This is an optimization exercise on Yosys and OpenROAD, whose aim is small area and a short achievable clock period, not a production implementation.
Only simulation tests tie the RTL to the original design; equivalence was not proved.
Some runs may be left out. An edit can pass the tests and still lose a function that they never use.
The clock cells of runs 9 to 12 come from the design's own scripts or RTL, not from TritonCTS.
No driver is modelled on the clock port, so clock power and skew are understated where the tree is cut down; a real chip needs a root buffer or a tree.

--- flow/design.v ---
module fir_filter #(parameter N = 101) (
    input wire clk,
    input wire reset,
    input wire signed [15:0] x_in,
    output reg signed [15:0] y_out
);
    reg signed [15:0] delay_line [0:N-1];   
    reg signed [15:0] acc;
    integer i, j;
    always @(*) begin
        acc = 16'd0;
        for (j = 0; j < N; j = j + 1) begin
            if (j % 2 == 0) begin
                acc = acc + delay_line[j];   
            end else begin
                acc = acc - delay_line[j];   
            end
        end
    end
    always @(posedge clk or posedge reset) begin
        if (reset) begin
            for (i = 0; i < N; i = i + 1) begin
                delay_line[i] <= 16'd0;
            end
            y_out <= 16'd0;
        end else begin
            for (i = N-1; i > 0; i = i - 1) begin
                delay_line[i] <= delay_line[i-1];
            end
            delay_line[0] <= x_in;
            y_out <= acc;
        end
    end
endmodule
--- flow/run.sh ---
#!/bin/bash
# synth_recipe.tcl (not shown) runs the flow's synth.tcl, then flattens the netlist and writes it again
# the make line also repeats each setting of config.mk as NAME=value (left out here)
make -C /OpenROAD-flow-scripts/flow DESIGN_CONFIG=/design/flow/config.mk WORK_HOME=/design/flow/orfs CLKGATE_MAP_FILE= SYNTH_SCRIPT=/design/flow/synth_recipe.tcl finish
--- flow/config.mk ---
export PLATFORM = sky130hd
export DESIGN_NAME = fir_filter
export DESIGN_NICKNAME = fir_filter
export VERILOG_FILES = /design/flow/design.v
export SDC_FILE = /design/flow/constraint.sdc
export NUM_CORES = 4
export LEC_CHECK = 0
export CAP_MARGIN = 20
export CORE_MARGIN = 2
export CORE_UTILIZATION = 45
export SLEW_MARGIN = 20
--- flow/constraint.sdc ---
create_clock -name core_clock -period 12.0 [get_ports {clk}]
set_input_delay 2.4000 -clock core_clock [delete_from_list [all_inputs] [get_ports {clk}]]
set_output_delay 2.4000 -clock core_clock [all_outputs]
set_load 0.01 [all_outputs]
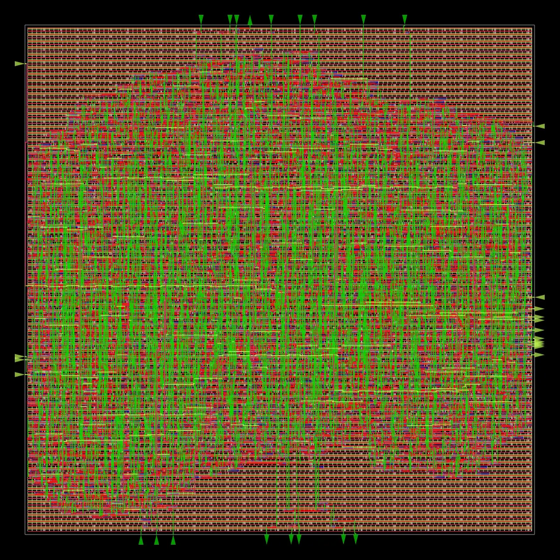
run_1/final_routing.png
top layer in use: met4
met1 wire length: 55,970 um
routed vias: 32,940
Routed WL: 150,500 um

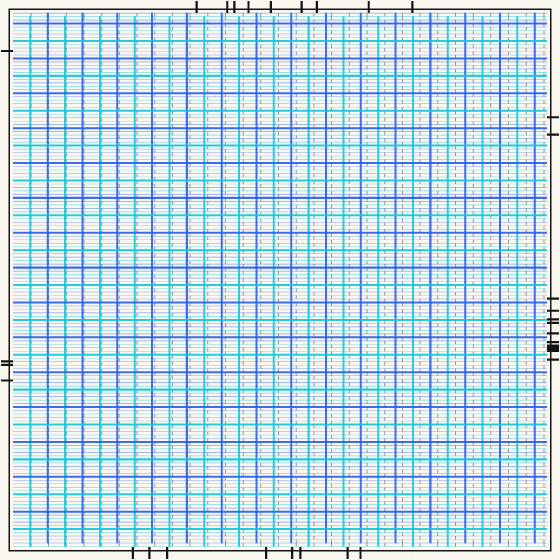
run_1/pdn.png
Pins as bars on the die edge. Tap cells in gray.
VSS -> cyan
VDD -> blue
met1 rails = 154
signal pins = 34
tap cells = 2,325
met5 straps = 30
rows = 153
die height: 421.3 um
core area: 0.1734 mm2
die width: 421.3 um

==> out/qor.txt, run 1 <==
Crit path buffers/inverters: 9
Clock Skews: 0.04256 ns
Min Tclk post-route: 9.219 ns
Num CTS Buffers: 172
Min-Delay Path Class: flop to flop
Most frequent cells in the layout: 1,745 x inv_1, 1,632 x dfrtp_1, 1,389 x fa_1, 186 x xnor2_1, 172 x clkbuf_16
Initial DRT Pass Iterations: 4
Critical Path Fanout Max: 2
CTS Buffer Depth: 3
Pre-CTS WS: 2.698 ns
Startpoint types: flop
DR vias/cell: 4.229
# Post-CTS Setup Buffers: 0
First-pass GRT wire length: 246,000 um
Max Cap Viol: 0
Busiest metal layer after global routing: met2
Final hold vios: 0
Hold Worst Slack: 0.3513 ns
Fin. max-slew vios: 0
Crit Path Class: flop to flop
# fillers: 14,640
Final TNS setup: 0 ns
Xor/xnor share of the synthesized area: 0.02325
CP Data Arrival Time: 9.87 ns
Drt drc: 0
Synthesized instance count: 5,104
Commonest non-fill, non-tap cell in the layout: inv_1
Post-DP Area: 0.08182 mm2
Number of synthesized flops with an enable pin: 0
Met3 global-route usage: 0.02684
Post-route ant nets: 0
Async SR Flop Fraction: 1.000
CTS Root Buffer Type: clkbuf_16
Initial core utilization: 0.4518
Grt ovf: 0
Main combinational cell family by area after synthesis: adder cells
Vias in the first global route: 41,550
Mapped Nets: 6,601
Adder-cell area share of the yosys netlist: 0.3692
H-tree depth: 4
Tcrit/Tclk final: 0.7682
Cts repair resizes: 0
Setup Viol. Count Final: 0
Die area: 0.1775 mm2
Syn Area/Cell: 15.35 um2
Netlist Area Pre-Place: 0.07837 mm2
CP max-delay cell: fa_1
Register area share after synthesis: 0.5211
Area occupied by multi-input gates: 0.03097 mm2
Post-DP HPWL: 121,200 um
Synth warnings: 2
Most used cell, CP: fa_1
Final nets: 6,826
Mean routed wirelength per cell: 19.32 um
#FFs+latches synth: 1,632
WP data required: 12.65 ns
Routability cong.: 0.8135
Setup ws final: 2.781 ns
Cell family with most CP delay: adder cells
Register area: 0.04084 mm2
Area Overhead vs Synth: 12.02%
Largest net degree at the start of global routing: 186
CTS tree: yes
CP max stage delay: 0.56 ns
Unrepaired setup endpoints after global routing: no
Slew @ Worst Pin: 1.001 ns
CP Capture Type: flop
Synth Area in Compound Gates: 0.001293
FMAX: 108.5 MHz
Clk sinks: 1,632
# IOs: 34
Multiplexer share of the synthesized area: 0.0001277
DRT iter0 DRCs: 1,523
Post-Synth Simple-Gate Area: 0.001357
All-Layer GR Usage: 0.1861
Max-slew headroom: 0.3324
Clock Pin Slew Worst Setup and Hold Paths: 0.06 ns
Top_reg_cell synth: dfrtp_1
Layout cell share with drive strength beyond 1: 0.05437
Met1 Usage GRT: 0.2208
Initial antenna violation count: 0
Clk Latency, worst-skew pair: 0.81 ns
# port buffers: 33
Cts hold-fix bufs: 0
Status: no timing/DRC/antenna violations
Unique masters post-synth: 24
Met2 usage: 0.3513
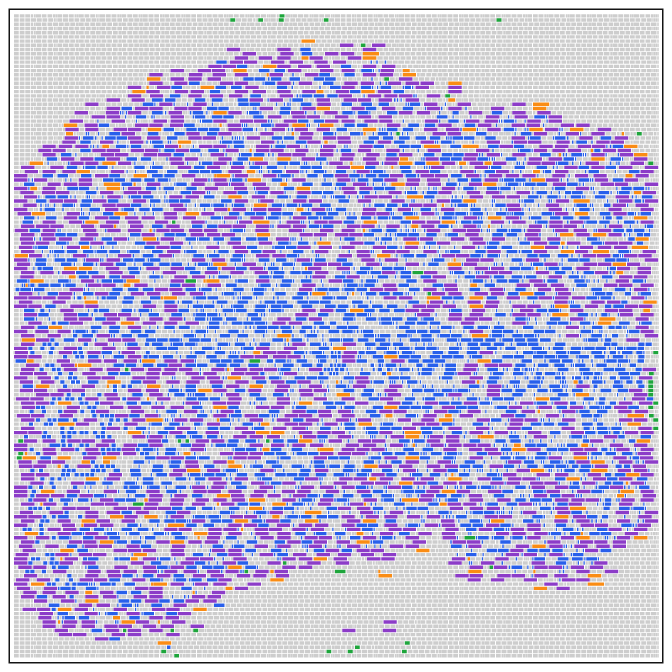
run_1/cell_classes.png
Fill, decap, tap and diode cells in gray.
other buffers and delay cells -> green  # cells 51, share of their area 0.64%
all other logic -> blue  # cells 3,472, share of their area 44%
flops -> purple  # cells 1,632, share of their area 48%
clock drivers and dummy loads -> orange  # cells 308, share of their area 7.0%
final core occ: 0.5062
FP Rows: 153
Finished Cell Area: 0.08779 mm2

[run 1: registers in the layout (all words and copies together), names as in the netlist]
signal,cells
y_out,16
delay_line,1616
[run 1: kinds of logic after synthesis]
family,after synthesis
buffers and inverters,1746
adders and majority gates,1479
DFF,1632
and+or+nand+nor,21
AOI/OAI and AO/OA,17
muxes,1
xor gates and xnor gates,208
[run 1: area by class of cell]
type | instances | share of cell area
timing repair buffer | 51 | 0.006157
sequential | 1632 | 0.4652
inverter | 1746 | 0.07470
multi-input combinational | 1726 | 0.3528
tap | 2325 | 0.03314
antenna | 1 | 0.00002851
clock buffer | 242 | 0.05647
clock inverter | 66 | 0.01149
[run 1: cell usage after synthesis (2+ instances only)]
library cell,n,area [um2]
a21boi_0,2,15.01
a21oi_1,5,25.02
dfrtp_1,1632,40840
fa_1,1389,27810
ha_1,90,1126
inv_1,1746,6554
nand2_1,3,11.26
nor2_1,7,26.28
nor2b_1,2,12.51
nor4_1,3,18.77
o21a_1,2,15.01
o21ai_0,5,25.02
xnor2_1,186,1629
xor2_1,22,192.7
[run 1: metrics by stage]
| stage | cells |
|---|---|
| after detailed placement | 7480 |
| after floorplan | 5104 |
| after CTS | 7788 |
| after global placement | 7480 |
| after global routing | 7788 |
| final | 7789 |
[run 1: path summary, 6_finish.rpt]
kind / startpoint / to / slack, ns / depth (start not counted)
setup / recovery: delay_line[52][2] / y_out[15] / 2.78 / 31
hold / removal: delay_line[19][2] / delay_line[20][2] / 0.35 / 0
setup reg to reg: delay_line[52][2] / y_out[15] / 2.78 / 31
hold reg to reg: delay_line[19][2] / delay_line[20][2] / 0.35 / 0
max in group asynchronous: reset / delay_line[19][4] / 7.23 / 5
min in group asynchronous: reset / delay_line[0][12] / 2.06 / 2
[run 1: per-layer routing]
metal / vias up / part of all wire
met5: - / 0
met4: 0 / 0.026
met3: 226 / 0.024
met2: 312 / 0.58
met1: 17940 / 0.37
li1: 14460 / -
run_1/zoom.png
Scale bar: 5 um. Window x 201 to 221, y 116 to 136 um. Cells in gray, sequential cells in the stronger gray; small squares are vias.
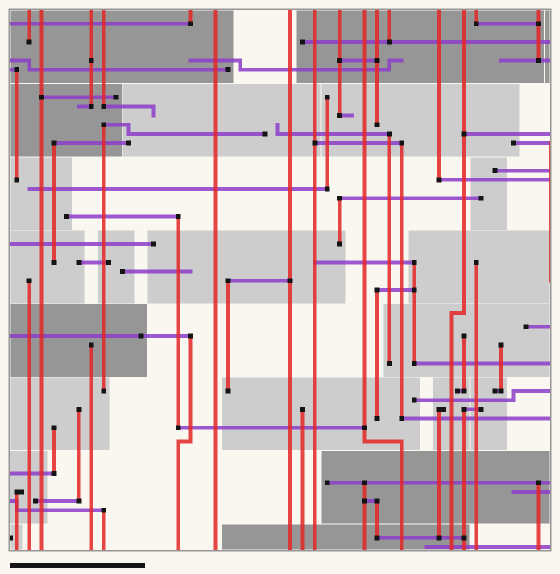

## Run 2: what changed since run 1
==> flow/design.v (replaced) <==
module fir_filter #(parameter N = 101) (
    input wire clk,
    input wire reset,
    input wire signed [15:0] x_in,
    output reg signed [15:0] y_out
);
    reg signed [15:0] d0;                   
    reg signed [15:0] dl [1:N-1];           
    reg signed [15:0] d101;                 
    reg full_q;                             
    reg [6:0] cnt;                          
    integer i;
    wire full = (cnt == N);
    always @(posedge clk) begin
        dl[1] <= d0;
        for (i = 2; i < N; i = i + 1)
            dl[i] <= dl[i-1];
        d101 <= dl[N-1];
    end
    always @(posedge clk or posedge reset) begin
        if (reset) begin
            d0 <= 16'd0;
            full_q <= 1'b0;
            y_out <= 16'd0;
            cnt <= 7'd0;
        end else begin
            d0 <= x_in;
            full_q <= full;
            y_out <= d0 + (full_q ? d101 : 16'sd0) - y_out;
            if (!full)
                cnt <= cnt + 7'd1;
        end
    end
endmodule
==> flow/flow/run.sh (new file) <==
#!/bin/bash
set -euo pipefail
export CTS_ARGS="-sink_clustering_enable -repair_clock_nets -dont_use_dummy_load -buf_list {sky130_fd_sc_hd__clkbuf_8 sky130_fd_sc_hd__clkbuf_16} -sink_clustering_size 30 -sink_clustering_max_diameter 80"
export BUFFER_PORTS_ARGS="-buffer_cell sky130_fd_sc_hd__buf_4"
export SETUP_SLACK_MARGIN=8.6
bash standard.sh > flow_standard.log 2>&1
==> flow/standard.sh (new file) <==
#!/bin/bash
# synth_recipe.tcl (not shown) runs the flow's synth.tcl, then flattens the netlist and writes it again
# the make line also repeats each setting of config.mk as NAME=value (left out here)
make -C /OpenROAD-flow-scripts/flow DESIGN_CONFIG=/design/flow/config.mk WORK_HOME=/design/flow/orfs CLKGATE_MAP_FILE= SYNTH_SCRIPT=/design/flow/synth_recipe.tcl "${@:-finish}"
removed: flow/run.sh
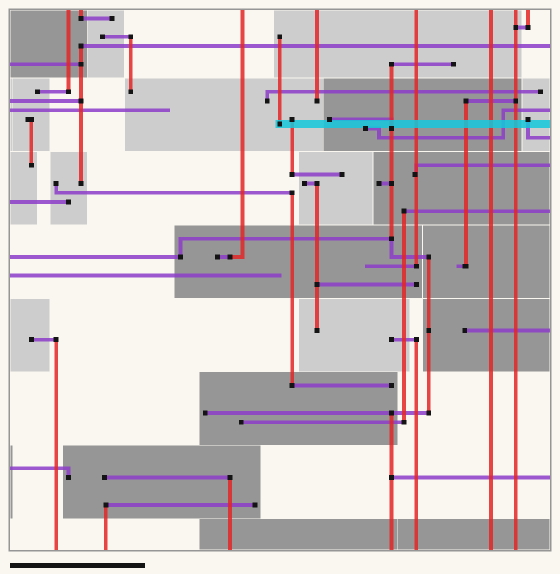
run_2/zoom.png
Scale bar: 5 um. Window x 131 to 151, y 75 to 95 um. Cells in gray, sequential cells in the stronger gray; small squares are vias.
met2 -> red
met3 -> cyan
met1 -> purple
cells with their middle in the window = 15
sequential cells in the window = 7
most frequent = dfxtp_1 (6), inv_1 (2), nand2_1 (2)
netlist names of flops here include = dl (5)

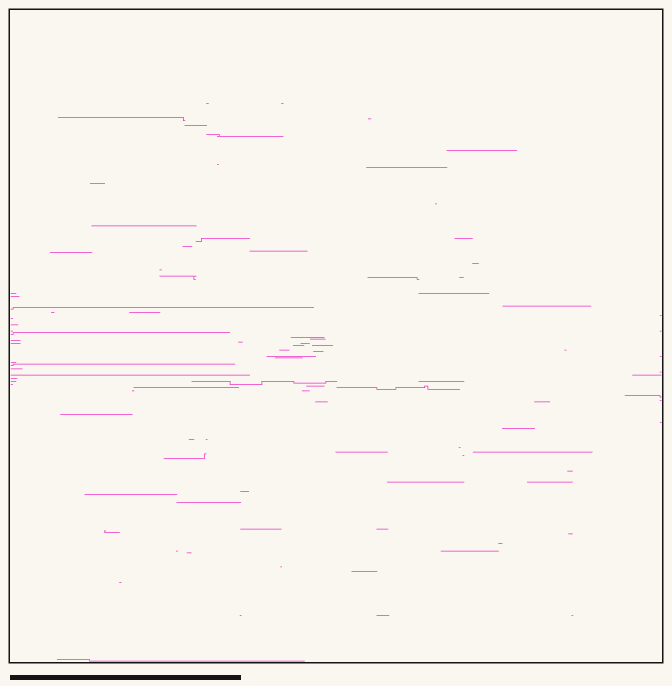
run_2/met3.png
Scale bar: 100 um.
nets with wire on the layer = 41
share of all routed wire = 4.6%
main direction = horizontal
longest straight run = 130 um
routed vias: 11,520
Routed WL: 35,850 um

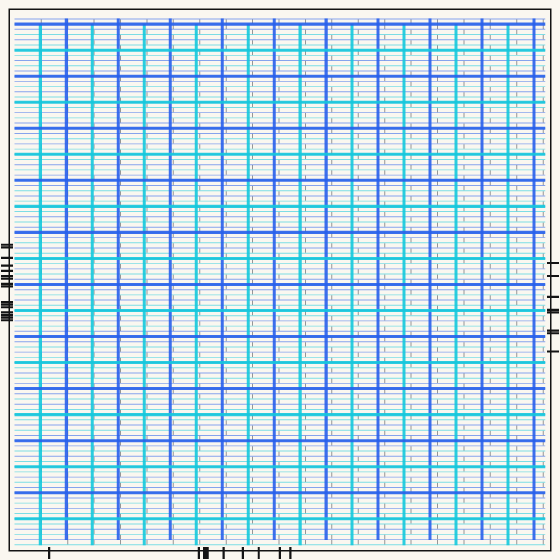
run_2/pdn.png
Pins as bars on the die edge. Tap cells in gray.
VDD -> blue
VSS -> cyan
met5 straps = 20
rows = 101
die height: 282.1 um
die width: 282.1 um
core area: 0.07620 mm2

==> run 2 against run 1 <==
Die area fell by 55%. First-iteration DRC count fell by 68%. Synthesized cell count fell by 64%. Still clean on timing, DRC and antenna. Final cell count fell by 62%. Critical endpoint is now y_out[1]. Maximum frequency rose to 2.6 times the previous value. Count of clock-buffer cells in the layout fell by 181. Sequential cell count rose by 24. Critical path type is now flop to primary output. Register-to-register slack improved by 6.2 ns. Sequential share of layout area rose by 41 points. Clock skew rose by 0.011 ns. Wire length fell by 76%.
==> out/qor.txt, run 2 <==
Top cells by area, synth: dfxtp_1 93%, dfrtp_1 2.9%, fa_1 0.86%
Setup Viol. Count Final: 0 (unchanged)
CTS tree: yes
Final hold vios: 0 (unchanged)
H-tree depth: 2 (-2)
CTS Buffer Depth: 3 (unchanged)
Register area share after synthesis: 0.9583 (+0.4372)
Num CTS Buffers: 61 (-65%)
Count leader, synth: dfxtp_1
Netlist Area Pre-Place: 0.03480 mm2 (-56%)
Most frequent cells in the layout: 1,616 x dfxtp_1, 61 x clkbuf_16, 45 x inv_1, 40 x dfrtp_1, 36 x buf_4
Clk Latency, worst-skew pair: 0.65 ns (-0.16 ns)
First-pass GRT wire length: 59,760 um (-76%)
Routability cong.: 0.7214 (-11%)
Area Overhead vs Synth: 9.336%
R2r startpoint: full_q
CP Capture Type: primary output
Largest register FFs: 1,600 (-0.99%)
Yosys top cell by area: dfxtp_1
Vias in the first global route: 11,740 (-72%)
Cell family with most CP delay: flip-flops
Status: no timing/DRC/antenna violations
Syn Area/Cell: 18.74 um2 (+22%)
Top_reg_cell synth: dfxtp_1
FMAX: 276.7 MHz (+160%)
#FFs+latches synth: 1,656 (+1.5%)
# fillers: 6,168 (-58%)
Reg2reg end: y_out[12]
Clock Pin Slew Worst Setup and Hold Paths: 0.10 ns (+0.04 ns)
Layout cell share with drive strength beyond 1: 0.05951 (+0.005146)
Synth top area share: 0.9295 (+0.4084)
All-Layer GR Usage: 0.09256 (-0.09356)
Min-Delay Path Class: flop to flop
Synth warnings: 2 (unchanged)
Initial core utilization: 0.4567 (+0.004895)
Fin. max-slew vios: 0 (unchanged)
Reg2reg setup slack: 8.95 ns (+6.17 ns)
Crit Path Class: flop to primary output
Max Cap Viol: 0 (unchanged)
CP max-delay cell: dfrtp_1
Initial DRT Pass Iterations: 4 (unchanged)
Unrepaired setup endpoints after global routing: yes
Startpoint types: flop
# IOs: 34 (unchanged)
Min Tclk post-route: 3.614 ns (-5.604 ns)
Clk sinks: 1,656 (+1.5%)
Slew @ Worst Pin: 0.9683 ns (-0.03303 ns)
==> run 2: how the worst max path moves through the flow <==
stage	from	to	slack [ns]	cells after the start
3_5_place_dp	reset	d0[6]	8.63	2
3_3_place_gp	reset	y_out[5]	8.70	2
4_1_cts	y_out[1]	y_out[1]	8.33	1
6_report	y_out[1]	y_out[1]	8.39	1
5_1_grt	y_out[10]	y_out[10]	8.32	1
2_1_floorplan	reset	cnt[0]	8.68	1
==> run 2: area by class of cell <==
type	instances	area, um2	area share
Timing Repair Buffer	52	450.4	0.01184
Sequential cell	1656	33350	0.8765
Multi-Input combinational cell	151	1260	0.03311
Antenna cell	1	2.502	0.00006576
Tap cell	1030	1289	0.03387
Inverter	46	172.7	0.004538
Clock buffer	61	1526	0.04011
==> run 2: timing repair <==
item,CTS,global route
setup buffers,16,3
setup endpoints to repair,16,16
resized for setup,16,0
hold buffers,0,0
==> run 2: layer usage <==
layer  track usage  vias up  share of wire
met1        0.1454     5443           0.57
met4       0.03396        0          0.027
met5             0        -              0
li1              -     5876              -
met3       0.02379       77          0.046
met2        0.1210      125           0.36
==> run 2: logic make-up after synthesis <==
group / after synthesis
compound gates: 45
mux: 2
flops: 1656
buf+inv: 50
fa+ha+maj: 33
simple gates: 53
xor+xnor: 18
==> run 2: per-stage QoR <==
stage | instance area (um2) | util | instances | setup WS, ns
2_1_floorplan | 34800 | - | 1857 | 8.682
3_5_place_dp | 36320 | 0.4766 | 2916 | 8.632
5_1_grt | 38050 | 0.4993 | 2996 | 8.320
3_3_place_gp | 36320 | 0.4766 | 2916 | 8.697
6_report | 38050 | 0.4994 | 2997 | 8.386
4_1_cts | 38030 | 0.4990 | 2993 | 8.331
run_2/final_routing.png
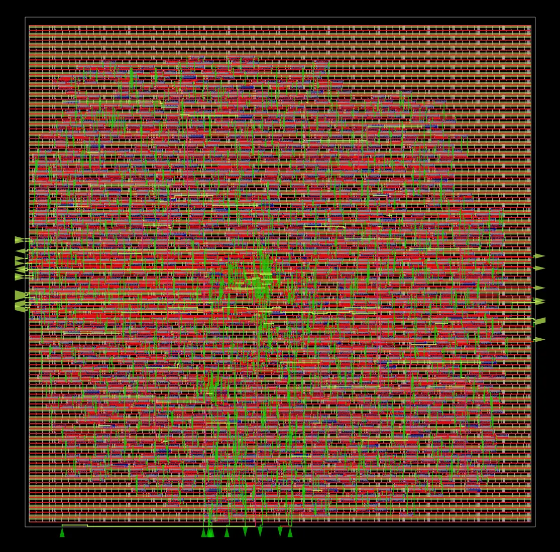

## Run 3: what changed since run 2
==> flow/run.sh (new file) <==
#!/bin/bash
# synth_recipe.tcl (not shown) runs the flow's synth.tcl, then flattens the netlist and writes it again
# the make line also repeats each setting of config.mk as NAME=value (left out here)
make -C /OpenROAD-flow-scripts/flow DESIGN_CONFIG=/design/flow/config.mk WORK_HOME=/design/flow/orfs CLKGATE_MAP_FILE= SYNTH_SCRIPT=/design/flow/synth_recipe.tcl finish
--- a/flow/config.mk
+++ b/flow/config.mk
@@ -9,3 +9,6 @@
 export CORE_MARGIN = 2
-export CORE_UTILIZATION = 45
+export CORE_UTILIZATION = 60
+export CTS_BUF_LIST = sky130_fd_sc_hd__clkbuf_8 sky130_fd_sc_hd__clkbuf_16
+export CTS_CLUSTER_DIAMETER = 80
+export CTS_CLUSTER_SIZE = 30
 export SLEW_MARGIN = 20
removed: flow/flow/run.sh
removed: flow/standard.sh
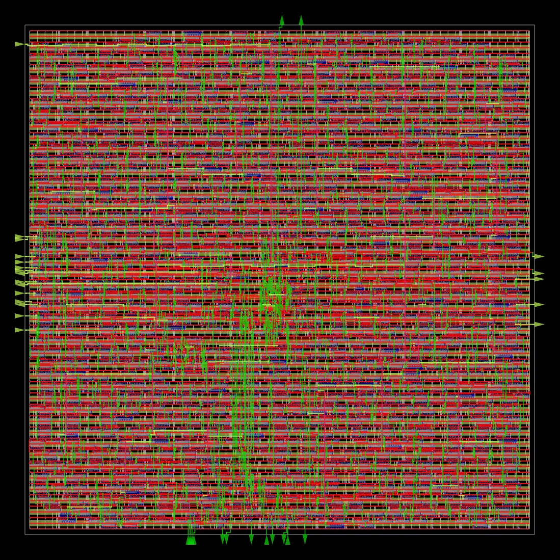
run_3/final_routing.png
All-Layer GR Usage: 0.1187
Routed WL: 34,010 um
routed vias: 11,400
DR WL met3: 1278 um

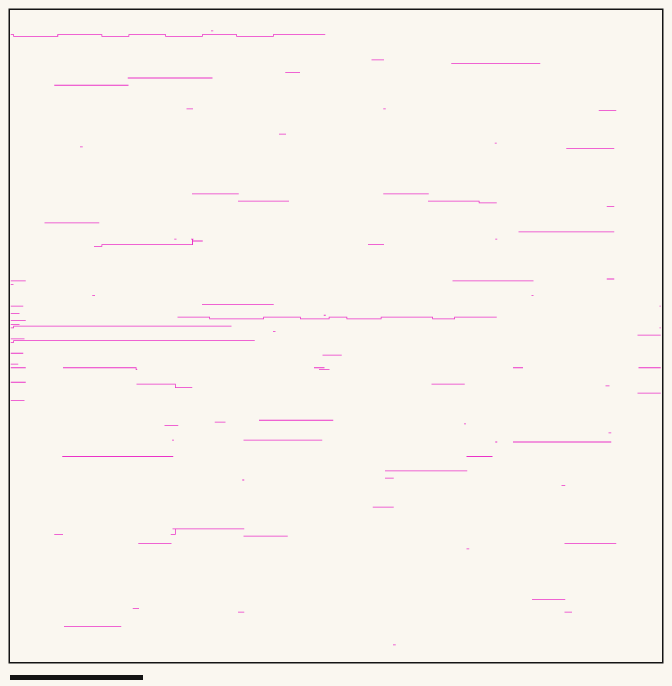
run_3/met3.png
Scale bar: 50 um.
share of all routed wire = 3.8%
main direction = horizontal
wire length on this layer = 1,280 um
nets with wire on the layer = 30
longest straight run = 90.4 um
met3 global-route usage: 0.02515

==> run 3 against run 2 <==
Sequential cell count is the same. Register-to-register slack worse by 0.16 ns. Clock skew shrank 0.040 ns. Critical path depth stayed put. First-iteration DRC count down 9.0%. Critical endpoint is now y_out[5]. Highest routed layer unchanged.
==> out/qor.txt, run 3 <==
Vias in the first global route: 11,370 (-3.2%)
Clk sinks: 1,656 (unchanged)
Setup Viol. Count Final: 0 (unchanged)
Min-Delay Path Class: flop to flop
Drt drc: 0
Max Cap Viol: 0 (unchanged)
Count leader, synth: dfxtp_1
Synth warnings: 2 (unchanged)
Clk Latency, worst-skew pair: 0.63 ns (-0.02 ns)
Largest register FFs: 1,600 (unchanged)
Syn Area/Cell: 18.74 um2 (unchanged)
CP max-delay cell: clkdlybuf4s50_1
Dpl cells: 2,651 (-9.1%)
Most frequent cells in the layout: 1,616 x dfxtp_1, 63 x clkbuf_16, 55 x inv_1, 40 x dfrtp_1, 33 x clkdlybuf4s50_1
Initial core utilization: 0.6055 (+0.1488)
H-tree depth: 2 (unchanged)
First-pass GRT wire length: 57,720 um (-3.4%)
Finished Cell Area: 0.03773 mm2 (-0.84%)
Area Overhead vs Synth: 8.420%
Top cells by area, synth: dfxtp_1 93%, dfrtp_1 2.9%, fa_1 0.86%
Num CTS Buffers: 61 (unchanged)
Setup ws final: 7.894 ns (-0.4915 ns)
Min Tclk post-route: 4.106 ns (+0.4915 ns)
R2r startpoint: full_q
CP Capture Type: primary output
# Post-CTS Setup Buffers: 0 (-16)
Reg2reg end: y_out[14]
Status: no timing/DRC/antenna violations
Fin. max-slew vios: 0 (unchanged)
Yosys top cell by area: dfxtp_1
# diodes: 0 (-1)
Slew @ Worst Pin: 0.9159 ns (-0.05240 ns)
Register area share after synthesis: 0.9583 (unchanged)
Cell family with most CP delay: buffers and inverters
Routability cong.: 0.7580 (+5.1%)
Unrepaired setup endpoints after global routing: no
# IOs: 34 (unchanged)
Pre-CTS WS: 8.358 ns (-0.2738 ns)
Reg2reg setup slack: 8.79 ns (-0.16 ns)
Layout cell share with drive strength beyond 1: 0.03617 (-0.02334)
Clock Pin Slew Worst Setup and Hold Paths: 0.10 ns (about the same)
Post-DP Area: 0.03607 mm2 (-0.69%)
Crit Path Class: flop to primary output
Non-Filler Instances: 2,728 (-9.0%)
#FFs+latches synth: 1,656 (unchanged)
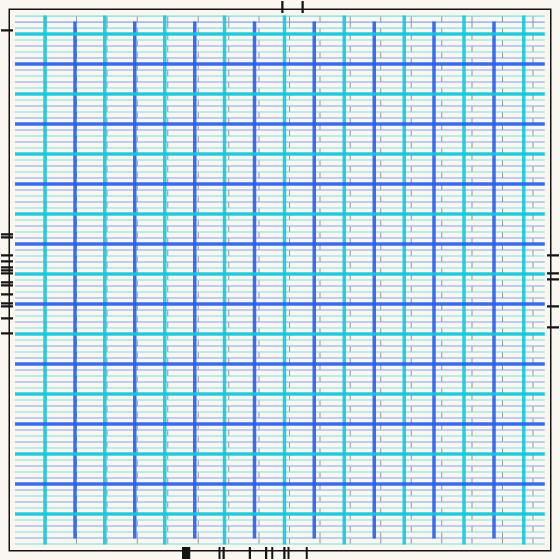
run_3/pdn.png
Pins as bars on the die edge. Tap cells in gray.
VDD -> blue
VSS -> cyan
tap cells = 765
met4 straps = 17
die width: 244.8 um
core area: 0.05748 mm2
die height: 244.8 um

-- run 3: cell counts after synthesis --
Identical to the previous run, type by type.
-- run 3: logic make-up after synthesis --
group                    count (synthesis)  share of synthesized area
flip-flops                            1656                     0.9583
AND/OR/NAND/NOR                         53                   0.007047
buffers and inverters                   50                   0.005500
AO/OA/AOI/OAI                           45                   0.008556
adder cells (fa/ha/maj)                 33                    0.01510
XOR/XNOR                                18                   0.004925
multiplexers                             2                  0.0005752
-- run 3: worst register-to-register path: stages (launching register included) --
cell and delay [ns]:
dfrtp_1 0.79, nand2_1 0.17, fa_1 0.52, inv_1 0.07
fa_1 0.46, a21o_1 0.23, a311oi_2 0.37, nor2_1 0.16
a31oi_1 0.24, xnor2_1 0.15
-- run 3: layer usage --
layer  GRT usage  part of all wire
met5           0                 0
met4     0.04609             0.031
met3     0.02515             0.038
met2      0.1550              0.37
met1      0.1917              0.56
-- run 3: final cells by class --
class	instances	area (um2)
tap	765	957.2
clock inverter	13	71.32
multi-input combinational	151	1260
clock buffer	64	1590
fill	4040	19740
sequential	1656	33350
timing repair buffer	33	330.3
inverter	46	172.7
-- run 3: worst max path at each step --
stage	startpoint	cells past startpoint	to	slack (ns)
after global routing	y_out[7]	1	y_out[7]	7.80
final	y_out[5]	1	y_out[5]	7.89
after floorplan	reset	1	cnt[0]	8.68
after global placement	reset	2	d0[14]	8.41
after detailed placement	reset	2	d0[14]	8.36
after CTS	y_out[5]	1	y_out[5]	7.84
run_3/cell_classes.png
Fill, decap, tap and diode cells in gray.
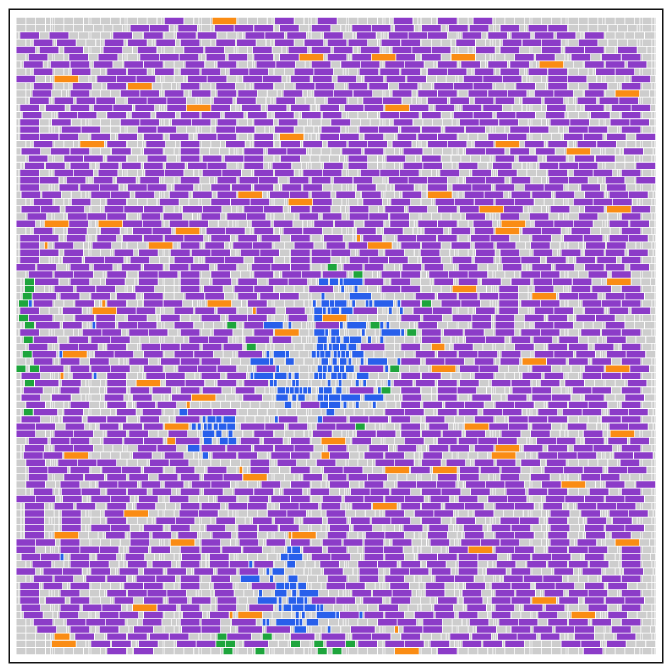

## Run 4: what changed since run 3
==> flow/flow/run.sh (new file) <==
#!/bin/bash
set -euo pipefail
export CTS_ARGS="-sink_clustering_enable -repair_clock_nets -dont_use_dummy_load -buf_list {sky130_fd_sc_hd__clkbuf_8} -sink_clustering_size 20 -sink_clustering_max_diameter 60"
export BUFFER_PORTS_ARGS="-buffer_cell sky130_fd_sc_hd__buf_4"
export SETUP_SLACK_MARGIN=9.0
bash standard.sh MATCH_CELL_FOOTPRINT=0 finish > flow_standard.log 2>&1
==> flow/standard.sh (new file) <==
#!/bin/bash
# synth_recipe.tcl (not shown) runs the flow's synth.tcl, then flattens the netlist and writes it again
# the make line also repeats each setting of config.mk as NAME=value (left out here)
make -C /OpenROAD-flow-scripts/flow DESIGN_CONFIG=/design/flow/config.mk WORK_HOME=/design/flow/orfs CLKGATE_MAP_FILE= SYNTH_SCRIPT=/design/flow/synth_recipe.tcl "${@:-finish}"
--- a/flow/config.mk
+++ b/flow/config.mk
@@ -10,5 +10,2 @@
 export CORE_UTILIZATION = 60
-export CTS_BUF_LIST = sky130_fd_sc_hd__clkbuf_8 sky130_fd_sc_hd__clkbuf_16
-export CTS_CLUSTER_DIAMETER = 80
-export CTS_CLUSTER_SIZE = 30
 export SLEW_MARGIN = 20
removed: flow/run.sh
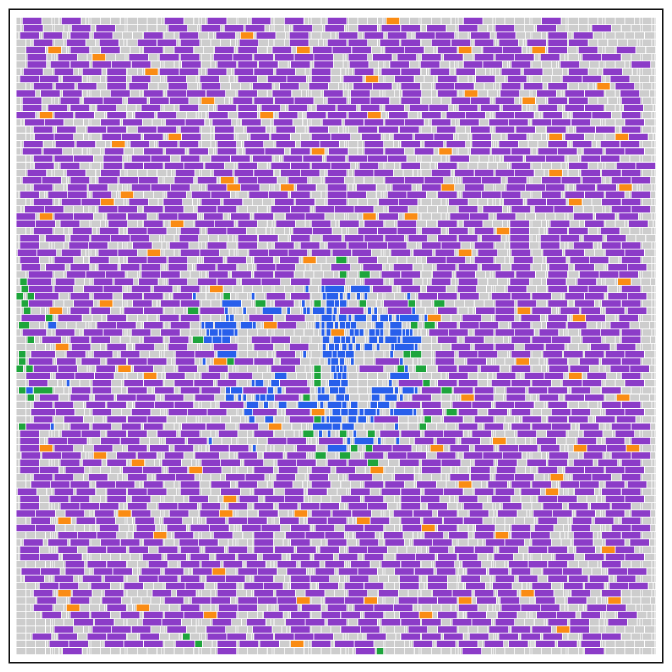
run_4/cell_classes.png
Fill, decap, tap and diode cells in gray.
cells driving clock nets -> orange  # cells 93, share of their area 3.5%
other buffers and delay cells -> green  # cells 56, share of their area 1.3%
all other logic -> blue  # cells 197, share of their area 3.9%
flops -> purple  # cells 1,656, share of their area 91%
FP Rows: 88
Finished Cell Area: 0.03753 mm2
final core occ: 0.6530

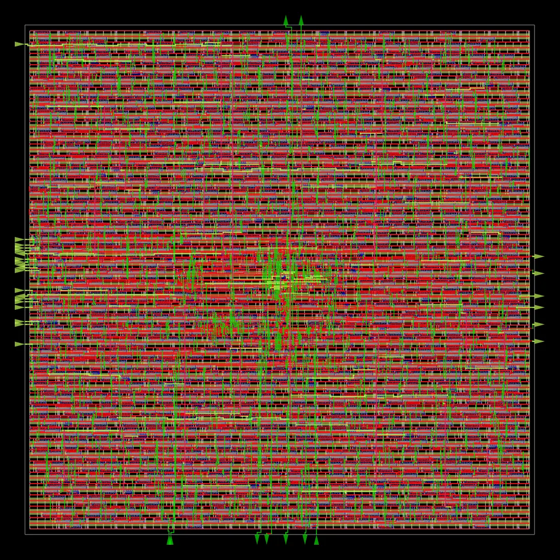
run_4/final_routing.png
routed vias: 11,650
met2 routed WL: 12,090 um
Routed WL: 34,260 um
mean routed wirelength per cell: 12.37 um
met1 wire length: 19,340 um

==> run 4 against run 3 <==
Critical path depth stayed put. Via count is 2.2% higher. Synthesized cell count stayed put. Critical path type unchanged.
==> out/qor.txt, run 4 <==
Layout cell share with drive strength beyond 1: 0.07792 (+0.04175)
Drt drc: 0 (unchanged)
Most frequent cells in the layout: 1,616 x dfxtp_1, 93 x clkbuf_8, 45 x inv_1, 39 x dfrtp_1, 39 x buf_4
Post-DP Area: 0.03599 mm2 (-0.22%)
CP max-delay cell: dfrtp_1
Die height: 244.8 um (unchanged)
Commonest non-fill, non-tap cell in the layout: dfxtp_1
Register area share after synthesis: 0.9583 (unchanged)
Pre-CTS WS: 8.788 ns (+0.4298 ns)
Die area: 0.05995 mm2
Yosys top cell by area: dfxtp_1
Initial antenna violation count: 1
# IOs: 34 (unchanged)
Unrepaired setup endpoints after global routing: yes
Count leader, synth: dfxtp_1
CP max stage delay: 0.42 ns
CP Capture Type: primary output
Max Cap Viol: 0 (unchanged)
# port buffers: 33
CP Data Arrival Time: 1.24 ns
Synth warnings: 2 (unchanged)
Setup ws final: 8.361 ns (+0.4666 ns)
Fin. max-slew vios: 0 (unchanged)
Slew @ Worst Pin: 0.3918 ns (-0.5241 ns)
Clk Latency, worst-skew pair: 0.70 ns (+0.07 ns)
Final TNS setup: 0 ns
Min Tclk post-route: 3.639 ns (-0.4666 ns)
Min-Delay Path Class: flop to flop
CP cell instances: buf_6
All-Layer GR Usage: 0.1217 (+0.002952)
Final hold vios: 0
First-pass GRT wire length: 58,450 um (+1.3%)
Clk sinks: 1,656 (unchanged)
Clock Pin Slew Worst Setup and Hold Paths: 0.10 ns (about the same)
H-tree depth: 3 (+1)
Initial core utilization: 0.6055 (unchanged)
FMAX: 274.8 MHz
WP data required: 9.60 ns
Die width: 244.8 um (unchanged)
Grt ovf: 0
Num CTS Buffers: 93 (+52%)
Cell family with most CP delay: flip-flops
Setup Viol. Count Final: 0 (unchanged)
Largest net degree at the start of global routing: 41
#FFs+latches synth: 1,656 (unchanged)
Synth top cells by count: 1,616 x dfxtp_1, 46 x inv_1, 40 x dfrtp_1
Crit Path Class: flop to primary output
Largest register FFs: 1,600 (unchanged)
Core area: 0.05748 mm2 (unchanged)
Routability cong.: 0.7175 (-5.3%)
Top cells by area, synth: dfxtp_1 93%, dfrtp_1 2.9%, fa_1 0.86%
Area Overhead vs Synth: 7.844%
Vias in the first global route: 11,590 (+2.0%)
Syn Area/Cell: 18.74 um2 (unchanged)
DRT iter0 DRCs: 443
Status: no timing/DRC/antenna violations
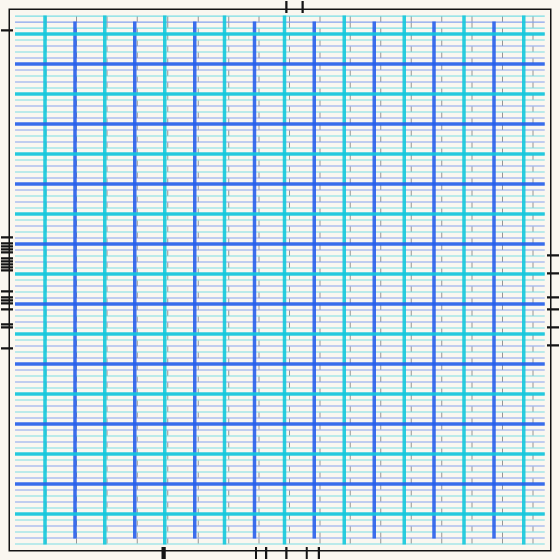
run_4/pdn.png
Pins as bars on the die edge. Tap cells in gray.
VDD -> blue
VSS -> cyan
met4 straps = 17
met5 straps = 17

-- run 4: cell counts after synthesis --
Identical to the previous run, type by type.
-- run 4: cells by family after synthesis --
kind of cell / count (synthesis) / share of synthesized area
buffers and inverters: 50 / 0.005500
AND/OR/NAND/NOR: 53 / 0.007047
AO/OA/AOI/OAI: 45 / 0.008556
flip-flops: 1656 / 0.9583
XOR/XNOR: 18 / 0.004925
multiplexers: 2 / 0.0005752
adder cells (fa/ha/maj): 33 / 0.01510
-- run 4: worst paths after layout --
path	from	cells past startpoint	to	slack (ns)
hold reg to reg	dl[24][4]	0	dl[25][4]	0.30
min in group asynchronous	reset	2	d0[12]	1.64
hold / removal	dl[24][4]	0	dl[25][4]	0.30
max in group asynchronous	reset	3	y_out[6]	9.85
setup reg to reg	y_out[1]	10	y_out[14]	9.10
setup / recovery	y_out[12]	1	y_out[12]	8.36
-- run 4: repair_timing --
item | CTS | global route
pin swaps | 0 | 1
gates resized for setup | 16 | 4
endpoints found under the setup margin | 20 | 20
setup buffers | 15 | 7
-- run 4: worst reg2reg max path: stages, from the launching register on --
cell,delay (ns)
dfrtp_1,0.41
buf_4,0.14
buf_4,0.13
fa_1,0.53
inv_1,0.07
fa_2,0.40
a21o_1,0.22
a311oi_2,0.34
nor2_1,0.14
a31oi_1,0.31
xnor2_1,0.16
-- run 4: metrics by stage --
| stage | std cells | hold slack (ns) | utilization |
|---|---|---|---|
| final | 2769 | 0.3034 | 0.6530 |
| after global routing | 2768 | 0.3046 | 0.6530 |
| after CTS | 2759 | 0.3054 | 0.6515 |
| after detailed placement | 2651 | 0.3121 | 0.6262 |
| after global placement | 2651 | 0.3098 | 0.6262 |
| after floorplan | 1857 | 0.3096 | - |
-- run 4: cell type report --
cell class	count	area (um2)
Clock buffer	93	1280
Multi-Input combinational cell	151	1266
Tap cell	765	957.2
Antenna cell	2	5.005
Timing Repair Buffer	56	493.0
Inverter	46	176.4
Sequential cell	1656	33360
Fill cell	4060	19940
-- run 4: per-layer routing --
layer	track usage	wire [um]
met2	0.1506	12090
met5	0	0
met1	0.1954	19340
met3	0.03783	1731
met4	0.04770	1093
run_4/zoom.png
Scale bar: 5 um. Window x 112 to 132, y 63 to 83 um. Cells in gray, sequential cells in the stronger gray; small squares are vias.
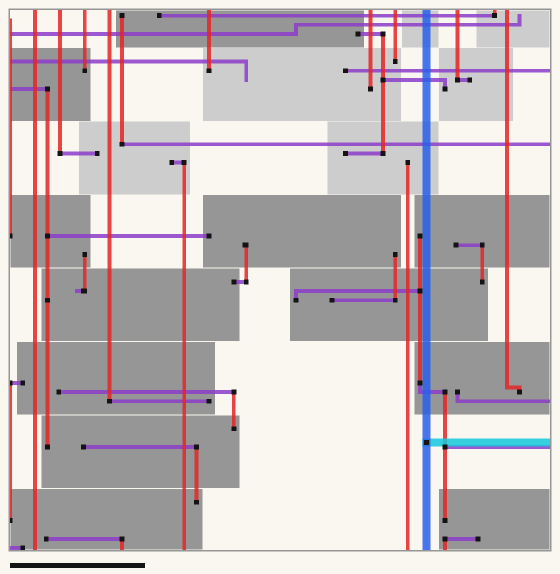

## Run 5: what changed since run 4
--- a/flow/design.v
+++ b/flow/design.v
@@ -9,3 +9,2 @@
     reg signed [15:0] d101;                 
-    reg full_q;                             
     reg [6:0] cnt;                          
@@ -17,3 +16,2 @@
             dl[i] <= dl[i-1];
-        d101 <= dl[N-1];
     end
@@ -22,3 +20,3 @@
             d0 <= 16'd0;
-            full_q <= 1'b0;
+            d101 <= 16'd0;
             y_out <= 16'd0;
@@ -27,4 +25,4 @@
             d0 <= x_in;
-            full_q <= full;
-            y_out <= d0 + (full_q ? d101 : 16'sd0) - y_out;
+            d101 <= full ? dl[N-1] : 16'd0;
+            y_out <= d0 + d101 - y_out;
             if (!full)
==> flow/run.sh (new file) <==
#!/bin/bash
# synth_recipe.tcl (not shown) runs the flow's synth.tcl, then flattens the netlist and writes it again
# the make line also repeats each setting of config.mk as NAME=value (left out here)
make -C /OpenROAD-flow-scripts/flow DESIGN_CONFIG=/design/flow/config.mk WORK_HOME=/design/flow/orfs CLKGATE_MAP_FILE= SYNTH_SCRIPT=/design/flow/synth_recipe.tcl finish
--- a/flow/config.mk
+++ b/flow/config.mk
@@ -9,3 +9,3 @@
 export CORE_MARGIN = 2
-export CORE_UTILIZATION = 60
+export CORE_UTILIZATION = 45
 export SLEW_MARGIN = 20
removed: flow/flow/run.sh
removed: flow/standard.sh
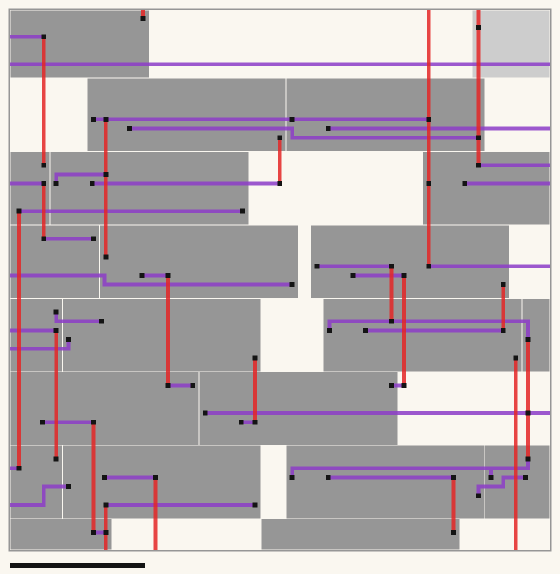
run_5/zoom.png
Scale bar: 5 um. Window x 131 to 151, y 75 to 95 um. Cells in gray, sequential cells in the stronger gray; small squares are vias.
met2 -> red
met1 -> purple
netlist names of flops here include = dl (13)
cells with their middle in the window = 13
sequential cells in the window = 13
most frequent = dfxtp_1 (13)

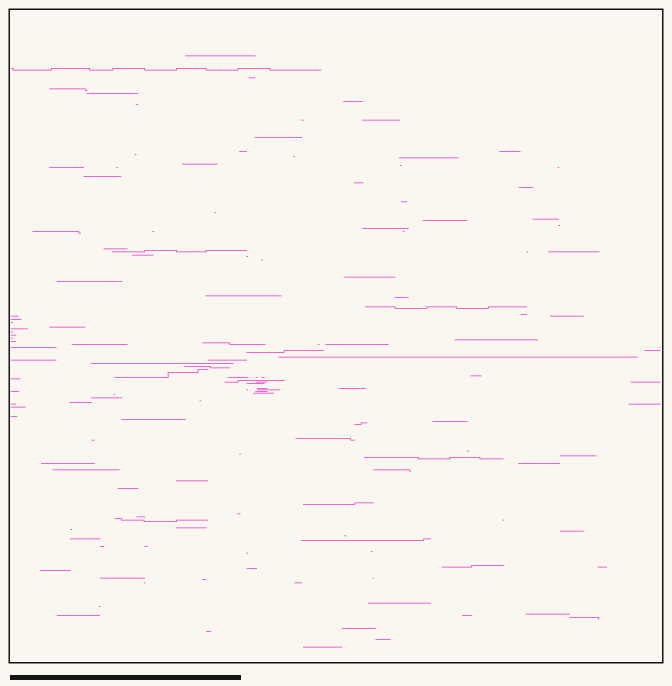
run_5/met3.png
Scale bar: 100 um.
longest straight run = 156 um
wire length on this layer = 2,030 um
main direction = horizontal
share of all routed wire = 5.2%
routed vias: 12,210
Routed WL: 38,890 um

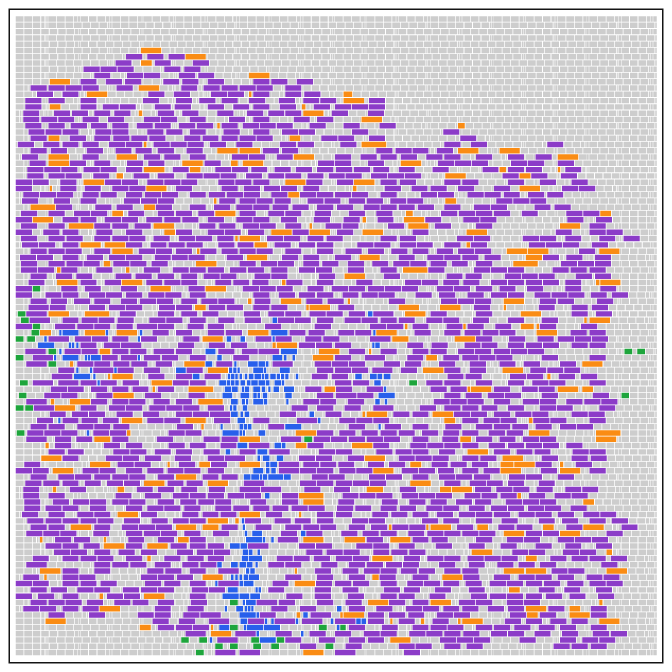
run_5/cell_classes.png
Fill, decap, tap and diode cells in gray.
flops -> purple  # cells 1,655, share of their area 83%
other buffers and delay cells -> green  # cells 34, share of their area 0.84%
all other logic -> blue  # cells 210, share of their area 3.8%
clock drivers and dummy loads -> orange  # cells 268, share of their area 12%
final core occ: 0.5377
fraction of area in registers: 0.8047
FP Rows: 102
Finished Cell Area: 0.04152 mm2
core area: 0.07721 mm2

==> run 5 against run 4 <==
Still clean. Utilization is 12 points lower. Global-route usage is 1.8 points lower. Maximum frequency is 14% lower. Critical endpoint unchanged.
==> out/qor.txt, run 5 <==
Synth top area share: 0.9162
Area Overhead vs Synth: 18.75%
Min-Delay Path Class: flop to flop
Initial core utilization: 0.4528 (-0.1527)
#FFs+latches synth: 1,655 (-0.060%)
Cell family with most CP delay: buffers and inverters
Synth warnings: 2 (unchanged)
Largest register FFs: 1,600 (unchanged)
CP Data Arrival Time: 1.85 ns (+0.61 ns)
Register area share after synthesis: 0.9555 (-0.002781)
Cts repair resizes: 0 (-16)
DRT iter0 DRCs: 693 (+56%)
Syn Area/Cell: 18.70 um2 (-0.24%)
Initial antenna violation count: 0 (-1)
Top cells by area, synth: dfxtp_1 92%, dfrtp_1 3.9%, fa_1 0.86%
Most frequent cells in the layout: 1,600 x dfxtp_1, 147 x clkbuf_16, 61 x inv_1, 55 x dfrtp_1, 34 x clkbuf_1
Die width: 282.7 um (+15%)
CP max-delay cell: clkdlybuf4s50_1
CP cell instances: clkdlybuf4s50_1
# Post-CTS Setup Buffers: 0 (-15)
Min Tclk post-route: 4.251 ns (+0.6125 ns)
Hold depth: 0 (unchanged)
Area occupied by multi-input gates: 0.001309 mm2 (+3.4%)
Clock Pin Slew Worst Setup and Hold Paths: 0.06 ns (-0.04 ns)
FMAX: 235.2 MHz (-14%)
Register area: 0.03341 mm2 (+0.15%)
Count leader, synth: dfxtp_1
All-Layer GR Usage: 0.1037 (-0.01800)
Max Cap Viol: 0 (unchanged)
Synth top cells by count: 1,600 x dfxtp_1, 62 x inv_1, 55 x dfrtp_1
Slew @ Worst Pin: 0.9728 ns (+0.5810 ns)
# IOs: 34 (unchanged)
H-tree depth: 4 (+1)
Mapped Nets: 1,921
Layout cell share with drive strength beyond 1: 0.1131 (+0.03514)
Commonest non-fill, non-tap cell in the layout: dfxtp_1
Status: no timing/DRC/antenna violations
CP max stage delay: 0.61 ns (+0.19 ns)
Setup Viol. Count Final: 0 (unchanged)
Yosys top cell by area: dfxtp_1
Final TNS setup: 0 ns (unchanged)
Post-route ant nets: 0
Critical path depth in cells: 1 (unchanged)
Largest net degree at the start of global routing: 56 (+37%)
R2R depth: 11 (+1)
First-pass GRT wire length: 65,050 um (+11%)
Num CTS Buffers: 146 (+57%)
Drt drc: 0 (unchanged)
Routability cong.: 0.7330 (+2.2%)
# diodes: 0 (-2)
# fillers: 5,995 (+48%)
Crit path buffers/inverters: 1
Clk Latency, worst-skew pair: 0.71 ns (about the same)
Vias in the first global route: 12,940 (+12%)
Die area: 0.07994 mm2 (+33%)
# port buffers: 33 (unchanged)
Fin. max-slew vios: 0 (unchanged)
Grt ovf: 0 (unchanged)
Unrepaired setup endpoints after global routing: no
Die height: 282.7 um (+15%)
Mean routed wirelength per cell: 12.13 um (-2.0%)
Crit Path Class: flop to primary output
Clk sinks: 1,655 (-0.060%)
WP data required: 9.60 ns (about the same)
Final hold vios: 0 (unchanged)
[run 5: kinds of logic after synthesis]
| group | count (synthesis) | share of synthesized area |
|---|---|---|
| buffers and inverters | 67 | 0.007372 |
| adders and majority gates | 33 | 0.01503 |
| xor gates and xnor gates | 22 | 0.005511 |
| AOI/OAI and AO/OA | 39 | 0.007873 |
| muxes | 1 | 0.0002863 |
| DFF | 1655 | 0.9555 |
| and+or+nand+nor | 53 | 0.008410 |
[run 5: layout make-up]
type                       count  area share
tap                         1040     0.03134
multi-input combinational    148     0.03152
timing repair buffer          34    0.008137
inverter                      62    0.005606
clock inverter                54     0.01609
clock buffer                 214      0.1026
sequential                  1655      0.8047
[run 5: layer usage]
layer,vias up,track usage,routed length (um)
met5,-,0,0
met4,0,0.05766,1131
met3,100,0.03409,2027
met2,200,0.1356,15000
met1,5764,0.1501,20730
li1,6144,-,-
[run 5: through the flow]
step / setup slack [ns] / instance area, um2 / hold WS, ns / instances
detailed placement: 8.406 / 36590 / 0.3121 / 2939
global placement: 8.427 / 36590 / 0.3097 / 2939
floorplan: 8.257 / 34960 / 0.3096 / 1870
CTS: 7.706 / 41520 / 0.3100 / 3207
global route: 7.695 / 41520 / 0.3160 / 3207
finish: 7.749 / 41520 / 0.3077 / 3207
[run 5: final timing paths]
kind                       slack (ns)       from        end
max                              7.75  y_out[12]  y_out[12]
min                              0.31  dl[37][5]  dl[38][5]
max reg2reg                      9.28    d101[0]   y_out[8]
min reg2reg                      0.31  dl[37][5]  dl[38][5]
max in group asynchronous        9.19      reset      d0[5]
min in group asynchronous        2.21      reset     d0[14]
## Run 6: what changed since run 5
--- a/flow/design.v
+++ b/flow/design.v
@@ -9,2 +9,3 @@
     reg signed [15:0] d101;                 
+    reg full_q;                             
     reg [6:0] cnt;                          
@@ -16,2 +17,3 @@
             dl[i] <= dl[i-1];
+        d101 <= dl[N-1];
     end
@@ -20,3 +22,3 @@
             d0 <= 16'd0;
-            d101 <= 16'd0;
+            full_q <= 1'b0;
             y_out <= 16'd0;
@@ -25,4 +27,4 @@
             d0 <= x_in;
-            d101 <= full ? dl[N-1] : 16'd0;
-            y_out <= d0 + d101 - y_out;
+            full_q <= full;
+            y_out <= d0 + (full_q ? d101 : 16'sd0) - y_out;
             if (!full)
==> flow/flow/run.sh (new file) <==
#!/bin/bash
set -euo pipefail
here=$(cd "$(dirname "$0")" && pwd)
export CTS_ARGS="-sink_clustering_enable -repair_clock_nets -dont_use_dummy_load -buf_list {sky130_fd_sc_hd__clkbuf_16} -sink_clustering_size 30 -sink_clustering_max_diameter 80"
export BUFFER_PORTS_ARGS="-buffer_cell sky130_fd_sc_hd__buf_4"
export SETUP_SLACK_MARGIN=${SETUP_SLACK_MARGIN:-9.0}
export POST_CTS_TCL=$here/post_cts.tcl
bash standard.sh MATCH_CELL_FOOTPRINT=0 finish > flow_standard.log 2>&1
==> flow/flow/post_cts.tcl (new file) <==
# Runs at the end of ORFS's CTS step.

set clk_net [get_nets -of_objects [get_ports clk]]
set root_pins [get_pins -of_objects $clk_net -filter "direction == input"]
if {[llength $root_pins] == 1} {
  set root [get_cells -of_objects [lindex $root_pins 0]]
  set root_out [get_nets -of_objects [get_pins -of_objects $root -filter "direction == output"]]
  set loads [get_pins -of_objects $root_out -filter "direction == input"]
  puts "clock root [get_full_name $root] drives [llength $loads] pins"
  if {[llength $loads] <= 4} {
    set names {}
    foreach p $loads { lappend names [get_full_name $p] }
    set clk_name [get_full_name $clk_net]
    set out_name [get_full_name $root_out]
    foreach p $names {
      disconnect_pin $out_name $p
      connect_pin $clk_name $p
    }
    disconnect_pin $clk_name [get_full_name [lindex $root_pins 0]]
    delete_instance [get_full_name $root]
    delete_net $out_name
    puts "removed clock root buffer"
  }
}

# Faster flops on the output and the adder's mask.
foreach c [get_cells {y_out*}] {
  if {[get_property [get_lib_cells -of_objects $c] name] eq "sky130_fd_sc_hd__dfrtp_1"} {
    replace_cell [get_full_name $c] sky130_fd_sc_hd__dfrtp_4
  }
}
foreach c [get_cells {full_q*}] {
  replace_cell [get_full_name $c] sky130_fd_sc_hd__dfrtp_4
}

detailed_placement
estimate_parasitics -placement
repair_timing -setup -setup_margin $::env(SETUP_SLACK_MARGIN) -repair_tns 100 -verbose
detailed_placement
check_placement -verbose
estimate_parasitics -placement
report_clock_latency
report_checks -path_delay max -group_path_count 3
==> flow/standard.sh (new file) <==
#!/bin/bash
# synth_recipe.tcl (not shown) runs the flow's synth.tcl, then flattens the netlist and writes it again
# the make line also repeats each setting of config.mk as NAME=value (left out here)
make -C /OpenROAD-flow-scripts/flow DESIGN_CONFIG=/design/flow/config.mk WORK_HOME=/design/flow/orfs CLKGATE_MAP_FILE= SYNTH_SCRIPT=/design/flow/synth_recipe.tcl "${@:-finish}"
--- a/flow/config.mk
+++ b/flow/config.mk
@@ -9,3 +9,3 @@
 export CORE_MARGIN = 2
-export CORE_UTILIZATION = 45
+export CORE_UTILIZATION = 60
 export SLEW_MARGIN = 20
removed: flow/run.sh
==> run 6 against run 5 <==
The flow now stops in clock tree synthesis (4_1_cts). Synthesized cell count down 0.70%. Area after synthesis down 0.45%.
==> out/qor.txt, run 6 <==
Dpl cells: 2,651 (-9.8%)
Number of synthesized flops with an enable pin: 0
Error msg: [ERROR STA-0100] unsupported object type Port.
Mapped Nets: 1,908 (-0.68%)
Post-DP HPWL: 17,650 um
Top_reg_cell synth: dfxtp_1
Top cells by area, synth: dfxtp_1 93%, dfrtp_1 2.9%, fa_1 0.86%
Routability cong.: 0.7175 (-2.1%)
Clk sinks: 1,656 (+0.060%)
# IOs: 34 (unchanged)
FP Rows: 88 (-14%)
Netlist Area Pre-Place: 0.03480 mm2
Syn Area/Cell: 18.74 um2 (+0.24%)
Synthesized instance count: 1,857
Failed at: clock tree synthesis (4_1_cts)
Die height: 244.8 um (-13%)
Register area share after synthesis: 0.9583 (+0.002781)
Synth top cells by count: 1,616 x dfxtp_1, 46 x inv_1, 40 x dfrtp_1
Synth top area share: 0.9295 (+0.01339)
Die width: 244.8 um (-13%)
Unique masters post-synth: 39
#FFs+latches synth: 1,656 (+0.060%)
Synth warnings: 2 (unchanged)
Count leader, synth: dfxtp_1
# port buffers: 33 (unchanged)
Initial core utilization: 0.6055 (+0.1527)
Yosys top cell by area: dfxtp_1
Status: stopped before the end
Async SR Flop Fraction: 0.02415
Pre-CTS WS: 8.788 ns (+0.3825 ns)
-- run 6: changes by cell type after synthesis, moves of 4 or more --
cell	delta
inv_1	-16
nand2_1	+18
dfxtp_1	+16
dfrtp_1	-15
o21ai_0	+5
xnor2_1	-5
and2_1	-16
a21o_1	+4
-- run 6: logic make-up after synthesis --
family,count (synthesis),share of synthesized area
simple gates,53,0.007047
compound gates,45,0.008556
fa+ha+maj,33,0.01510
flops,1656,0.9583
buf+inv,50,0.005500
xor+xnor,18,0.004925
mux,2,0.0005752
-- run 6: worst min-delay path by stage --
| stage | end | slack [ns] | cells past startpoint |
|---|---|---|---|
| after floorplan | d101[0] | 0.31 | 0 |
| after global placement | dl[5][15] | 0.31 | 0 |
| after detailed placement | d101[7] | 0.31 | 0 |
-- run 6: through the flow --
step                area [um2]    util  hold slack (ns)
detailed placement       35990  0.6262           0.3121
floorplan                34810       -           0.3096
global placement         35990  0.6262           0.3098
## Run 7: what changed since run 6
--- a/flow/flow/post_cts.tcl
+++ b/flow/flow/post_cts.tcl
@@ -2,3 +2,3 @@
 
-set clk_net [get_nets -of_objects [get_ports clk]]
+set clk_net [get_nets [[[[ord::get_db_block] findBTerm clk] getNet] getName]]
 set root_pins [get_pins -of_objects $clk_net -filter "direction == input"]
@@ -25,12 +25,2 @@
 
-# Faster flops on the output and the adder's mask.
-foreach c [get_cells {y_out*}] {
-  if {[get_property [get_lib_cells -of_objects $c] name] eq "sky130_fd_sc_hd__dfrtp_1"} {
-    replace_cell [get_full_name $c] sky130_fd_sc_hd__dfrtp_4
-  }
-}
-foreach c [get_cells {full_q*}] {
-  replace_cell [get_full_name $c] sky130_fd_sc_hd__dfrtp_4
-}
-
 detailed_placement
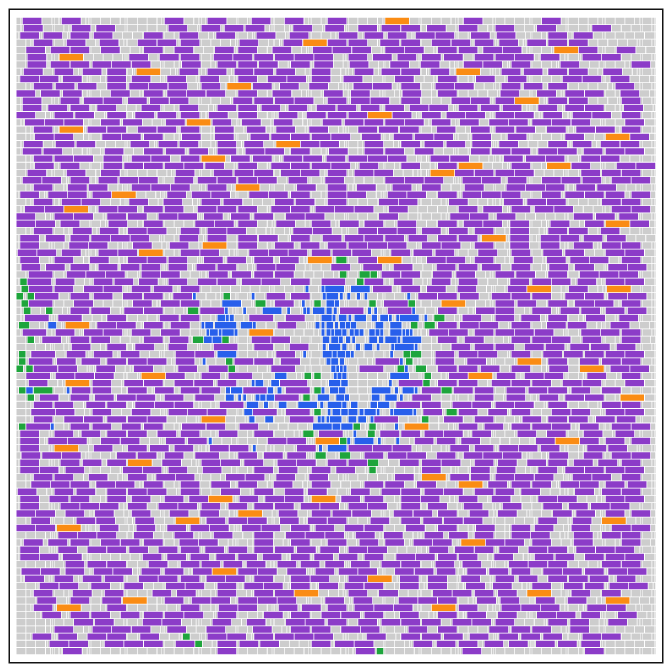
run_7/cell_classes.png
Fill, decap, tap and diode cells in gray.
all other logic -> blue  # cells 197, share of their area 3.9%
other buffers and delay cells -> green  # cells 62, share of their area 1.5%
flops -> purple  # cells 1,656, share of their area 91%
cells driving clock nets -> orange  # cells 60, share of their area 4.1%
core area: 0.05748 mm2
Finished Cell Area: 0.03780 mm2
FP Rows: 88
fraction of area in registers: 0.8824

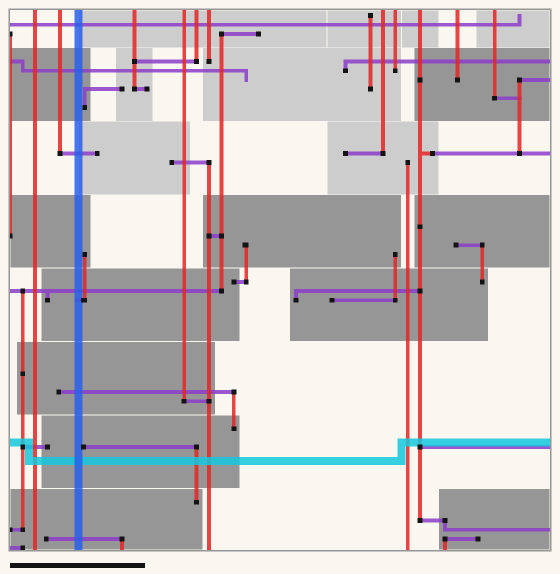
run_7/zoom.png
Scale bar: 5 um. Window x 112 to 132, y 63 to 83 um. Cells in gray, sequential cells in the stronger gray; small squares are vias.
met2 -> red
met4 -> blue
met3 -> cyan
met1 -> purple
netlist names of flops here include = dl (7)
cells with their middle in the window = 16
most frequent = dfxtp_1 (8), buf_6 (2)
sequential cells in the window = 9

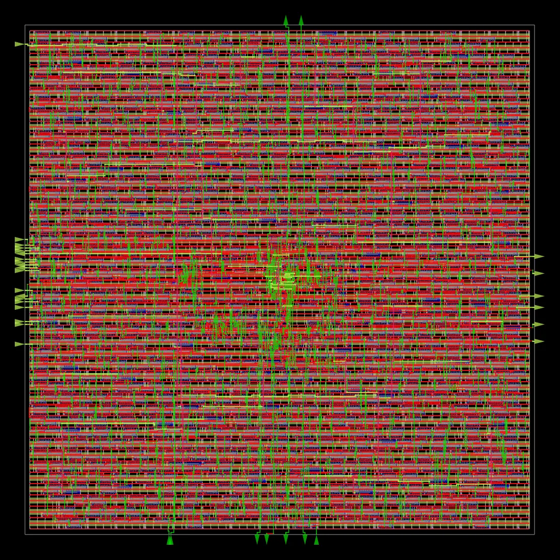
run_7/final_routing.png
met2 routed WL: 11,930 um
DR WL met3: 1473 um

==> run 7 against run 6 <==
The run now finishes clean. Synthesized cell count is the same. Area after synthesis is the same.
==> out/qor.txt, run 7 <==
Status: no timing/DRC/antenna violations
DRT iter0 DRCs: 459
Area occupied by multi-input gates: 0.001266 mm2
Most frequent cells in the layout: 1,616 x dfxtp_1, 60 x clkbuf_16, 45 x inv_1, 45 x buf_4, 39 x dfrtp_1
Vias in the first global route: 11,250
Commonest non-fill, non-tap cell in the layout: dfxtp_1
Async SR Flop Fraction: 0.02415 (unchanged)
Initial DRT Pass Iterations: 6
Synthesized instance count: 1,857 (unchanged)
Register area share after synthesis: 0.9583 (unchanged)
Register area: 0.03336 mm2
Clk sinks: 1,656 (unchanged)
Largest register FFs: 1,600
Area Overhead vs Synth: 8.617%
Clk Latency, worst-skew pair: 0.46 ns
Synth warnings: 2 (unchanged)
Yosys top cell by area: dfxtp_1
Routed WL: 33,830 um
Setup Viol. Count Final: 0
Post-DP HPWL: 17,650 um (unchanged)
Largest net degree at the start of global routing: 41
Hold depth: 0
DR vias/cell: 4.191
R2r startpoint: y_out[2]
Max Cap Viol: 0
Syn Area/Cell: 18.74 um2 (unchanged)
Layout cell share with drive strength beyond 1: 0.06481
Final nets: 2,028
Drt drc: 0
Critical Path Fanout Max: 2
Post-route ant nets: 0
Initial core utilization: 0.6055 (unchanged)
CP max stage delay: 0.43 ns
WP data required: 9.60 ns
Reg2reg end: y_out[14]
Unrepaired setup endpoints after global routing: yes
Worst Hold Launch: dl[49][4]
Slew @ Worst Pin: 0.4081 ns
Final hold vios: 0
Mean routed wirelength per cell: 12.33 um
CP Data Arrival Time: 1.04 ns
Top_reg_cell synth: dfxtp_1
Crit Path Class: flop to primary output
Routability cong.: 0.7175 (unchanged)
Final TNS setup: 0 ns
Mapped Nets: 1,908 (unchanged)
Fin. max-slew vios: 0
# fillers: 4,022
Final core occ: 0.6577
# port buffers: 33 (unchanged)
# IOs: 34 (unchanged)
CP cell instances: buf_6
Largest Register: dl
Startpoint types: flop
CP Capture Type: primary output
Min-Delay Path Class: flop to flop
Routed vias: 11,500
Clock Skews: 0.04256 ns
Synth top area share: 0.9295 (unchanged)
Top cells by area, synth: dfxtp_1 93%, dfrtp_1 2.9%, fa_1 0.86%
Synth top cells by count: 1,616 x dfxtp_1, 46 x inv_1, 40 x dfrtp_1
FMAX: 291.1 MHz
WHS Endpoint: dl[50][4]
First-pass GRT wire length: 57,300 um
All-Layer GR Usage: 0.1174
R2R depth: 11
Max-slew headroom: 0.7268
Post-DP Area: 0.03599 mm2 (unchanged)
Initial antenna violation count: 0
#FFs+latches synth: 1,656 (unchanged)
Cell family with most CP delay: flip-flops
Clock Pin Slew Worst Setup and Hold Paths: 0.11 ns
Die height: 244.8 um (unchanged)
Min Tclk post-route: 3.435 ns
Number of synthesized flops with an enable pin: 0 (unchanged)
Die width: 244.8 um (unchanged)
Unique masters post-synth: 39 (unchanged)
Die area: 0.05995 mm2
Tcrit/Tclk final: 0.2863
Count leader, synth: dfxtp_1
Netlist Area Pre-Place: 0.03480 mm2 (unchanged)
Grt ovf: 0
Reg2reg setup slack: 9.09 ns
Crit path buffers/inverters: 1
CP max-delay cell: dfrtp_1
## run 7: cell counts after synthesis
No cell type changed its count.
## run 7: worst max-delay path by stage
stage | start | to | slack, ns | depth (start not counted)
2_1_floorplan | y_out[10] | y_out[10] | 9.20 | 0
3_3_place_gp | reset | d0[1] | 8.82 | 2
3_5_place_dp | reset | y_out[11] | 8.79 | 2
5_1_grt | y_out[12] | y_out[12] | 8.50 | 1
6_report | y_out[12] | y_out[12] | 8.56 | 1
## run 7: through the flow
stage,worst slack (ns),hold WS (ns),cells
finish,8.565,0.2980,2743
global route,8.500,0.2987,2740
detailed placement,8.788,0.3121,2651
global placement,8.817,0.3098,2651
floorplan,9.198,0.3096,1857
## run 7: final cells by class
type | count | area share
Multi-Input combinational cell | 151 | 0.03350
Inverter | 46 | 0.004667
Timing Repair Buffer | 62 | 0.01423
Tap cell | 765 | 0.02532
Antenna cell | 3 | 0.0001986
Sequential cell | 1656 | 0.8824
Clock buffer | 60 | 0.03972
## run 7: per-layer routing
| layer | vias up | wire length, um | track usage |
|---|---|---|---|
| li1 | 5902 | - | - |
| met1 | 5394 | 19610 | 0.1971 |
| met2 | 132 | 11930 | 0.1485 |
| met3 | 67 | 1473 | 0.02777 |
| met4 | 0 | 821 | 0.03336 |
| met5 | - | 0 | 0 |
## run 7: cell families after synthesis
family	synth area share
AO/OA/AOI/OAI	0.008556
XOR/XNOR	0.004925
adder cells (fa/ha/maj)	0.01510
buffers and inverters	0.005500
flip-flops	0.9583
multiplexers	0.0005752
AND/OR/NAND/NOR	0.007047
## Run 8: what changed since run 7
==> flow/flow/clock_inv.tcl (new file) <==
# Rebuild the clock tree's buffers as inverters (same topology, same places):
# one inverter stage is faster and smaller than a two-stage buffer. Only done
# when every register sees an even number of tree stages.
proc clk_tree_levels {} {
  # Returns a dict: buffer instance name -> level (1 = driven by the port),
  # or {} if the tree is not a plain buffer tree with even depth everywhere.
  set block [ord::get_db_block]
  set net [[$block findBTerm clk] getNet]
  set levels [dict create]
  set frontier [list [list $net 0]]
  while {[llength $frontier]} {
    set next {}
    foreach item $frontier {
      lassign $item n lvl
      foreach it [$n getITerms] {
        if {![$it isInputSignal] && [$it getIoType] ne "INPUT"} { continue }
        set inst [$it getInst]
        set m [[$inst getMaster] getName]
        if {[string match "sky130_fd_sc_hd__clkbuf_*" $m]} {
          dict set levels [$inst getName] [expr {$lvl + 1}]
          set out [[$inst findITerm X] getNet]
          lappend next [list $out [expr {$lvl + 1}]]
        } elseif {[$it getMTerm] ne "NULL" && [[$it getMTerm] getSigType] eq "CLOCK" || [[$it getMTerm] getName] eq "CLK"} {
          if {$lvl % 2 != 0} { puts "clock sink [$inst getName] at odd depth $lvl"; return {} }
        } else {
          puts "clock net feeds [$inst getName] ($m) pin [[$it getMTerm] getName]"
          return {}
        }
      }
    }
    set frontier $next
  }
  return $levels
}

proc clk_swap_inst {name cell} {
  set block [ord::get_db_block]
  set inst [$block findInst $name]
  set loc [$inst getLocation]
  set orient [$inst getOrient]
  set a_net [[$inst findITerm A] getNet]
  set x_net [[$inst findITerm X] getNet]
  odb::dbInst_destroy $inst
  set new [odb::dbInst_create $block [[ord::get_db] findMaster $cell] $name]
  [$new findITerm A] connect $a_net
  [$new findITerm Y] connect $x_net
  $new setOrient $orient
  $new setLocation [lindex $loc 0] [lindex $loc 1]
  $new setPlacementStatus PLACED
}

proc clk_tree_to_inverters {cells} {
  # cells: list of inverter cells by level (the last one is used for deeper levels)
  set levels [clk_tree_levels]
  if {[dict size $levels] == 0} { puts "clock tree left as buffers"; return 0 }
  dict for {name lvl} $levels {
    set i [expr {min($lvl, [llength $cells]) - 1}]
    clk_swap_inst $name [lindex $cells $i]
  }
  puts "clock tree: [dict size $levels] buffers replaced by inverters"
  return 1
}
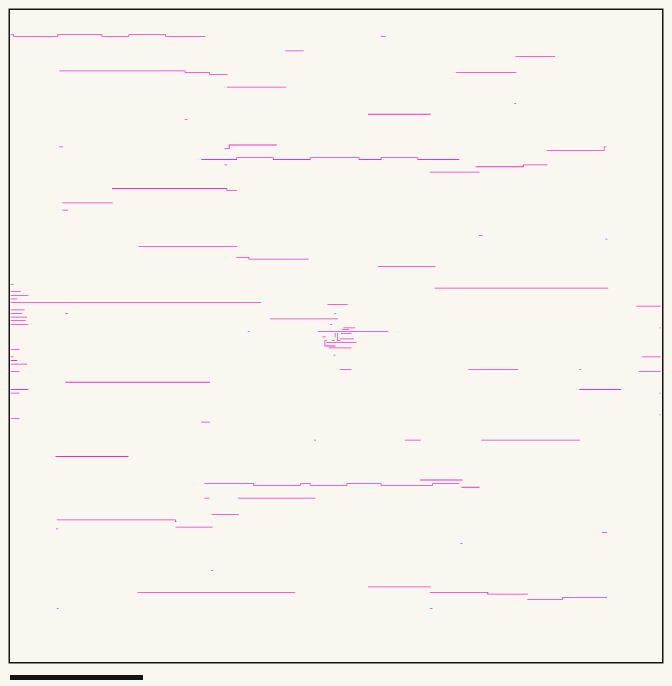
run_8/met3.png
Scale bar: 50 um.
longest straight run = 93.6 um
share of all routed wire = 4.4%
nets with wire on the layer = 44
wire length on this layer = 1,470 um
met3 global-route usage: 0.02777
Routed WL: 33,830 um

==> run 8 against run 7 <==
Largest cell class unchanged. Wire length is the same. Setup slack stayed put. Register-to-register slack about the same. Critical endpoint unchanged. Cell area did not move. Worst hold slack stayed put.
==> out/qor.txt, run 8 <==
Drt drc: 0 (unchanged)
Top cells by area, synth: dfxtp_1 93%, dfrtp_1 2.9%, fa_1 0.86%
Final TNS setup: 0 ns (unchanged)
Largest Register: dl
Register area share after synthesis: 0.9583 (unchanged)
Syn Area/Cell: 18.74 um2 (unchanged)
Initial DRT Pass Iterations: 6 (unchanged)
Number of synthesized flops with an enable pin: 0 (unchanged)
Reg2reg setup slack: 9.09 ns (about the same)
Synthesized instance count: 1,857 (unchanged)
R2R depth: 11 (unchanged)
WP data required: 9.60 ns (about the same)
Synth top area share: 0.9295 (unchanged)
Core area: 0.05748 mm2 (unchanged)
Area occupied by multi-input gates: 0.001266 mm2 (unchanged)
Die height: 244.8 um (unchanged)
Routability cong.: 0.7175 (unchanged)
Max Cap Viol: 0 (unchanged)
Crit Path Class: flop to primary output
All-Layer GR Usage: 0.1174 (unchanged)
Reg2reg end: y_out[14]
Min-Delay Path Class: flop to flop
Grt ovf: 0 (unchanged)
Die width: 244.8 um (unchanged)
CP Capture Type: primary output
Non-Filler Instances: 2,743 (unchanged)
Initial antenna violation count: 0 (unchanged)
Mean routed wirelength per cell: 12.33 um (unchanged)
DRT iter0 DRCs: 459 (unchanged)
Slew @ Worst Pin: 0.4081 ns (unchanged)
Post-route ant nets: 0 (unchanged)
FMAX: 291.1 MHz (unchanged)
Status: no timing/DRC/antenna violations
CP max-delay cell: dfrtp_1
Most frequent cells in the layout: 1,616 x dfxtp_1, 60 x clkbuf_16, 45 x inv_1, 45 x buf_4, 39 x dfrtp_1
Cell family with most CP delay: flip-flops
Critical Path Fanout Max: 2 (unchanged)
Unrepaired setup endpoints after global routing: yes
Yosys top cell by area: dfxtp_1
Register area: 0.03336 mm2 (unchanged)
Min Tclk post-route: 3.435 ns (unchanged)
Largest net degree at the start of global routing: 41 (unchanged)
CP Data Arrival Time: 1.04 ns (about the same)
Crit path from: y_out[12]
Synth warnings: 2 (unchanged)
#FFs+latches synth: 1,656 (unchanged)
Critical path depth in cells: 1 (unchanged)
FP Rows: 88 (unchanged)
Post-DP HPWL: 17,650 um (unchanged)
Top_reg_cell synth: dfxtp_1
Hold depth: 0 (unchanged)
CP cell instances: buf_6
Routed vias: 11,500 (unchanged)
R2r startpoint: y_out[2]
Setup Viol. Count Final: 0 (unchanged)
Fin. max-slew vios: 0 (unchanged)
Unique masters post-synth: 39 (unchanged)
CP max stage delay: 0.43 ns (about the same)
Commonest non-fill, non-tap cell in the layout: dfxtp_1
# IOs: 34 (unchanged)
First-pass GRT wire length: 57,300 um (unchanged)
Final nets: 2,028 (unchanged)
Final hold vios: 0 (unchanged)
Initial core utilization: 0.6055 (unchanged)
Clock Skews: 0.04256 ns (unchanged)
Area Overhead vs Synth: 8.617% (unchanged)
Crit path buffers/inverters: 1 (unchanged)
Largest register FFs: 1,600 (unchanged)
Count leader, synth: dfxtp_1
Startpoint types: flop
Vias in the first global route: 11,250 (unchanged)
Clk sinks: 1,656 (unchanged)
Clk Latency, worst-skew pair: 0.46 ns (about the same)
Netlist Area Pre-Place: 0.03480 mm2 (unchanged)
DR vias/cell: 4.191 (unchanged)
Tcrit/Tclk final: 0.2863 (unchanged)
Dpl cells: 2,651 (unchanged)
Synth top cells by count: 1,616 x dfxtp_1, 46 x inv_1, 40 x dfrtp_1
Mapped Nets: 1,908 (unchanged)
Capture point of the worst path: y_out[12]
Async SR Flop Fraction: 0.02415 (unchanged)
# fillers: 4,022 (unchanged)
Layout cell share with drive strength beyond 1: 0.06481 (unchanged)
# port buffers: 33 (unchanged)
Max-slew headroom: 0.7268 (unchanged)
Die area: 0.05995 mm2 (unchanged)
Clock Pin Slew Worst Setup and Hold Paths: 0.11 ns (about the same)
Hold Worst Slack: 0.2980 ns (unchanged)
[run 8: cell counts after synthesis]
Identical to the previous run, type by type.
[run 8: layer usage]
| layer | vias to the layer above | routed length [um] | global-route usage |
|---|---|---|---|
| li1 | 5902 | - | - |
| met1 | 5394 | 19610 | 0.1971 |
| met2 | 132 | 11930 | 0.1485 |
| met3 | 67 | 1473 | 0.02777 |
| met4 | 0 | 821 | 0.03336 |
| met5 | - | 0 | 0 |
[run 8: logic make-up (layout without fill, tap and decap cells)]
| logic type | count (synthesis) | in the layout | share of synthesized area |
|---|---|---|---|
| buf+inv | 50 | 168 | 0.005500 |
| other cells | 0 | 3 | 0 |
| mux | 2 | 2 | 0.0005752 |
| fa+ha+maj | 33 | 33 | 0.01510 |
| flops | 1656 | 1656 | 0.9583 |
| compound gates | 45 | 45 | 0.008556 |
| simple gates | 53 | 53 | 0.007047 |
| xor+xnor | 18 | 18 | 0.004925 |
[run 8: final cells by class, without the clock buffers]
cell class                 instances  area share
sequential                      1656      0.8824
multi-input combinational        151     0.03350
tap                              765     0.02532
timing repair buffer              62     0.01423
inverter                          46    0.004667
antenna                            3   0.0001986
[run 8: metrics by stage]
step / utilization / setup slack, ns / area, um2
after floorplan: - / 9.198 / 34810
after global placement: 0.6262 / 8.817 / 35990
after detailed placement: 0.6262 / 8.788 / 35990
after global routing: 0.6576 / 8.500 / 37800
final: 0.6577 / 8.565 / 37800
[run 8: worst min-delay path by stage]
stage                    start        end  slack, ns
floorplan           dl[100][0]    d101[0]       0.31
global placement     dl[4][15]  dl[5][15]       0.31
detailed placement  dl[100][7]    d101[7]       0.31
global route         dl[32][4]  dl[33][4]       0.30
finish               dl[49][4]  dl[50][4]       0.30
[run 8: worst register-to-register path, delay by kind of cell (launching register included)]
family	cells	cell delay [ns]
xor gates and xnor gates	1	0.16
AOI/OAI and AO/OA	3	0.86
adders and majority gates	2	0.86
DFF	1	0.40
buffers and inverters	4	0.42
and+or+nand+nor	1	0.16
## Run 9: what changed since run 8
==> flow/flow/run.sh (replaced) <==
#!/bin/bash
set -euo pipefail
here=$(cd "$(dirname "$0")" && pwd)
export CTS_ARGS="-sink_clustering_enable -repair_clock_nets -dont_use_dummy_load -buf_list {sky130_fd_sc_hd__clkbuf_16} -sink_clustering_size 40 -sink_clustering_max_diameter 80"
export BUFFER_PORTS_ARGS="-buffer_cell sky130_fd_sc_hd__buf_4"
export SETUP_SLACK_MARGIN=${SETUP_SLACK_MARGIN:-8.6}
export SKIP_CTS_REPAIR_TIMING=1
export POST_CTS_TCL=$here/post_cts.tcl
bash standard.sh MATCH_CELL_FOOTPRINT=0 finish > flow_standard.log 2>&1
--- a/flow/flow/clock_inv.tcl
+++ b/flow/flow/clock_inv.tcl
@@ -62 +62,45 @@
 }
+
+proc clk_leaf_slew {name} {
+  # Largest slew at the clock pins the tree inverter $name drives.
+  set w 0
+  foreach it [[[[[ord::get_db_block] findInst $name] findITerm Y] getNet] getITerms] {
+    if {[$it isInputSignal] || [$it getIoType] eq "INPUT"} {
+      set s [get_property [get_pins [[$it getInst] getName]/[[$it getMTerm] getName]] slew_max]
+      if {$s > $w} { set w $s }
+    }
+  }
+  return $w
+}
+
+proc clk_size_leaves {ladder target rounds} {
+  # Resize the last-level tree inverters along $ladder (weakest first) so the
+  # slew at every register clock pin stays under $target (ns), using the
+  # smallest inverter that does.
+  set leaves {}
+  foreach inst [[ord::get_db_block] getInsts] {
+    set m [[$inst getMaster] getName]
+    if {[lsearch $ladder $m] < 0} continue
+    set drives_reg 0
+    foreach it [[[$inst findITerm Y] getNet] getITerms] {
+      if {[[$it getMTerm] getName] eq "CLK"} { set drives_reg 1; break }
+    }
+    if {$drives_reg} { lappend leaves [$inst getName] }
+  }
+  for {set r 0} {$r < $rounds} {incr r} {
+    estimate_parasitics -placement
+    set changed 0
+    foreach n $leaves {
+      set m [[[[ord::get_db_block] findInst $n] getMaster] getName]
+      set i [lsearch $ladder $m]
+      set s [clk_leaf_slew $n]
+      if {$s > $target && $i < [llength $ladder] - 1} {
+        replace_cell $n [lindex $ladder [expr {$i + 1}]]; incr changed
+      } elseif {$s < 0.8 * $target && $i > 0} {
+        replace_cell $n [lindex $ladder [expr {$i - 1}]]; incr changed
+      }
+    }
+    puts "clock leaf sizing round $r: $changed changed"
+    if {$changed == 0} break
+  }
+}
--- a/flow/flow/post_cts.tcl
+++ b/flow/flow/post_cts.tcl
@@ -25,5 +25,20 @@
 
+source [file join [file dirname [info script]] clock_inv.tcl]
+if {[clk_tree_to_inverters {sky130_fd_sc_hd__inv_16 sky130_fd_sc_hd__inv_12}]} {
+  clk_size_leaves {sky130_fd_sc_hd__inv_8 sky130_fd_sc_hd__inv_12 sky130_fd_sc_hd__inv_16} 0.11 6
+}
+
+# The input ports have plenty of slack: smaller buffers on x_in.
+foreach c [get_cells input*] {
+  set in_net [get_nets -of_objects [get_pins [get_full_name $c]/A]]
+  if {[string match "x_in*" [get_full_name $in_net]]} {
+    replace_cell [get_full_name $c] sky130_fd_sc_hd__buf_2
+  }
+}
+
 detailed_placement
 estimate_parasitics -placement
+repair_design
 repair_timing -setup -setup_margin $::env(SETUP_SLACK_MARGIN) -repair_tns 100 -verbose
+repair_timing -hold -verbose
 detailed_placement
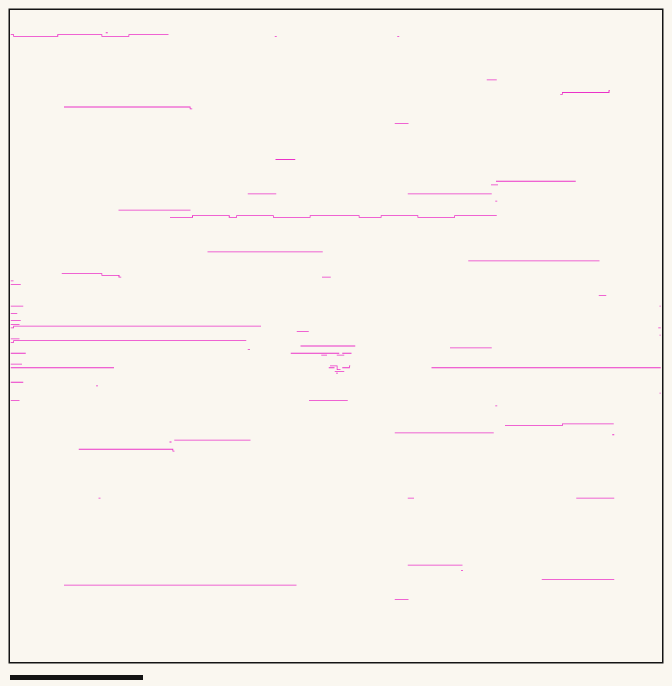
run_9/met3.png
Scale bar: 50 um.
share of all routed wire = 3.7%
longest straight run = 92.7 um
nets with wire on the layer = 35
Routed WL: 33,530 um
routed vias: 11,240
met3 global-route usage: 0.02449

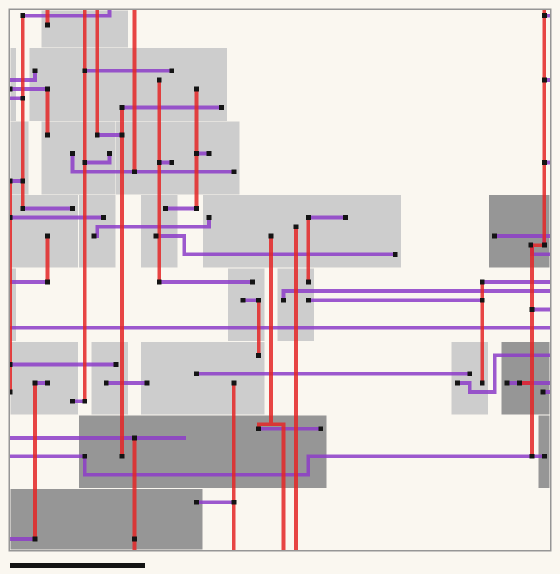
run_9/zoom.png
Scale bar: 5 um. Window x 112 to 132, y 63 to 83 um. Cells in gray, sequential cells in the stronger gray; small squares are vias.
met2 -> red
met1 -> purple
netlist names of flops here include = y_out (2)
cells with their middle in the window = 16
most frequent = inv_1 (4), ha_1 (4)
sequential cells in the window = 2

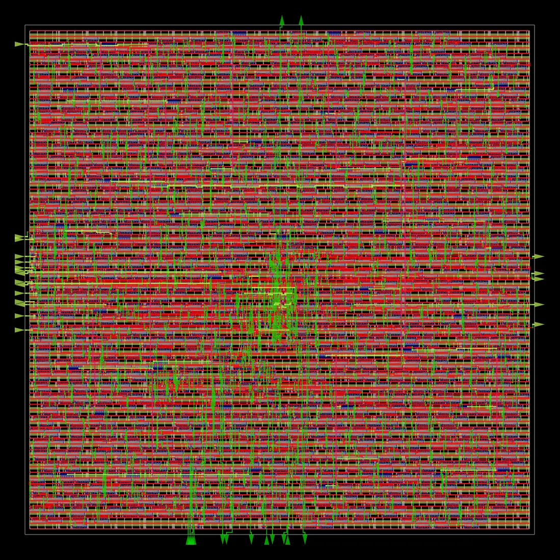
run_9/final_routing.png
met2 routed WL: 12,310 um
DR WL met3: 1233 um
mean routed wirelength per cell: 12.43 um
met1 wire length: 19,140 um

==> run 9 against run 8 <==
Sequential cell count did not move. Die area did not move. Still clean. Maximum frequency rose by 4.5%. Via count fell by 2.3%. Worst hold slack improved by 0.014 ns. Utilization fell by 1.6 points. First-iteration DRC count rose by 10%. Critical path depth did not move.
==> out/qor.txt, run 9 <==
Status: no timing/DRC/antenna violations
Cell family with most CP delay: flip-flops
# IOs: 34 (unchanged)
Hold Worst Slack: 0.3123 ns (+0.01429 ns)
Vias in the first global route: 11,150 (-0.92%)
Grt ovf: 0 (unchanged)
FMAX: 304.3 MHz (+4.5%)
Dpl cells: 2,651 (unchanged)
Top_reg_cell synth: dfxtp_1
Max Cap Viol: 0 (unchanged)
Min Tclk post-route: 3.286 ns (-0.1494 ns)
All-Layer GR Usage: 0.1170 (-0.0003812)
Synth top cells by count: 1,616 x dfxtp_1, 46 x inv_1, 40 x dfrtp_1
#FFs+latches synth: 1,656 (unchanged)
Commonest non-fill, non-tap cell in the layout: dfxtp_1
Synth warnings: 2 (unchanged)
Syn Area/Cell: 18.74 um2 (unchanged)
Final hold vios: 0 (unchanged)
First-pass GRT wire length: 56,920 um (-0.66%)
Core area: 0.05748 mm2 (unchanged)
Die width: 244.8 um (unchanged)
Synth top area share: 0.9295 (unchanged)
Clk sinks: 1,656 (unchanged)
Setup Viol. Count Final: 0 (unchanged)
Synthesized instance count: 1,857 (unchanged)
Setup ws final: 8.714 ns (+0.1494 ns)
Number of synthesized flops with an enable pin: 0 (unchanged)
Post-route ant nets: 0 (unchanged)
Final TNS setup: 0 ns (unchanged)
Initial core utilization: 0.6055 (unchanged)
Initial DRT Pass Iterations: 4 (-2)
CP max stage delay: 0.42 ns (about the same)
Max-slew headroom: 0.3819 (-0.3449)
CP Data Arrival Time: 0.89 ns (-0.15 ns)
Non-Filler Instances: 2,697 (-1.7%)
Critical Path Fanout Max: 2 (unchanged)
Die height: 244.8 um (unchanged)
Area Overhead vs Synth: 5.939%
Count leader, synth: dfxtp_1
Mapped Nets: 1,908 (unchanged)
CP max-delay cell: dfrtp_1
Most frequent cells in the layout: 1,616 x dfxtp_1, 46 x inv_16, 45 x inv_1, 40 x dfrtp_1, 30 x nand2_1
Yosys top cell by area: dfxtp_1
CP Capture Type: primary output
Unique masters post-synth: 39 (unchanged)
WP data required: 9.60 ns (about the same)
[run 9: cell families (layout without fill, tap and decap cells)]
family,Yosys count,count (layout),synth area share
and+or+nand+nor,53,53,0.007047
buffers and inverters,50,125,0.005500
muxes,2,2,0.0005752
adders and majority gates,33,33,0.01510
xor gates and xnor gates,18,18,0.004925
AOI/OAI and AO/OA,45,45,0.008556
DFF,1656,1656,0.9583
[run 9: metal layers]
| layer | global-route usage | vias to the layer above |
|---|---|---|
| li1 | - | 5813 |
| met1 | 0.1908 | 5277 |
| met3 | 0.02449 | 51 |
| met4 | 0.03784 | 0 |
| met5 | 0 | - |
| met2 | 0.1547 | 95 |
[run 9: final cells by class]
| type | instances | area [um2] |
|---|---|---|
| flip-flops and latches | 1656 | 33350 |
| fillers | 4121 | 20600 |
| well taps | 765 | 957.2 |
| multi-input cells | 151 | 1260 |
| inverters | 92 | 1094 |
| repair buffers | 33 | 207.7 |
[run 9: final timing paths]
path                            startpoint        end  slack (ns)  cells past startpoint
worst max-delay path             y_out[14]  y_out[14]        8.71                      1
worst min-delay path              dl[2][1]   dl[3][1]        0.31                      0
worst max register to register      full_q  y_out[14]        8.97                      9
worst min register to register    dl[2][1]   dl[3][1]        0.31                      0
max in group asynchronous            reset      d0[3]        9.08                      2
min in group asynchronous            reset     d0[15]        2.32                      2
[run 9: stage by stage]
stage	cell area (um2)
2_1_floorplan	34800
6_report	36870
3_3_place_gp	35990
5_1_grt	36870
3_5_place_dp	35990
[run 9: worst reg2reg max path, delay by kind of cell (launching register included)]
kind | cells | cell delay, ns
adders and majority gates | 2 | 0.96
AOI/OAI and AO/OA | 3 | 0.79
DFF | 1 | 0.73
and+or+nand+nor | 2 | 0.29
xor gates and xnor gates | 1 | 0.15
buffers and inverters | 1 | 0.07
run_9/cell_classes.png
Fill, decap, tap and diode cells in gray.
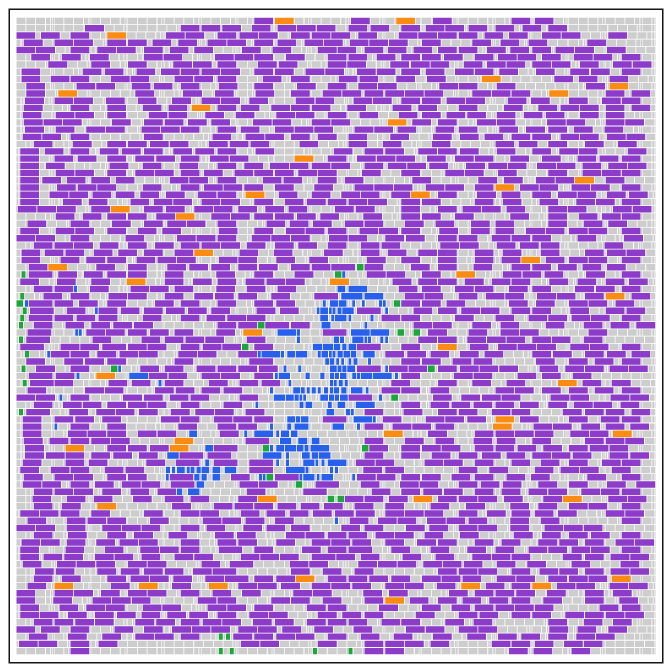

## Run 10: what changed since run 9
--- a/flow/config.mk
+++ b/flow/config.mk
@@ -9,3 +9,3 @@
 export CORE_MARGIN = 2
-export CORE_UTILIZATION = 60
+export CORE_UTILIZATION = 70
 export SLEW_MARGIN = 20
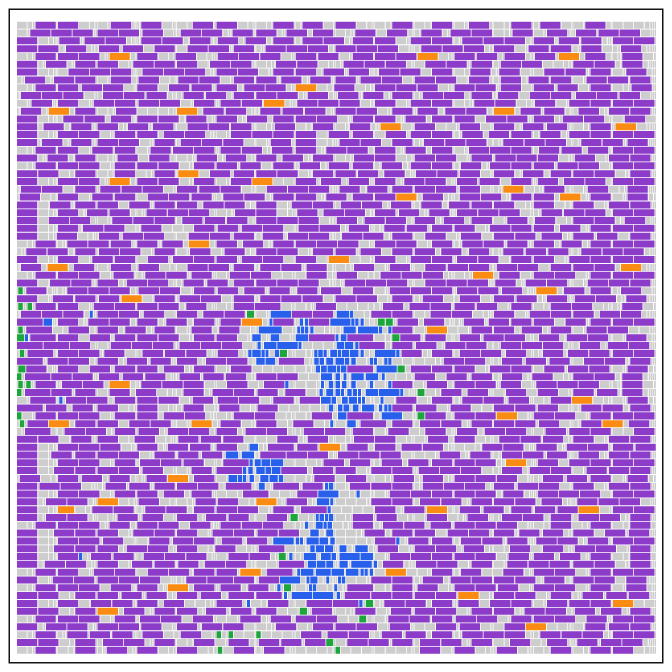
run_10/cell_classes.png
Fill, decap, tap and diode cells in gray.
other buffers and delay cells -> green  # cells 33, share of their area 0.58%
all other logic -> blue  # cells 197, share of their area 4.0%
cells driving clock nets -> orange  # cells 46, share of their area 2.6%
flops -> purple  # cells 1,656, share of their area 93%
fraction of area in registers: 0.9078
final core occ: 0.7490
core area: 0.04905 mm2

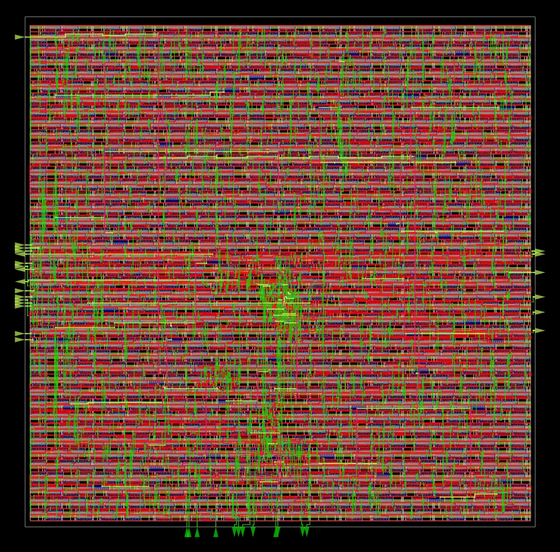
run_10/final_routing.png
met2 routed WL: 13,310 um
Routed WL: 34,970 um
All-Layer GR Usage: 0.1382
mean routed wirelength per cell: 13.47 um

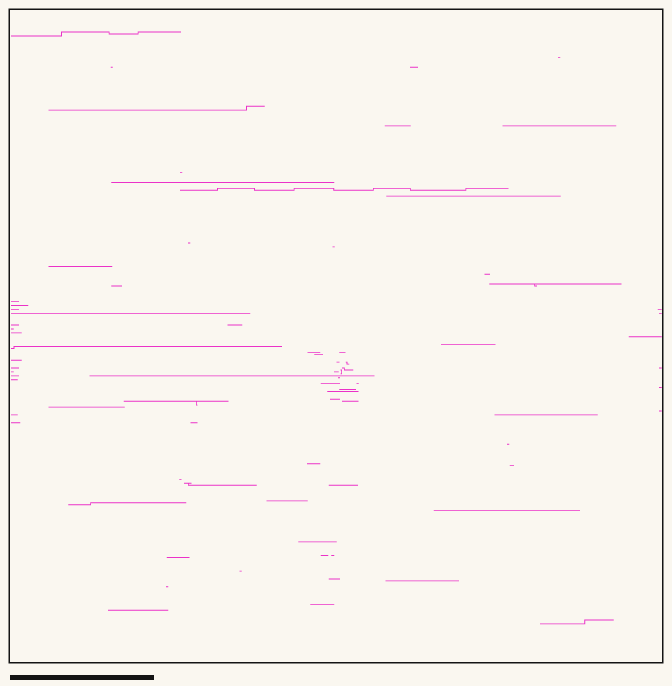
run_10/met3.png
Scale bar: 50 um.
nets with wire on the layer = 43
wire length on this layer = 1,280 um
longest straight run = 98.9 um
main direction = horizontal
met3 global-route usage: 0.02646
routed vias: 11,290

==> run 10 against run 9 <==
Maximum frequency about the same. Setup slack improved by 0.00077 ns. Cell area shrank 0.35%. Worst hold slack worse by 0.0070 ns. Register-to-register slack worse by 0.15 ns. Synthesized cell count unchanged. Final cell count is 3.7% lower. Die area down 14%. Via count grew 0.45%. Largest cell class unchanged.
==> out/qor.txt, run 10 <==
Status: no timing/DRC/antenna violations
Area Overhead vs Synth: 5.565%
Crit path buffers/inverters: 1
Post-route ant nets: 0 (unchanged)
Max-slew headroom: 0.3881 (+0.006204)
CP Data Arrival Time: 0.89 ns (about the same)
Synthesized instance count: 1,857 (unchanged)
Finished Cell Area: 0.03674 mm2 (-0.35%)
CP cell instances: buf_4
Largest register FFs: 1,600
Post-DP HPWL: 18,520 um
CP max-delay cell: dfrtp_1
Final TNS setup: 0 ns (unchanged)
Final hold vios: 0 (unchanged)
FP Rows: 81
Top cells by area, synth: dfxtp_1 93%, dfrtp_1 2.9%, fa_1 0.86%
#FFs+latches synth: 1,656 (unchanged)
Min Tclk post-route: 3.285 ns (-0.0007700 ns)
FMAX: 304.4 MHz (about the same)
Crit Path Class: flop to primary output
Synth top cells by count: 1,616 x dfxtp_1, 46 x inv_1, 40 x dfrtp_1
Initial DRT Pass Iterations: 4 (unchanged)
Synth top area share: 0.9295 (unchanged)
Clk Latency, worst-skew pair: 0.29 ns
# IOs: 34 (unchanged)
Drt drc: 0
DR vias/cell: 4.348
Most frequent cells in the layout: 1,616 x dfxtp_1, 45 x inv_1, 45 x inv_16, 40 x dfrtp_1, 30 x nand2_1
Die height: 227.0 um (-7.3%)
Min-Delay Path Class: flop to flop
Syn Area/Cell: 18.74 um2 (unchanged)
Clock Pin Slew Worst Setup and Hold Paths: 0.12 ns
Netlist Area Pre-Place: 0.03480 mm2
Clock Skews: 0.03219 ns
Layout cell share with drive strength beyond 1: 0.04296
Synth warnings: 2 (unchanged)
Final nets: 1,985
Count leader, synth: dfxtp_1
DRT iter0 DRCs: 534
Die width: 227.0 um (-7.3%)
Yosys top cell by area: dfxtp_1
Unique masters post-synth: 39 (unchanged)
Initial core utilization: 0.7095 (+0.1040)
# diodes: 0
Commonest non-fill, non-tap cell in the layout: dfxtp_1
Fin. max-slew vios: 0
Async SR Flop Fraction: 0.02415
Top_reg_cell synth: dfxtp_1
Number of synthesized flops with an enable pin: 0 (unchanged)
Tcrit/Tclk final: 0.2738
Slew @ Worst Pin: 0.9179 ns
Non-Filler Instances: 2,596 (-3.7%)
Register area share after synthesis: 0.9583
Clk sinks: 1,656 (unchanged)
First-pass GRT wire length: 56,260 um (-1.2%)
Unrepaired setup endpoints after global routing: no
Mapped Nets: 1,908 (unchanged)
Largest Register: dl
Routability cong.: 0.7784
Max Cap Viol: 0 (unchanged)
Vias in the first global route: 10,870 (-2.5%)
Grt ovf: 0 (unchanged)
Initial antenna violation count: 1
Post-DP Area: 0.03586 mm2 (-0.35%)
Critical Path Fanout Max: 2 (unchanged)
CP Capture Type: primary output
Cell family with most CP delay: flip-flops
Largest net degree at the start of global routing: 41
Die area: 0.05152 mm2
Dpl cells: 2,550 (-3.8%)
Startpoint types: flop
Setup ws final: 8.715 ns (+0.0007700 ns)
Pre-CTS WS: 8.721 ns
# port buffers: 33
WP data required: 9.60 ns (about the same)
Setup Viol. Count Final: 0 (unchanged)
CP max stage delay: 0.42 ns (about the same)
run 10: cell counts after synthesis:
Identical to the previous run, type by type.
run 10: routing by layer:
metal  part of all wire  vias to the layer above  global-route usage
li1                   -                     5814                   -
met1               0.56                     5304              0.2245
met2               0.38                      113              0.1889
met3              0.037                       56             0.02646
met4              0.023                        0             0.04259
met5                  0                        -                   0
run 10: final cells by class:
cell class / instances / area [um2]
Fill cell: 2964 / 12310
Inverter: 92 / 1090
Multi-Input combinational cell: 151 / 1260
Sequential cell: 1656 / 33350
Tap cell: 664 / 830.8
Timing Repair Buffer: 33 / 207.7
run 10: worst reg2reg max path, cell delays in order, from the launching register on:
cell and delay (ns):
dfrtp_1 0.75, nand2_1 0.13, fa_1 0.50, inv_1 0.07, fa_1 0.46, a21o_1 0.23
a311oi_2 0.34, nor2_1 0.17, a31oi_1 0.30, xnor2_1 0.16
run 10: kinds of logic (layout without fill, tap and decap cells):
| kind of cell | count (synthesis) | in the layout | synth area share |
|---|---|---|---|
| XOR/XNOR | 18 | 18 | 0.004925 |
| flip-flops | 1656 | 1656 | 0.9583 |
| multiplexers | 2 | 2 | 0.0005752 |
| buffers and inverters | 50 | 125 | 0.005500 |
| AND/OR/NAND/NOR | 53 | 53 | 0.007047 |
| adder cells (fa/ha/maj) | 33 | 33 | 0.01510 |
| AO/OA/AOI/OAI | 45 | 45 | 0.008556 |
run 10: path summary, 6_finish.rpt:
check,startpoint,to,slack (ns),depth (start not counted)
min in group asynchronous,reset,d0[15],2.30,2
setup reg to reg,full_q,y_out[14],8.82,9
max in group asynchronous,reset,y_out[6],9.10,2
hold reg to reg,dl[16][5],dl[17][5],0.31,0
setup / recovery,y_out[12],y_out[12],8.71,1
hold / removal,dl[16][5],dl[17][5],0.31,0
run 10: per-stage QoR:
stage	utilization	hold WS, ns
floorplan	-	0.3096
global placement	0.7311	0.3097
detailed placement	0.7311	0.3121
global route	0.7490	0.3073
finish	0.7490	0.3054
run_10/zoom.png
Scale bar: 5 um. Window x 103 to 123, y 58 to 78 um. Cells in gray, sequential cells in the stronger gray; small squares are vias.
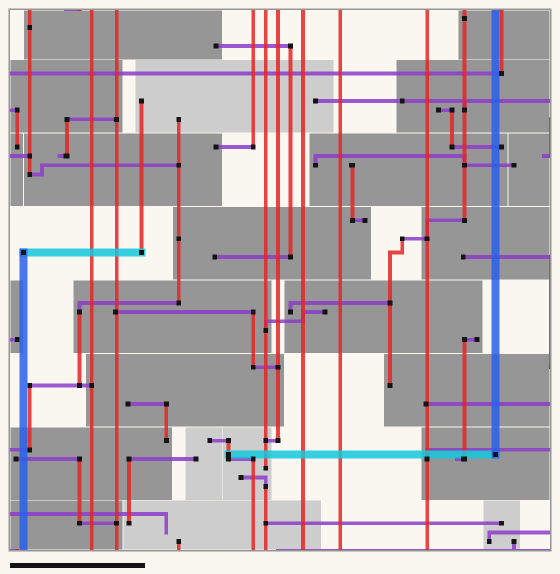

## Run 11: what changed since run 10
--- a/flow/design.v
+++ b/flow/design.v
@@ -10,5 +10,5 @@
     reg full_q;                             
-    reg [6:0] cnt;                          
+    reg [6:0] lfsr;                         
     integer i;
-    wire full = (cnt == N);
+    localparam [6:0] LFSR_N = 7'd119;
     always @(posedge clk) begin
@@ -24,9 +24,9 @@
             y_out <= 16'd0;
-            cnt <= 7'd0;
+            lfsr <= 7'd1;
         end else begin
             d0 <= x_in;
-            full_q <= full;
-            y_out <= d0 + (full_q ? d101 : 16'sd0) - y_out;
-            if (!full)
-                cnt <= cnt + 7'd1;
+            y_out <= d0 + (full_q ? d101 : 16'sd0) + ~y_out + 16'sd1;
+            lfsr <= {lfsr[5:0], lfsr[6] ^ lfsr[5]};
+            if (lfsr == LFSR_N)
+                full_q <= 1'b1;
         end
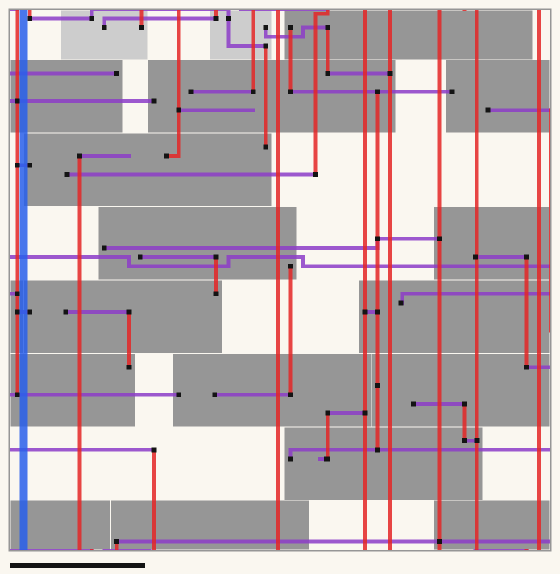
run_11/zoom.png
Scale bar: 5 um. Window x 103 to 123, y 58 to 78 um. Cells in gray, sequential cells in the stronger gray; small squares are vias.
met2 -> red
met1 -> purple
met4 -> blue
sequential cells in the window = 16
most frequent = dfxtp_1 (13), dfrtp_1 (3)
cells with their middle in the window = 18
netlist names of flops here include = dl (13), lfsr (3)

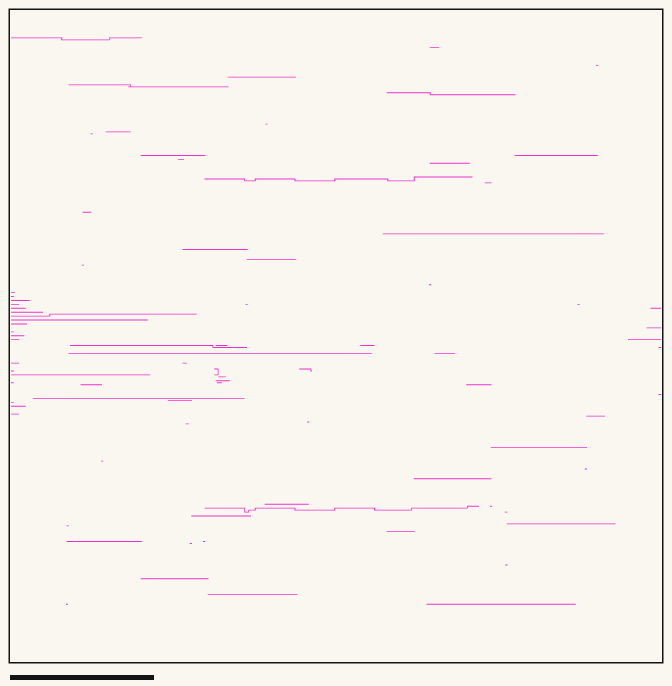
run_11/met3.png
Scale bar: 50 um.
share of all routed wire = 3.8%
main direction = horizontal
longest straight run = 105 um
nets with wire on the layer = 40
met3 global-route usage: 0.02955
Routed WL: 35,950 um
routed vias: 10,980

==> run 11 against run 10 <==
Still clean on timing, DRC and antenna. Die area is 0.63% lower. Register-to-register slack better by 0.11 ns. Sequential cell count is the same. Maximum frequency is 0.17% higher. Critical path type unchanged.
==> out/qor.txt, run 11 <==
Clock Pin Slew Worst Setup and Hold Paths: 0.12 ns (about the same)
Vias in the first global route: 10,940 (+0.68%)
Min-Delay Path Class: flop to flop
Yosys top cell by area: dfxtp_1
Worst Hold Launch: dl[1][6]
DR vias/cell: 4.318 (-0.68%)
Min Tclk post-route: 3.279 ns (-0.005660 ns)
Crit path from: y_out[14]
Syn Area/Cell: 19.21 um2 (+2.5%)
Max Cap Viol: 0 (unchanged)
Die area: 0.05119 mm2 (-0.63%)
Count leader, synth: dfxtp_1
Max-slew headroom: 0.3779 (-0.01013)
Final TNS setup: 0 ns (unchanged)
First-pass GRT wire length: 57,690 um (+2.6%)
Register area share after synthesis: 0.9646 (+0.006278)
CP max stage delay: 0.45 ns (+0.03 ns)
# port buffers: 33 (unchanged)
Number of synthesized flops with an enable pin: 0 (unchanged)
Crit Path Class: flop to primary output
DRT iter0 DRCs: 618 (+16%)
Clk sinks: 1,656 (unchanged)
All-Layer GR Usage: 0.1443 (+0.006098)
Unrepaired setup endpoints after global routing: no
Cell family with most CP delay: flip-flops
Most frequent cells in the layout: 1,616 x dfxtp_1, 45 x inv_16, 39 x dfrtp_1, 23 x inv_1, 17 x buf_4
Largest net degree at the start of global routing: 41 (unchanged)
Commonest non-fill, non-tap cell in the layout: dfxtp_1
Routability cong.: 0.7556 (-2.9%)
Finished Cell Area: 0.03653 mm2 (-0.58%)
Async SR Flop Fraction: 0.02415 (unchanged)
# fillers: 2,889 (-2.5%)
Met1 Usage GRT: 0.2300 (+0.005558)
Unique masters post-synth: 37 (-5.1%)
Post-route ant nets: 0 (unchanged)
Fin. max-slew vios: 0 (unchanged)
Netlist Area Pre-Place: 0.03458 mm2 (-0.65%)
Clock Skews: 0.03041 ns (-0.001779 ns)
Initial core utilization: 0.7079 (-0.001666)
Post-DP HPWL: 18,830 um (+1.7%)
CP Capture Type: primary output
Largest Register: dl
Setup Viol. Count Final: 0 (unchanged)
Clk Latency, worst-skew pair: 0.29 ns (about the same)
Largest register FFs: 1,600 (unchanged)
Synthesized instance count: 1,800 (-3.1%)
#FFs+latches synth: 1,656 (unchanged)
Synth top cells by count: 1,616 x dfxtp_1, 39 x dfrtp_1, 24 x inv_1
WP data required: 9.60 ns (about the same)
Final hold vios: 0 (unchanged)
Mean routed wirelength per cell: 14.14 um (+4.9%)
R2r startpoint: full_q
Synth top area share: 0.9356 (+0.006054)
Area Overhead vs Synth: 5.637% (about the same)
Mapped Nets: 1,849 (-3.1%)
Post-DP Area: 0.03565 mm2 (-0.59%)
Startpoint types: flop
Drt drc: 0 (unchanged)
Initial DRT Pass Iterations: 4 (unchanged)
Crit path buffers/inverters: 1 (unchanged)
Critical Path Fanout Max: 2 (unchanged)
Initial antenna violation count: 0 (-1)
Top cells by area, synth: dfxtp_1 94%, dfrtp_1 2.8%, fa_1 0.87%
Layout cell share with drive strength beyond 1: 0.04739 (+0.004430)
Met2 usage: 0.2038 (+0.01493)
Core area: 0.04885 mm2 (-0.41%)
Top_reg_cell synth: dfxtp_1
Slew @ Worst Pin: 0.9331 ns (+0.01520 ns)
Busiest metal layer after global routing: met1
Final nets: 1,929 (-2.8%)
CP cell instances: buf_4
Synth warnings: 2 (unchanged)
Grt ovf: 0 (unchanged)
FMAX: 304.9 MHz (+0.17%)
Status: no timing/DRC/antenna violations
Tcrit/Tclk final: 0.2733 (-0.0004717)
CP Data Arrival Time: 0.88 ns (about the same)
FP Rows: 81 (unchanged)
# IOs: 34 (unchanged)
CP max-delay cell: dfrtp_1
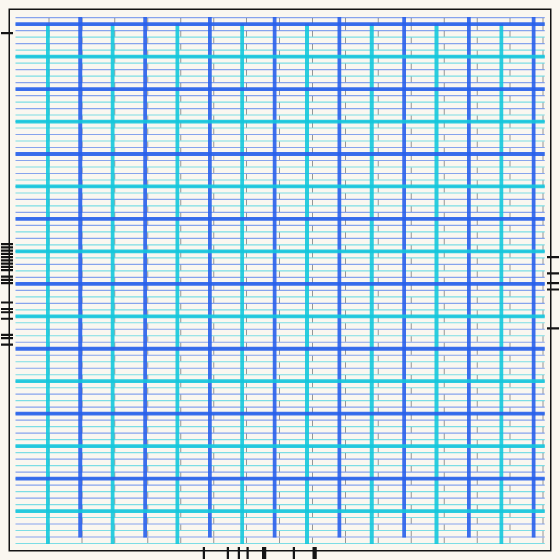
run_11/pdn.png
Pins as bars on the die edge. Tap cells in gray.
VDD -> blue
VSS -> cyan
met4 straps = 16
met5 straps = 16
die width: 226.3 um

run 11: changes by cell type after synthesis, moves of 3 or more:
cell     delta
and2_1     +15
a21oi_1     -3
nand3_1     -3
o21ai_0     -9
inv_1      -22
nand2_1    -28
run 11: worst paths after layout:
kind                             endpoint  slack, ns  cells past startpoint
max in group asynchronous         lfsr[4]       9.08                      2
worst max-delay path            y_out[14]       8.72                      1
worst min-delay path             dl[2][6]       0.32                      0
min in group asynchronous           d0[5]       2.30                      2
worst min register to register   dl[2][6]       0.32                      0
worst max register to register  y_out[14]       8.93                     10
run 11: stage by stage:
stage | setup WS [ns] | std cells | utilization | hold WS, ns
global placement | 8.734 | 2496 | 0.7299 | 0.3098
detailed placement | 8.700 | 2496 | 0.7299 | 0.3121
global route | 8.695 | 2542 | 0.7477 | 0.3275
finish | 8.721 | 2543 | 0.7478 | 0.3171
floorplan | 8.684 | 1800 | - | 0.3096
run 11: cell families after synthesis:
logic type / count (synthesis) / synth area share
compound gates: 38 / 0.008685
xor+xnor: 16 / 0.004053
buf+inv: 25 / 0.002714
flops: 1656 / 0.9646
simple gates: 34 / 0.005500
fa+ha+maj: 31 / 0.01447
run 11: layout make-up:
| cell class | count | area [um2] | share of cell area |
|---|---|---|---|
| flip-flops and latches | 1656 | 33350 | 0.9131 |
| repair buffers | 33 | 207.7 | 0.005686 |
| inverters | 70 | 1002 | 0.02744 |
| multi-input cells | 119 | 1131 | 0.03097 |
| well taps | 664 | 830.8 | 0.02274 |
| diodes | 1 | 2.502 | 0.00006851 |
run 11: layer usage:
layer  up-vias  share of wire  wire length [um]
met4         0          0.021               769
met1      5148           0.55             19660
li1       5665              -                 -
met3        60          0.038              1381
met2       108           0.39             14140
met5         -              0                 0
run_11/final_routing.png
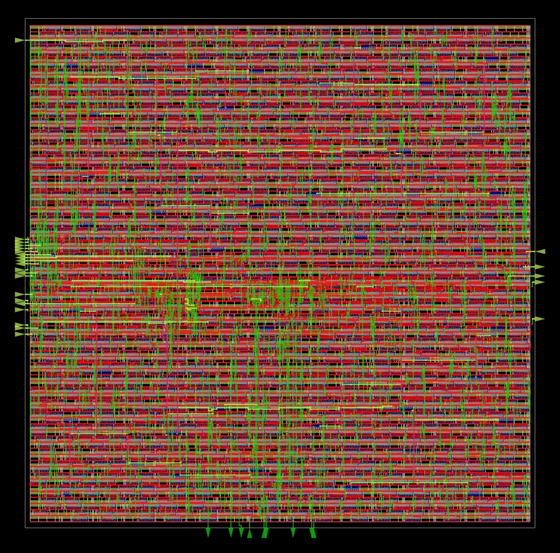

## Run 12: what changed since run 11
--- a/flow/flow/run.sh
+++ b/flow/flow/run.sh
@@ -8,2 +8,3 @@
 export POST_CTS_TCL=$here/post_cts.tcl
+export PRE_IO_PLACEMENT_TCL=$here/pre_io.tcl
 bash standard.sh MATCH_CELL_FOOTPRINT=0 finish > flow_standard.log 2>&1
==> flow/flow/pre_io.tcl (new file) <==
# Keep the data ports together in the middle of the bottom edge, so the
# adder, the output registers and the port buffers sit next to their pins.
set die [[ord::get_db_block] getDieArea]
set w [expr {([$die xMax] - [$die xMin]) / 1000.0}]
set names {}
foreach p [get_ports {x_in[*] y_out[*] reset}] { lappend names [get_full_name $p] }
set_io_pin_constraint -pin_names $names -region "bottom:[expr {0.25 * $w}]-[expr {0.75 * $w}]"
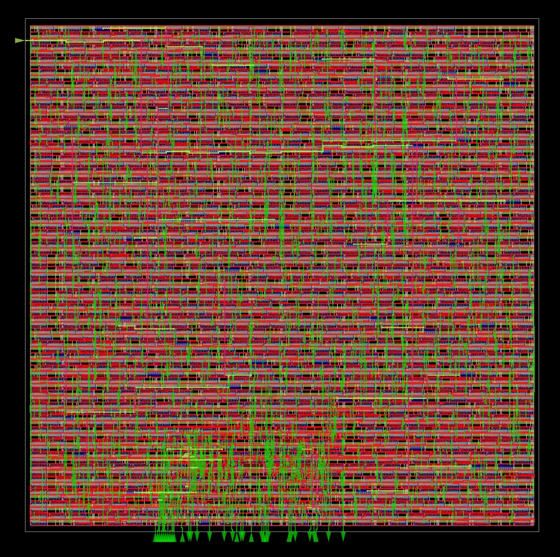
run_12/final_routing.png
met1 wire length: 18,390 um
routed vias: 11,000

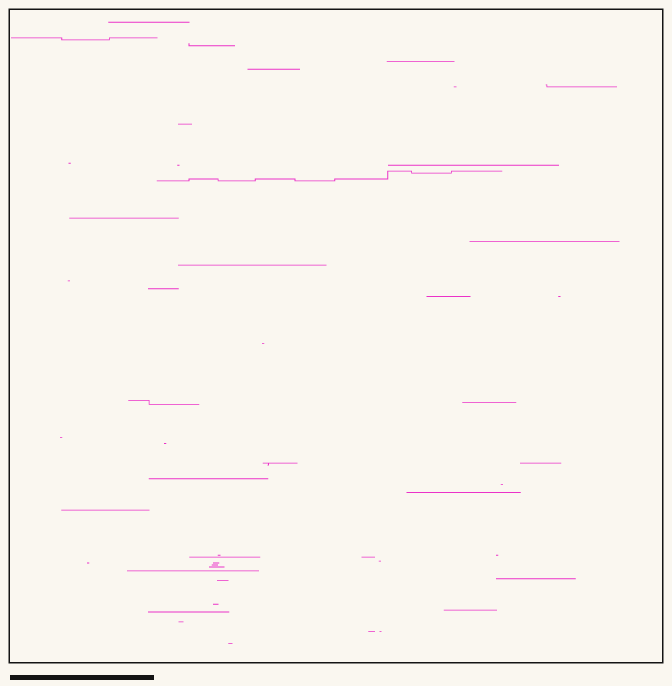
run_12/met3.png
Scale bar: 50 um.
share of all routed wire = 2.5%
nets with wire on the layer = 15
wire length on this layer = 871 um
longest straight run = 59.1 um
Routed WL: 34,510 um
met3 global-route usage: 0.02203

==> run 12 against run 11 <==
Register-to-register slack about the same. Synthesized cell count unchanged. First-iteration DRC count decreased by 27%. Highest routed layer unchanged. Critical path type unchanged.
==> out/qor.txt, run 12 <==
DRT iter0 DRCs: 451 (-27%)
# port buffers: 33 (unchanged)
Initial core utilization: 0.7079 (unchanged)
Fin. max-slew vios: 0 (unchanged)
Top_reg_cell synth: dfxtp_1
Largest net degree at the start of global routing: 41 (unchanged)
CP max stage delay: 0.41 ns (-0.04 ns)
Drt drc: 0 (unchanged)
Synth top cells by count: 1,616 x dfxtp_1, 39 x dfrtp_1, 24 x inv_1
Post-DP HPWL: 16,660 um (-12%)
Die width: 226.3 um (unchanged)
Unique masters post-synth: 37 (unchanged)
Vias in the first global route: 11,260 (+2.9%)
Mapped Nets: 1,849 (unchanged)
Layout cell share with drive strength beyond 1: 0.04787 (+0.0004815)
Dpl cells: 2,497 (+0.040%)
Min-Delay Path Class: flop to flop
CP Data Arrival Time: 0.83 ns (-0.05 ns)
Clock Skews: 0.04948 ns (+0.01907 ns)
Count leader, synth: dfxtp_1
Status: no timing/DRC/antenna violations
Crit path buffers/inverters: 1 (unchanged)
Async SR Flop Fraction: 0.02415 (unchanged)
Max Cap Viol: 0 (unchanged)
Area Overhead vs Synth: 5.699% (about the same)
Routability cong.: 0.7624 (+0.90%)
# diodes: 0 (-1)
Met1 Usage GRT: 0.2144 (-0.01560)
Slew @ Worst Pin: 0.4912 ns (-0.4419 ns)
Tcrit/Tclk final: 0.2691 (-0.004175)
WP data required: 9.60 ns (about the same)
Final core occ: 0.7482 (about the same)
First-pass GRT wire length: 57,700 um (about the same)
# fillers: 2,871 (-0.62%)
CP max-delay cell: dfrtp_1
Netlist Area Pre-Place: 0.03458 mm2 (unchanged)
Cell family with most CP delay: flip-flops
DR vias/cell: 4.322 (about the same)
FMAX: 309.7 MHz (+1.6%)
Synth top area share: 0.9356 (unchanged)
Synth warnings: 2 (unchanged)
Post-route ant nets: 0 (unchanged)
Setup Viol. Count Final: 0 (unchanged)
Number of synthesized flops with an enable pin: 0 (unchanged)
Startpoint types: flop
Clk sinks: 1,656 (unchanged)
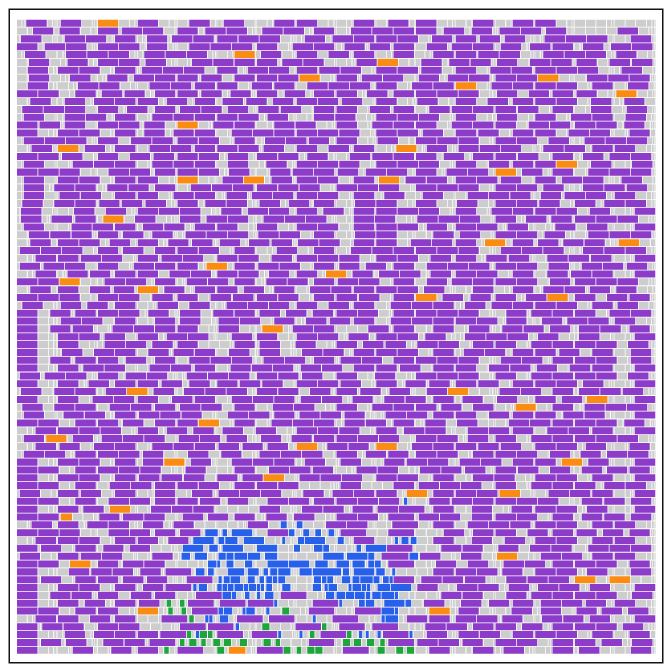
run_12/cell_classes.png
Fill, decap, tap and diode cells in gray.
cells driving clock nets -> orange  # cells 47, share of their area 2.6%
all other logic -> blue  # cells 143, share of their area 3.4%
flops -> purple  # cells 1,656, share of their area 93%
other buffers and delay cells -> green  # cells 34, share of their area 0.60%
fraction of area in registers: 0.9126
FP Rows: 81
core area: 0.04885 mm2

[run 12: per-stage QoR]
step,hold slack [ns]
global placement,0.3125
global route,0.2815
detailed placement,0.3121
floorplan,0.3096
finish,0.2744
[run 12: path summary, 6_finish.rpt]
check                      slack, ns   endpoint  cells past startpoint      start
setup / recovery                8.77  y_out[15]                      1  y_out[15]
hold / removal                  0.27  dl[7][10]                      0  dl[6][10]
min in group asynchronous       2.22      d0[6]                      3      reset
hold reg to reg                 0.27  dl[7][10]                      0  dl[6][10]
max in group asynchronous       9.39    lfsr[0]                      3      reset
setup reg to reg                8.93  y_out[10]                     10     full_q
[run 12: logic make-up (layout without fill, tap and decap cells)]
| kind of cell | Yosys count | count (layout) | synth area share |
|---|---|---|---|
| xor+xnor | 16 | 16 | 0.004053 |
| flops | 1656 | 1656 | 0.9646 |
| fa+ha+maj | 31 | 31 | 0.01447 |
| buf+inv | 25 | 105 | 0.002714 |
| simple gates | 34 | 34 | 0.005500 |
| compound gates | 38 | 38 | 0.008685 |
[run 12: cell type report]
type | instances | share of cell area
inverters | 71 | 0.02787
multi-input cells | 119 | 0.03095
flip-flops and latches | 1656 | 0.9126
well taps | 664 | 0.02273
repair buffers | 34 | 0.005888
[run 12: layer usage]
layer  up-vias  part of all wire
met1      5221              0.53
met3        50             0.025
met4         0             0.021
met5         -                 0
li1       5656                 -
met2        69              0.42

[static timing again, ports no longer ideal]
How much do the figures lean on ideal ports? The routed layouts below were timed once more, with nothing changed but the port constraints. Step 1 assumes that a clkbuf_16 drives the clock port and a buf_2 every other input. Step 2, shift: input delay + t, output delay - t, t = (earliest + latest rising clock arrival at the registers) / 2. This alone moves slack from input paths to output paths. Three values: no drivers, after step 1, after step 2; two values: the first two.
| run | shift t [ns] | setup slack, ns | worst hold slack (ns) | worst register clock-pin slew, ns | cell pins on the clock port's net |
|---|---|---|---|---|---|
| run 1 | 0.869 | 2.781 / 2.781 / 2.781 | 0.351 / 0.351 / 0.351 | 0.07 / 0.07 | 1 |
| run 2 | 0.672 | 8.386 / 8.331 / 8.749 | 0.283 / 0.283 / 0.283 | 0.10 / 0.10 | 1 |
| run 3 | 0.686 | 7.894 / 7.837 / 8.509 | 0.318 / 0.318 / 0.318 | 0.11 / 0.11 | 1 |
| run 4 | 0.732 | 8.361 / 8.302 / 9.034 | 0.303 / 0.303 / 0.303 | 0.12 / 0.12 | 1 |
| run 5 | 0.760 | 7.749 / 7.690 / 8.451 | 0.308 / 0.308 / 0.308 | 0.07 / 0.07 | 1 |
| run 7 | 0.552 | 8.565 / 8.451 / 9.003 | 0.298 / 0.298 / 0.298 | 0.11 / 0.11 | 4 |
| run 8 | 0.552 | 8.565 / 8.451 / 9.003 | 0.298 / 0.298 / 0.298 | 0.11 / 0.11 | 4 |
| run 9 | 0.502 | 8.714 / 8.486 / 8.784 | 0.312 / 0.312 / 0.312 | 0.12 / 0.12 | 4 |
| run 10 | 0.500 | 8.715 / 8.486 / 8.805 | 0.305 / 0.305 / 0.305 | 0.12 / 0.12 | 4 |
| run 11 | 0.501 | 8.721 / 8.492 / 8.782 | 0.317 / 0.316 / 0.316 | 0.12 / 0.12 | 4 |
| run 12 | 0.483 | 8.771 / 8.546 / 8.931 | 0.274 / 0.273 / 0.273 | 0.12 / 0.12 | 4 |
After both steps setup and hold are still met in every run listed. Setup slack includes reset recovery checks.
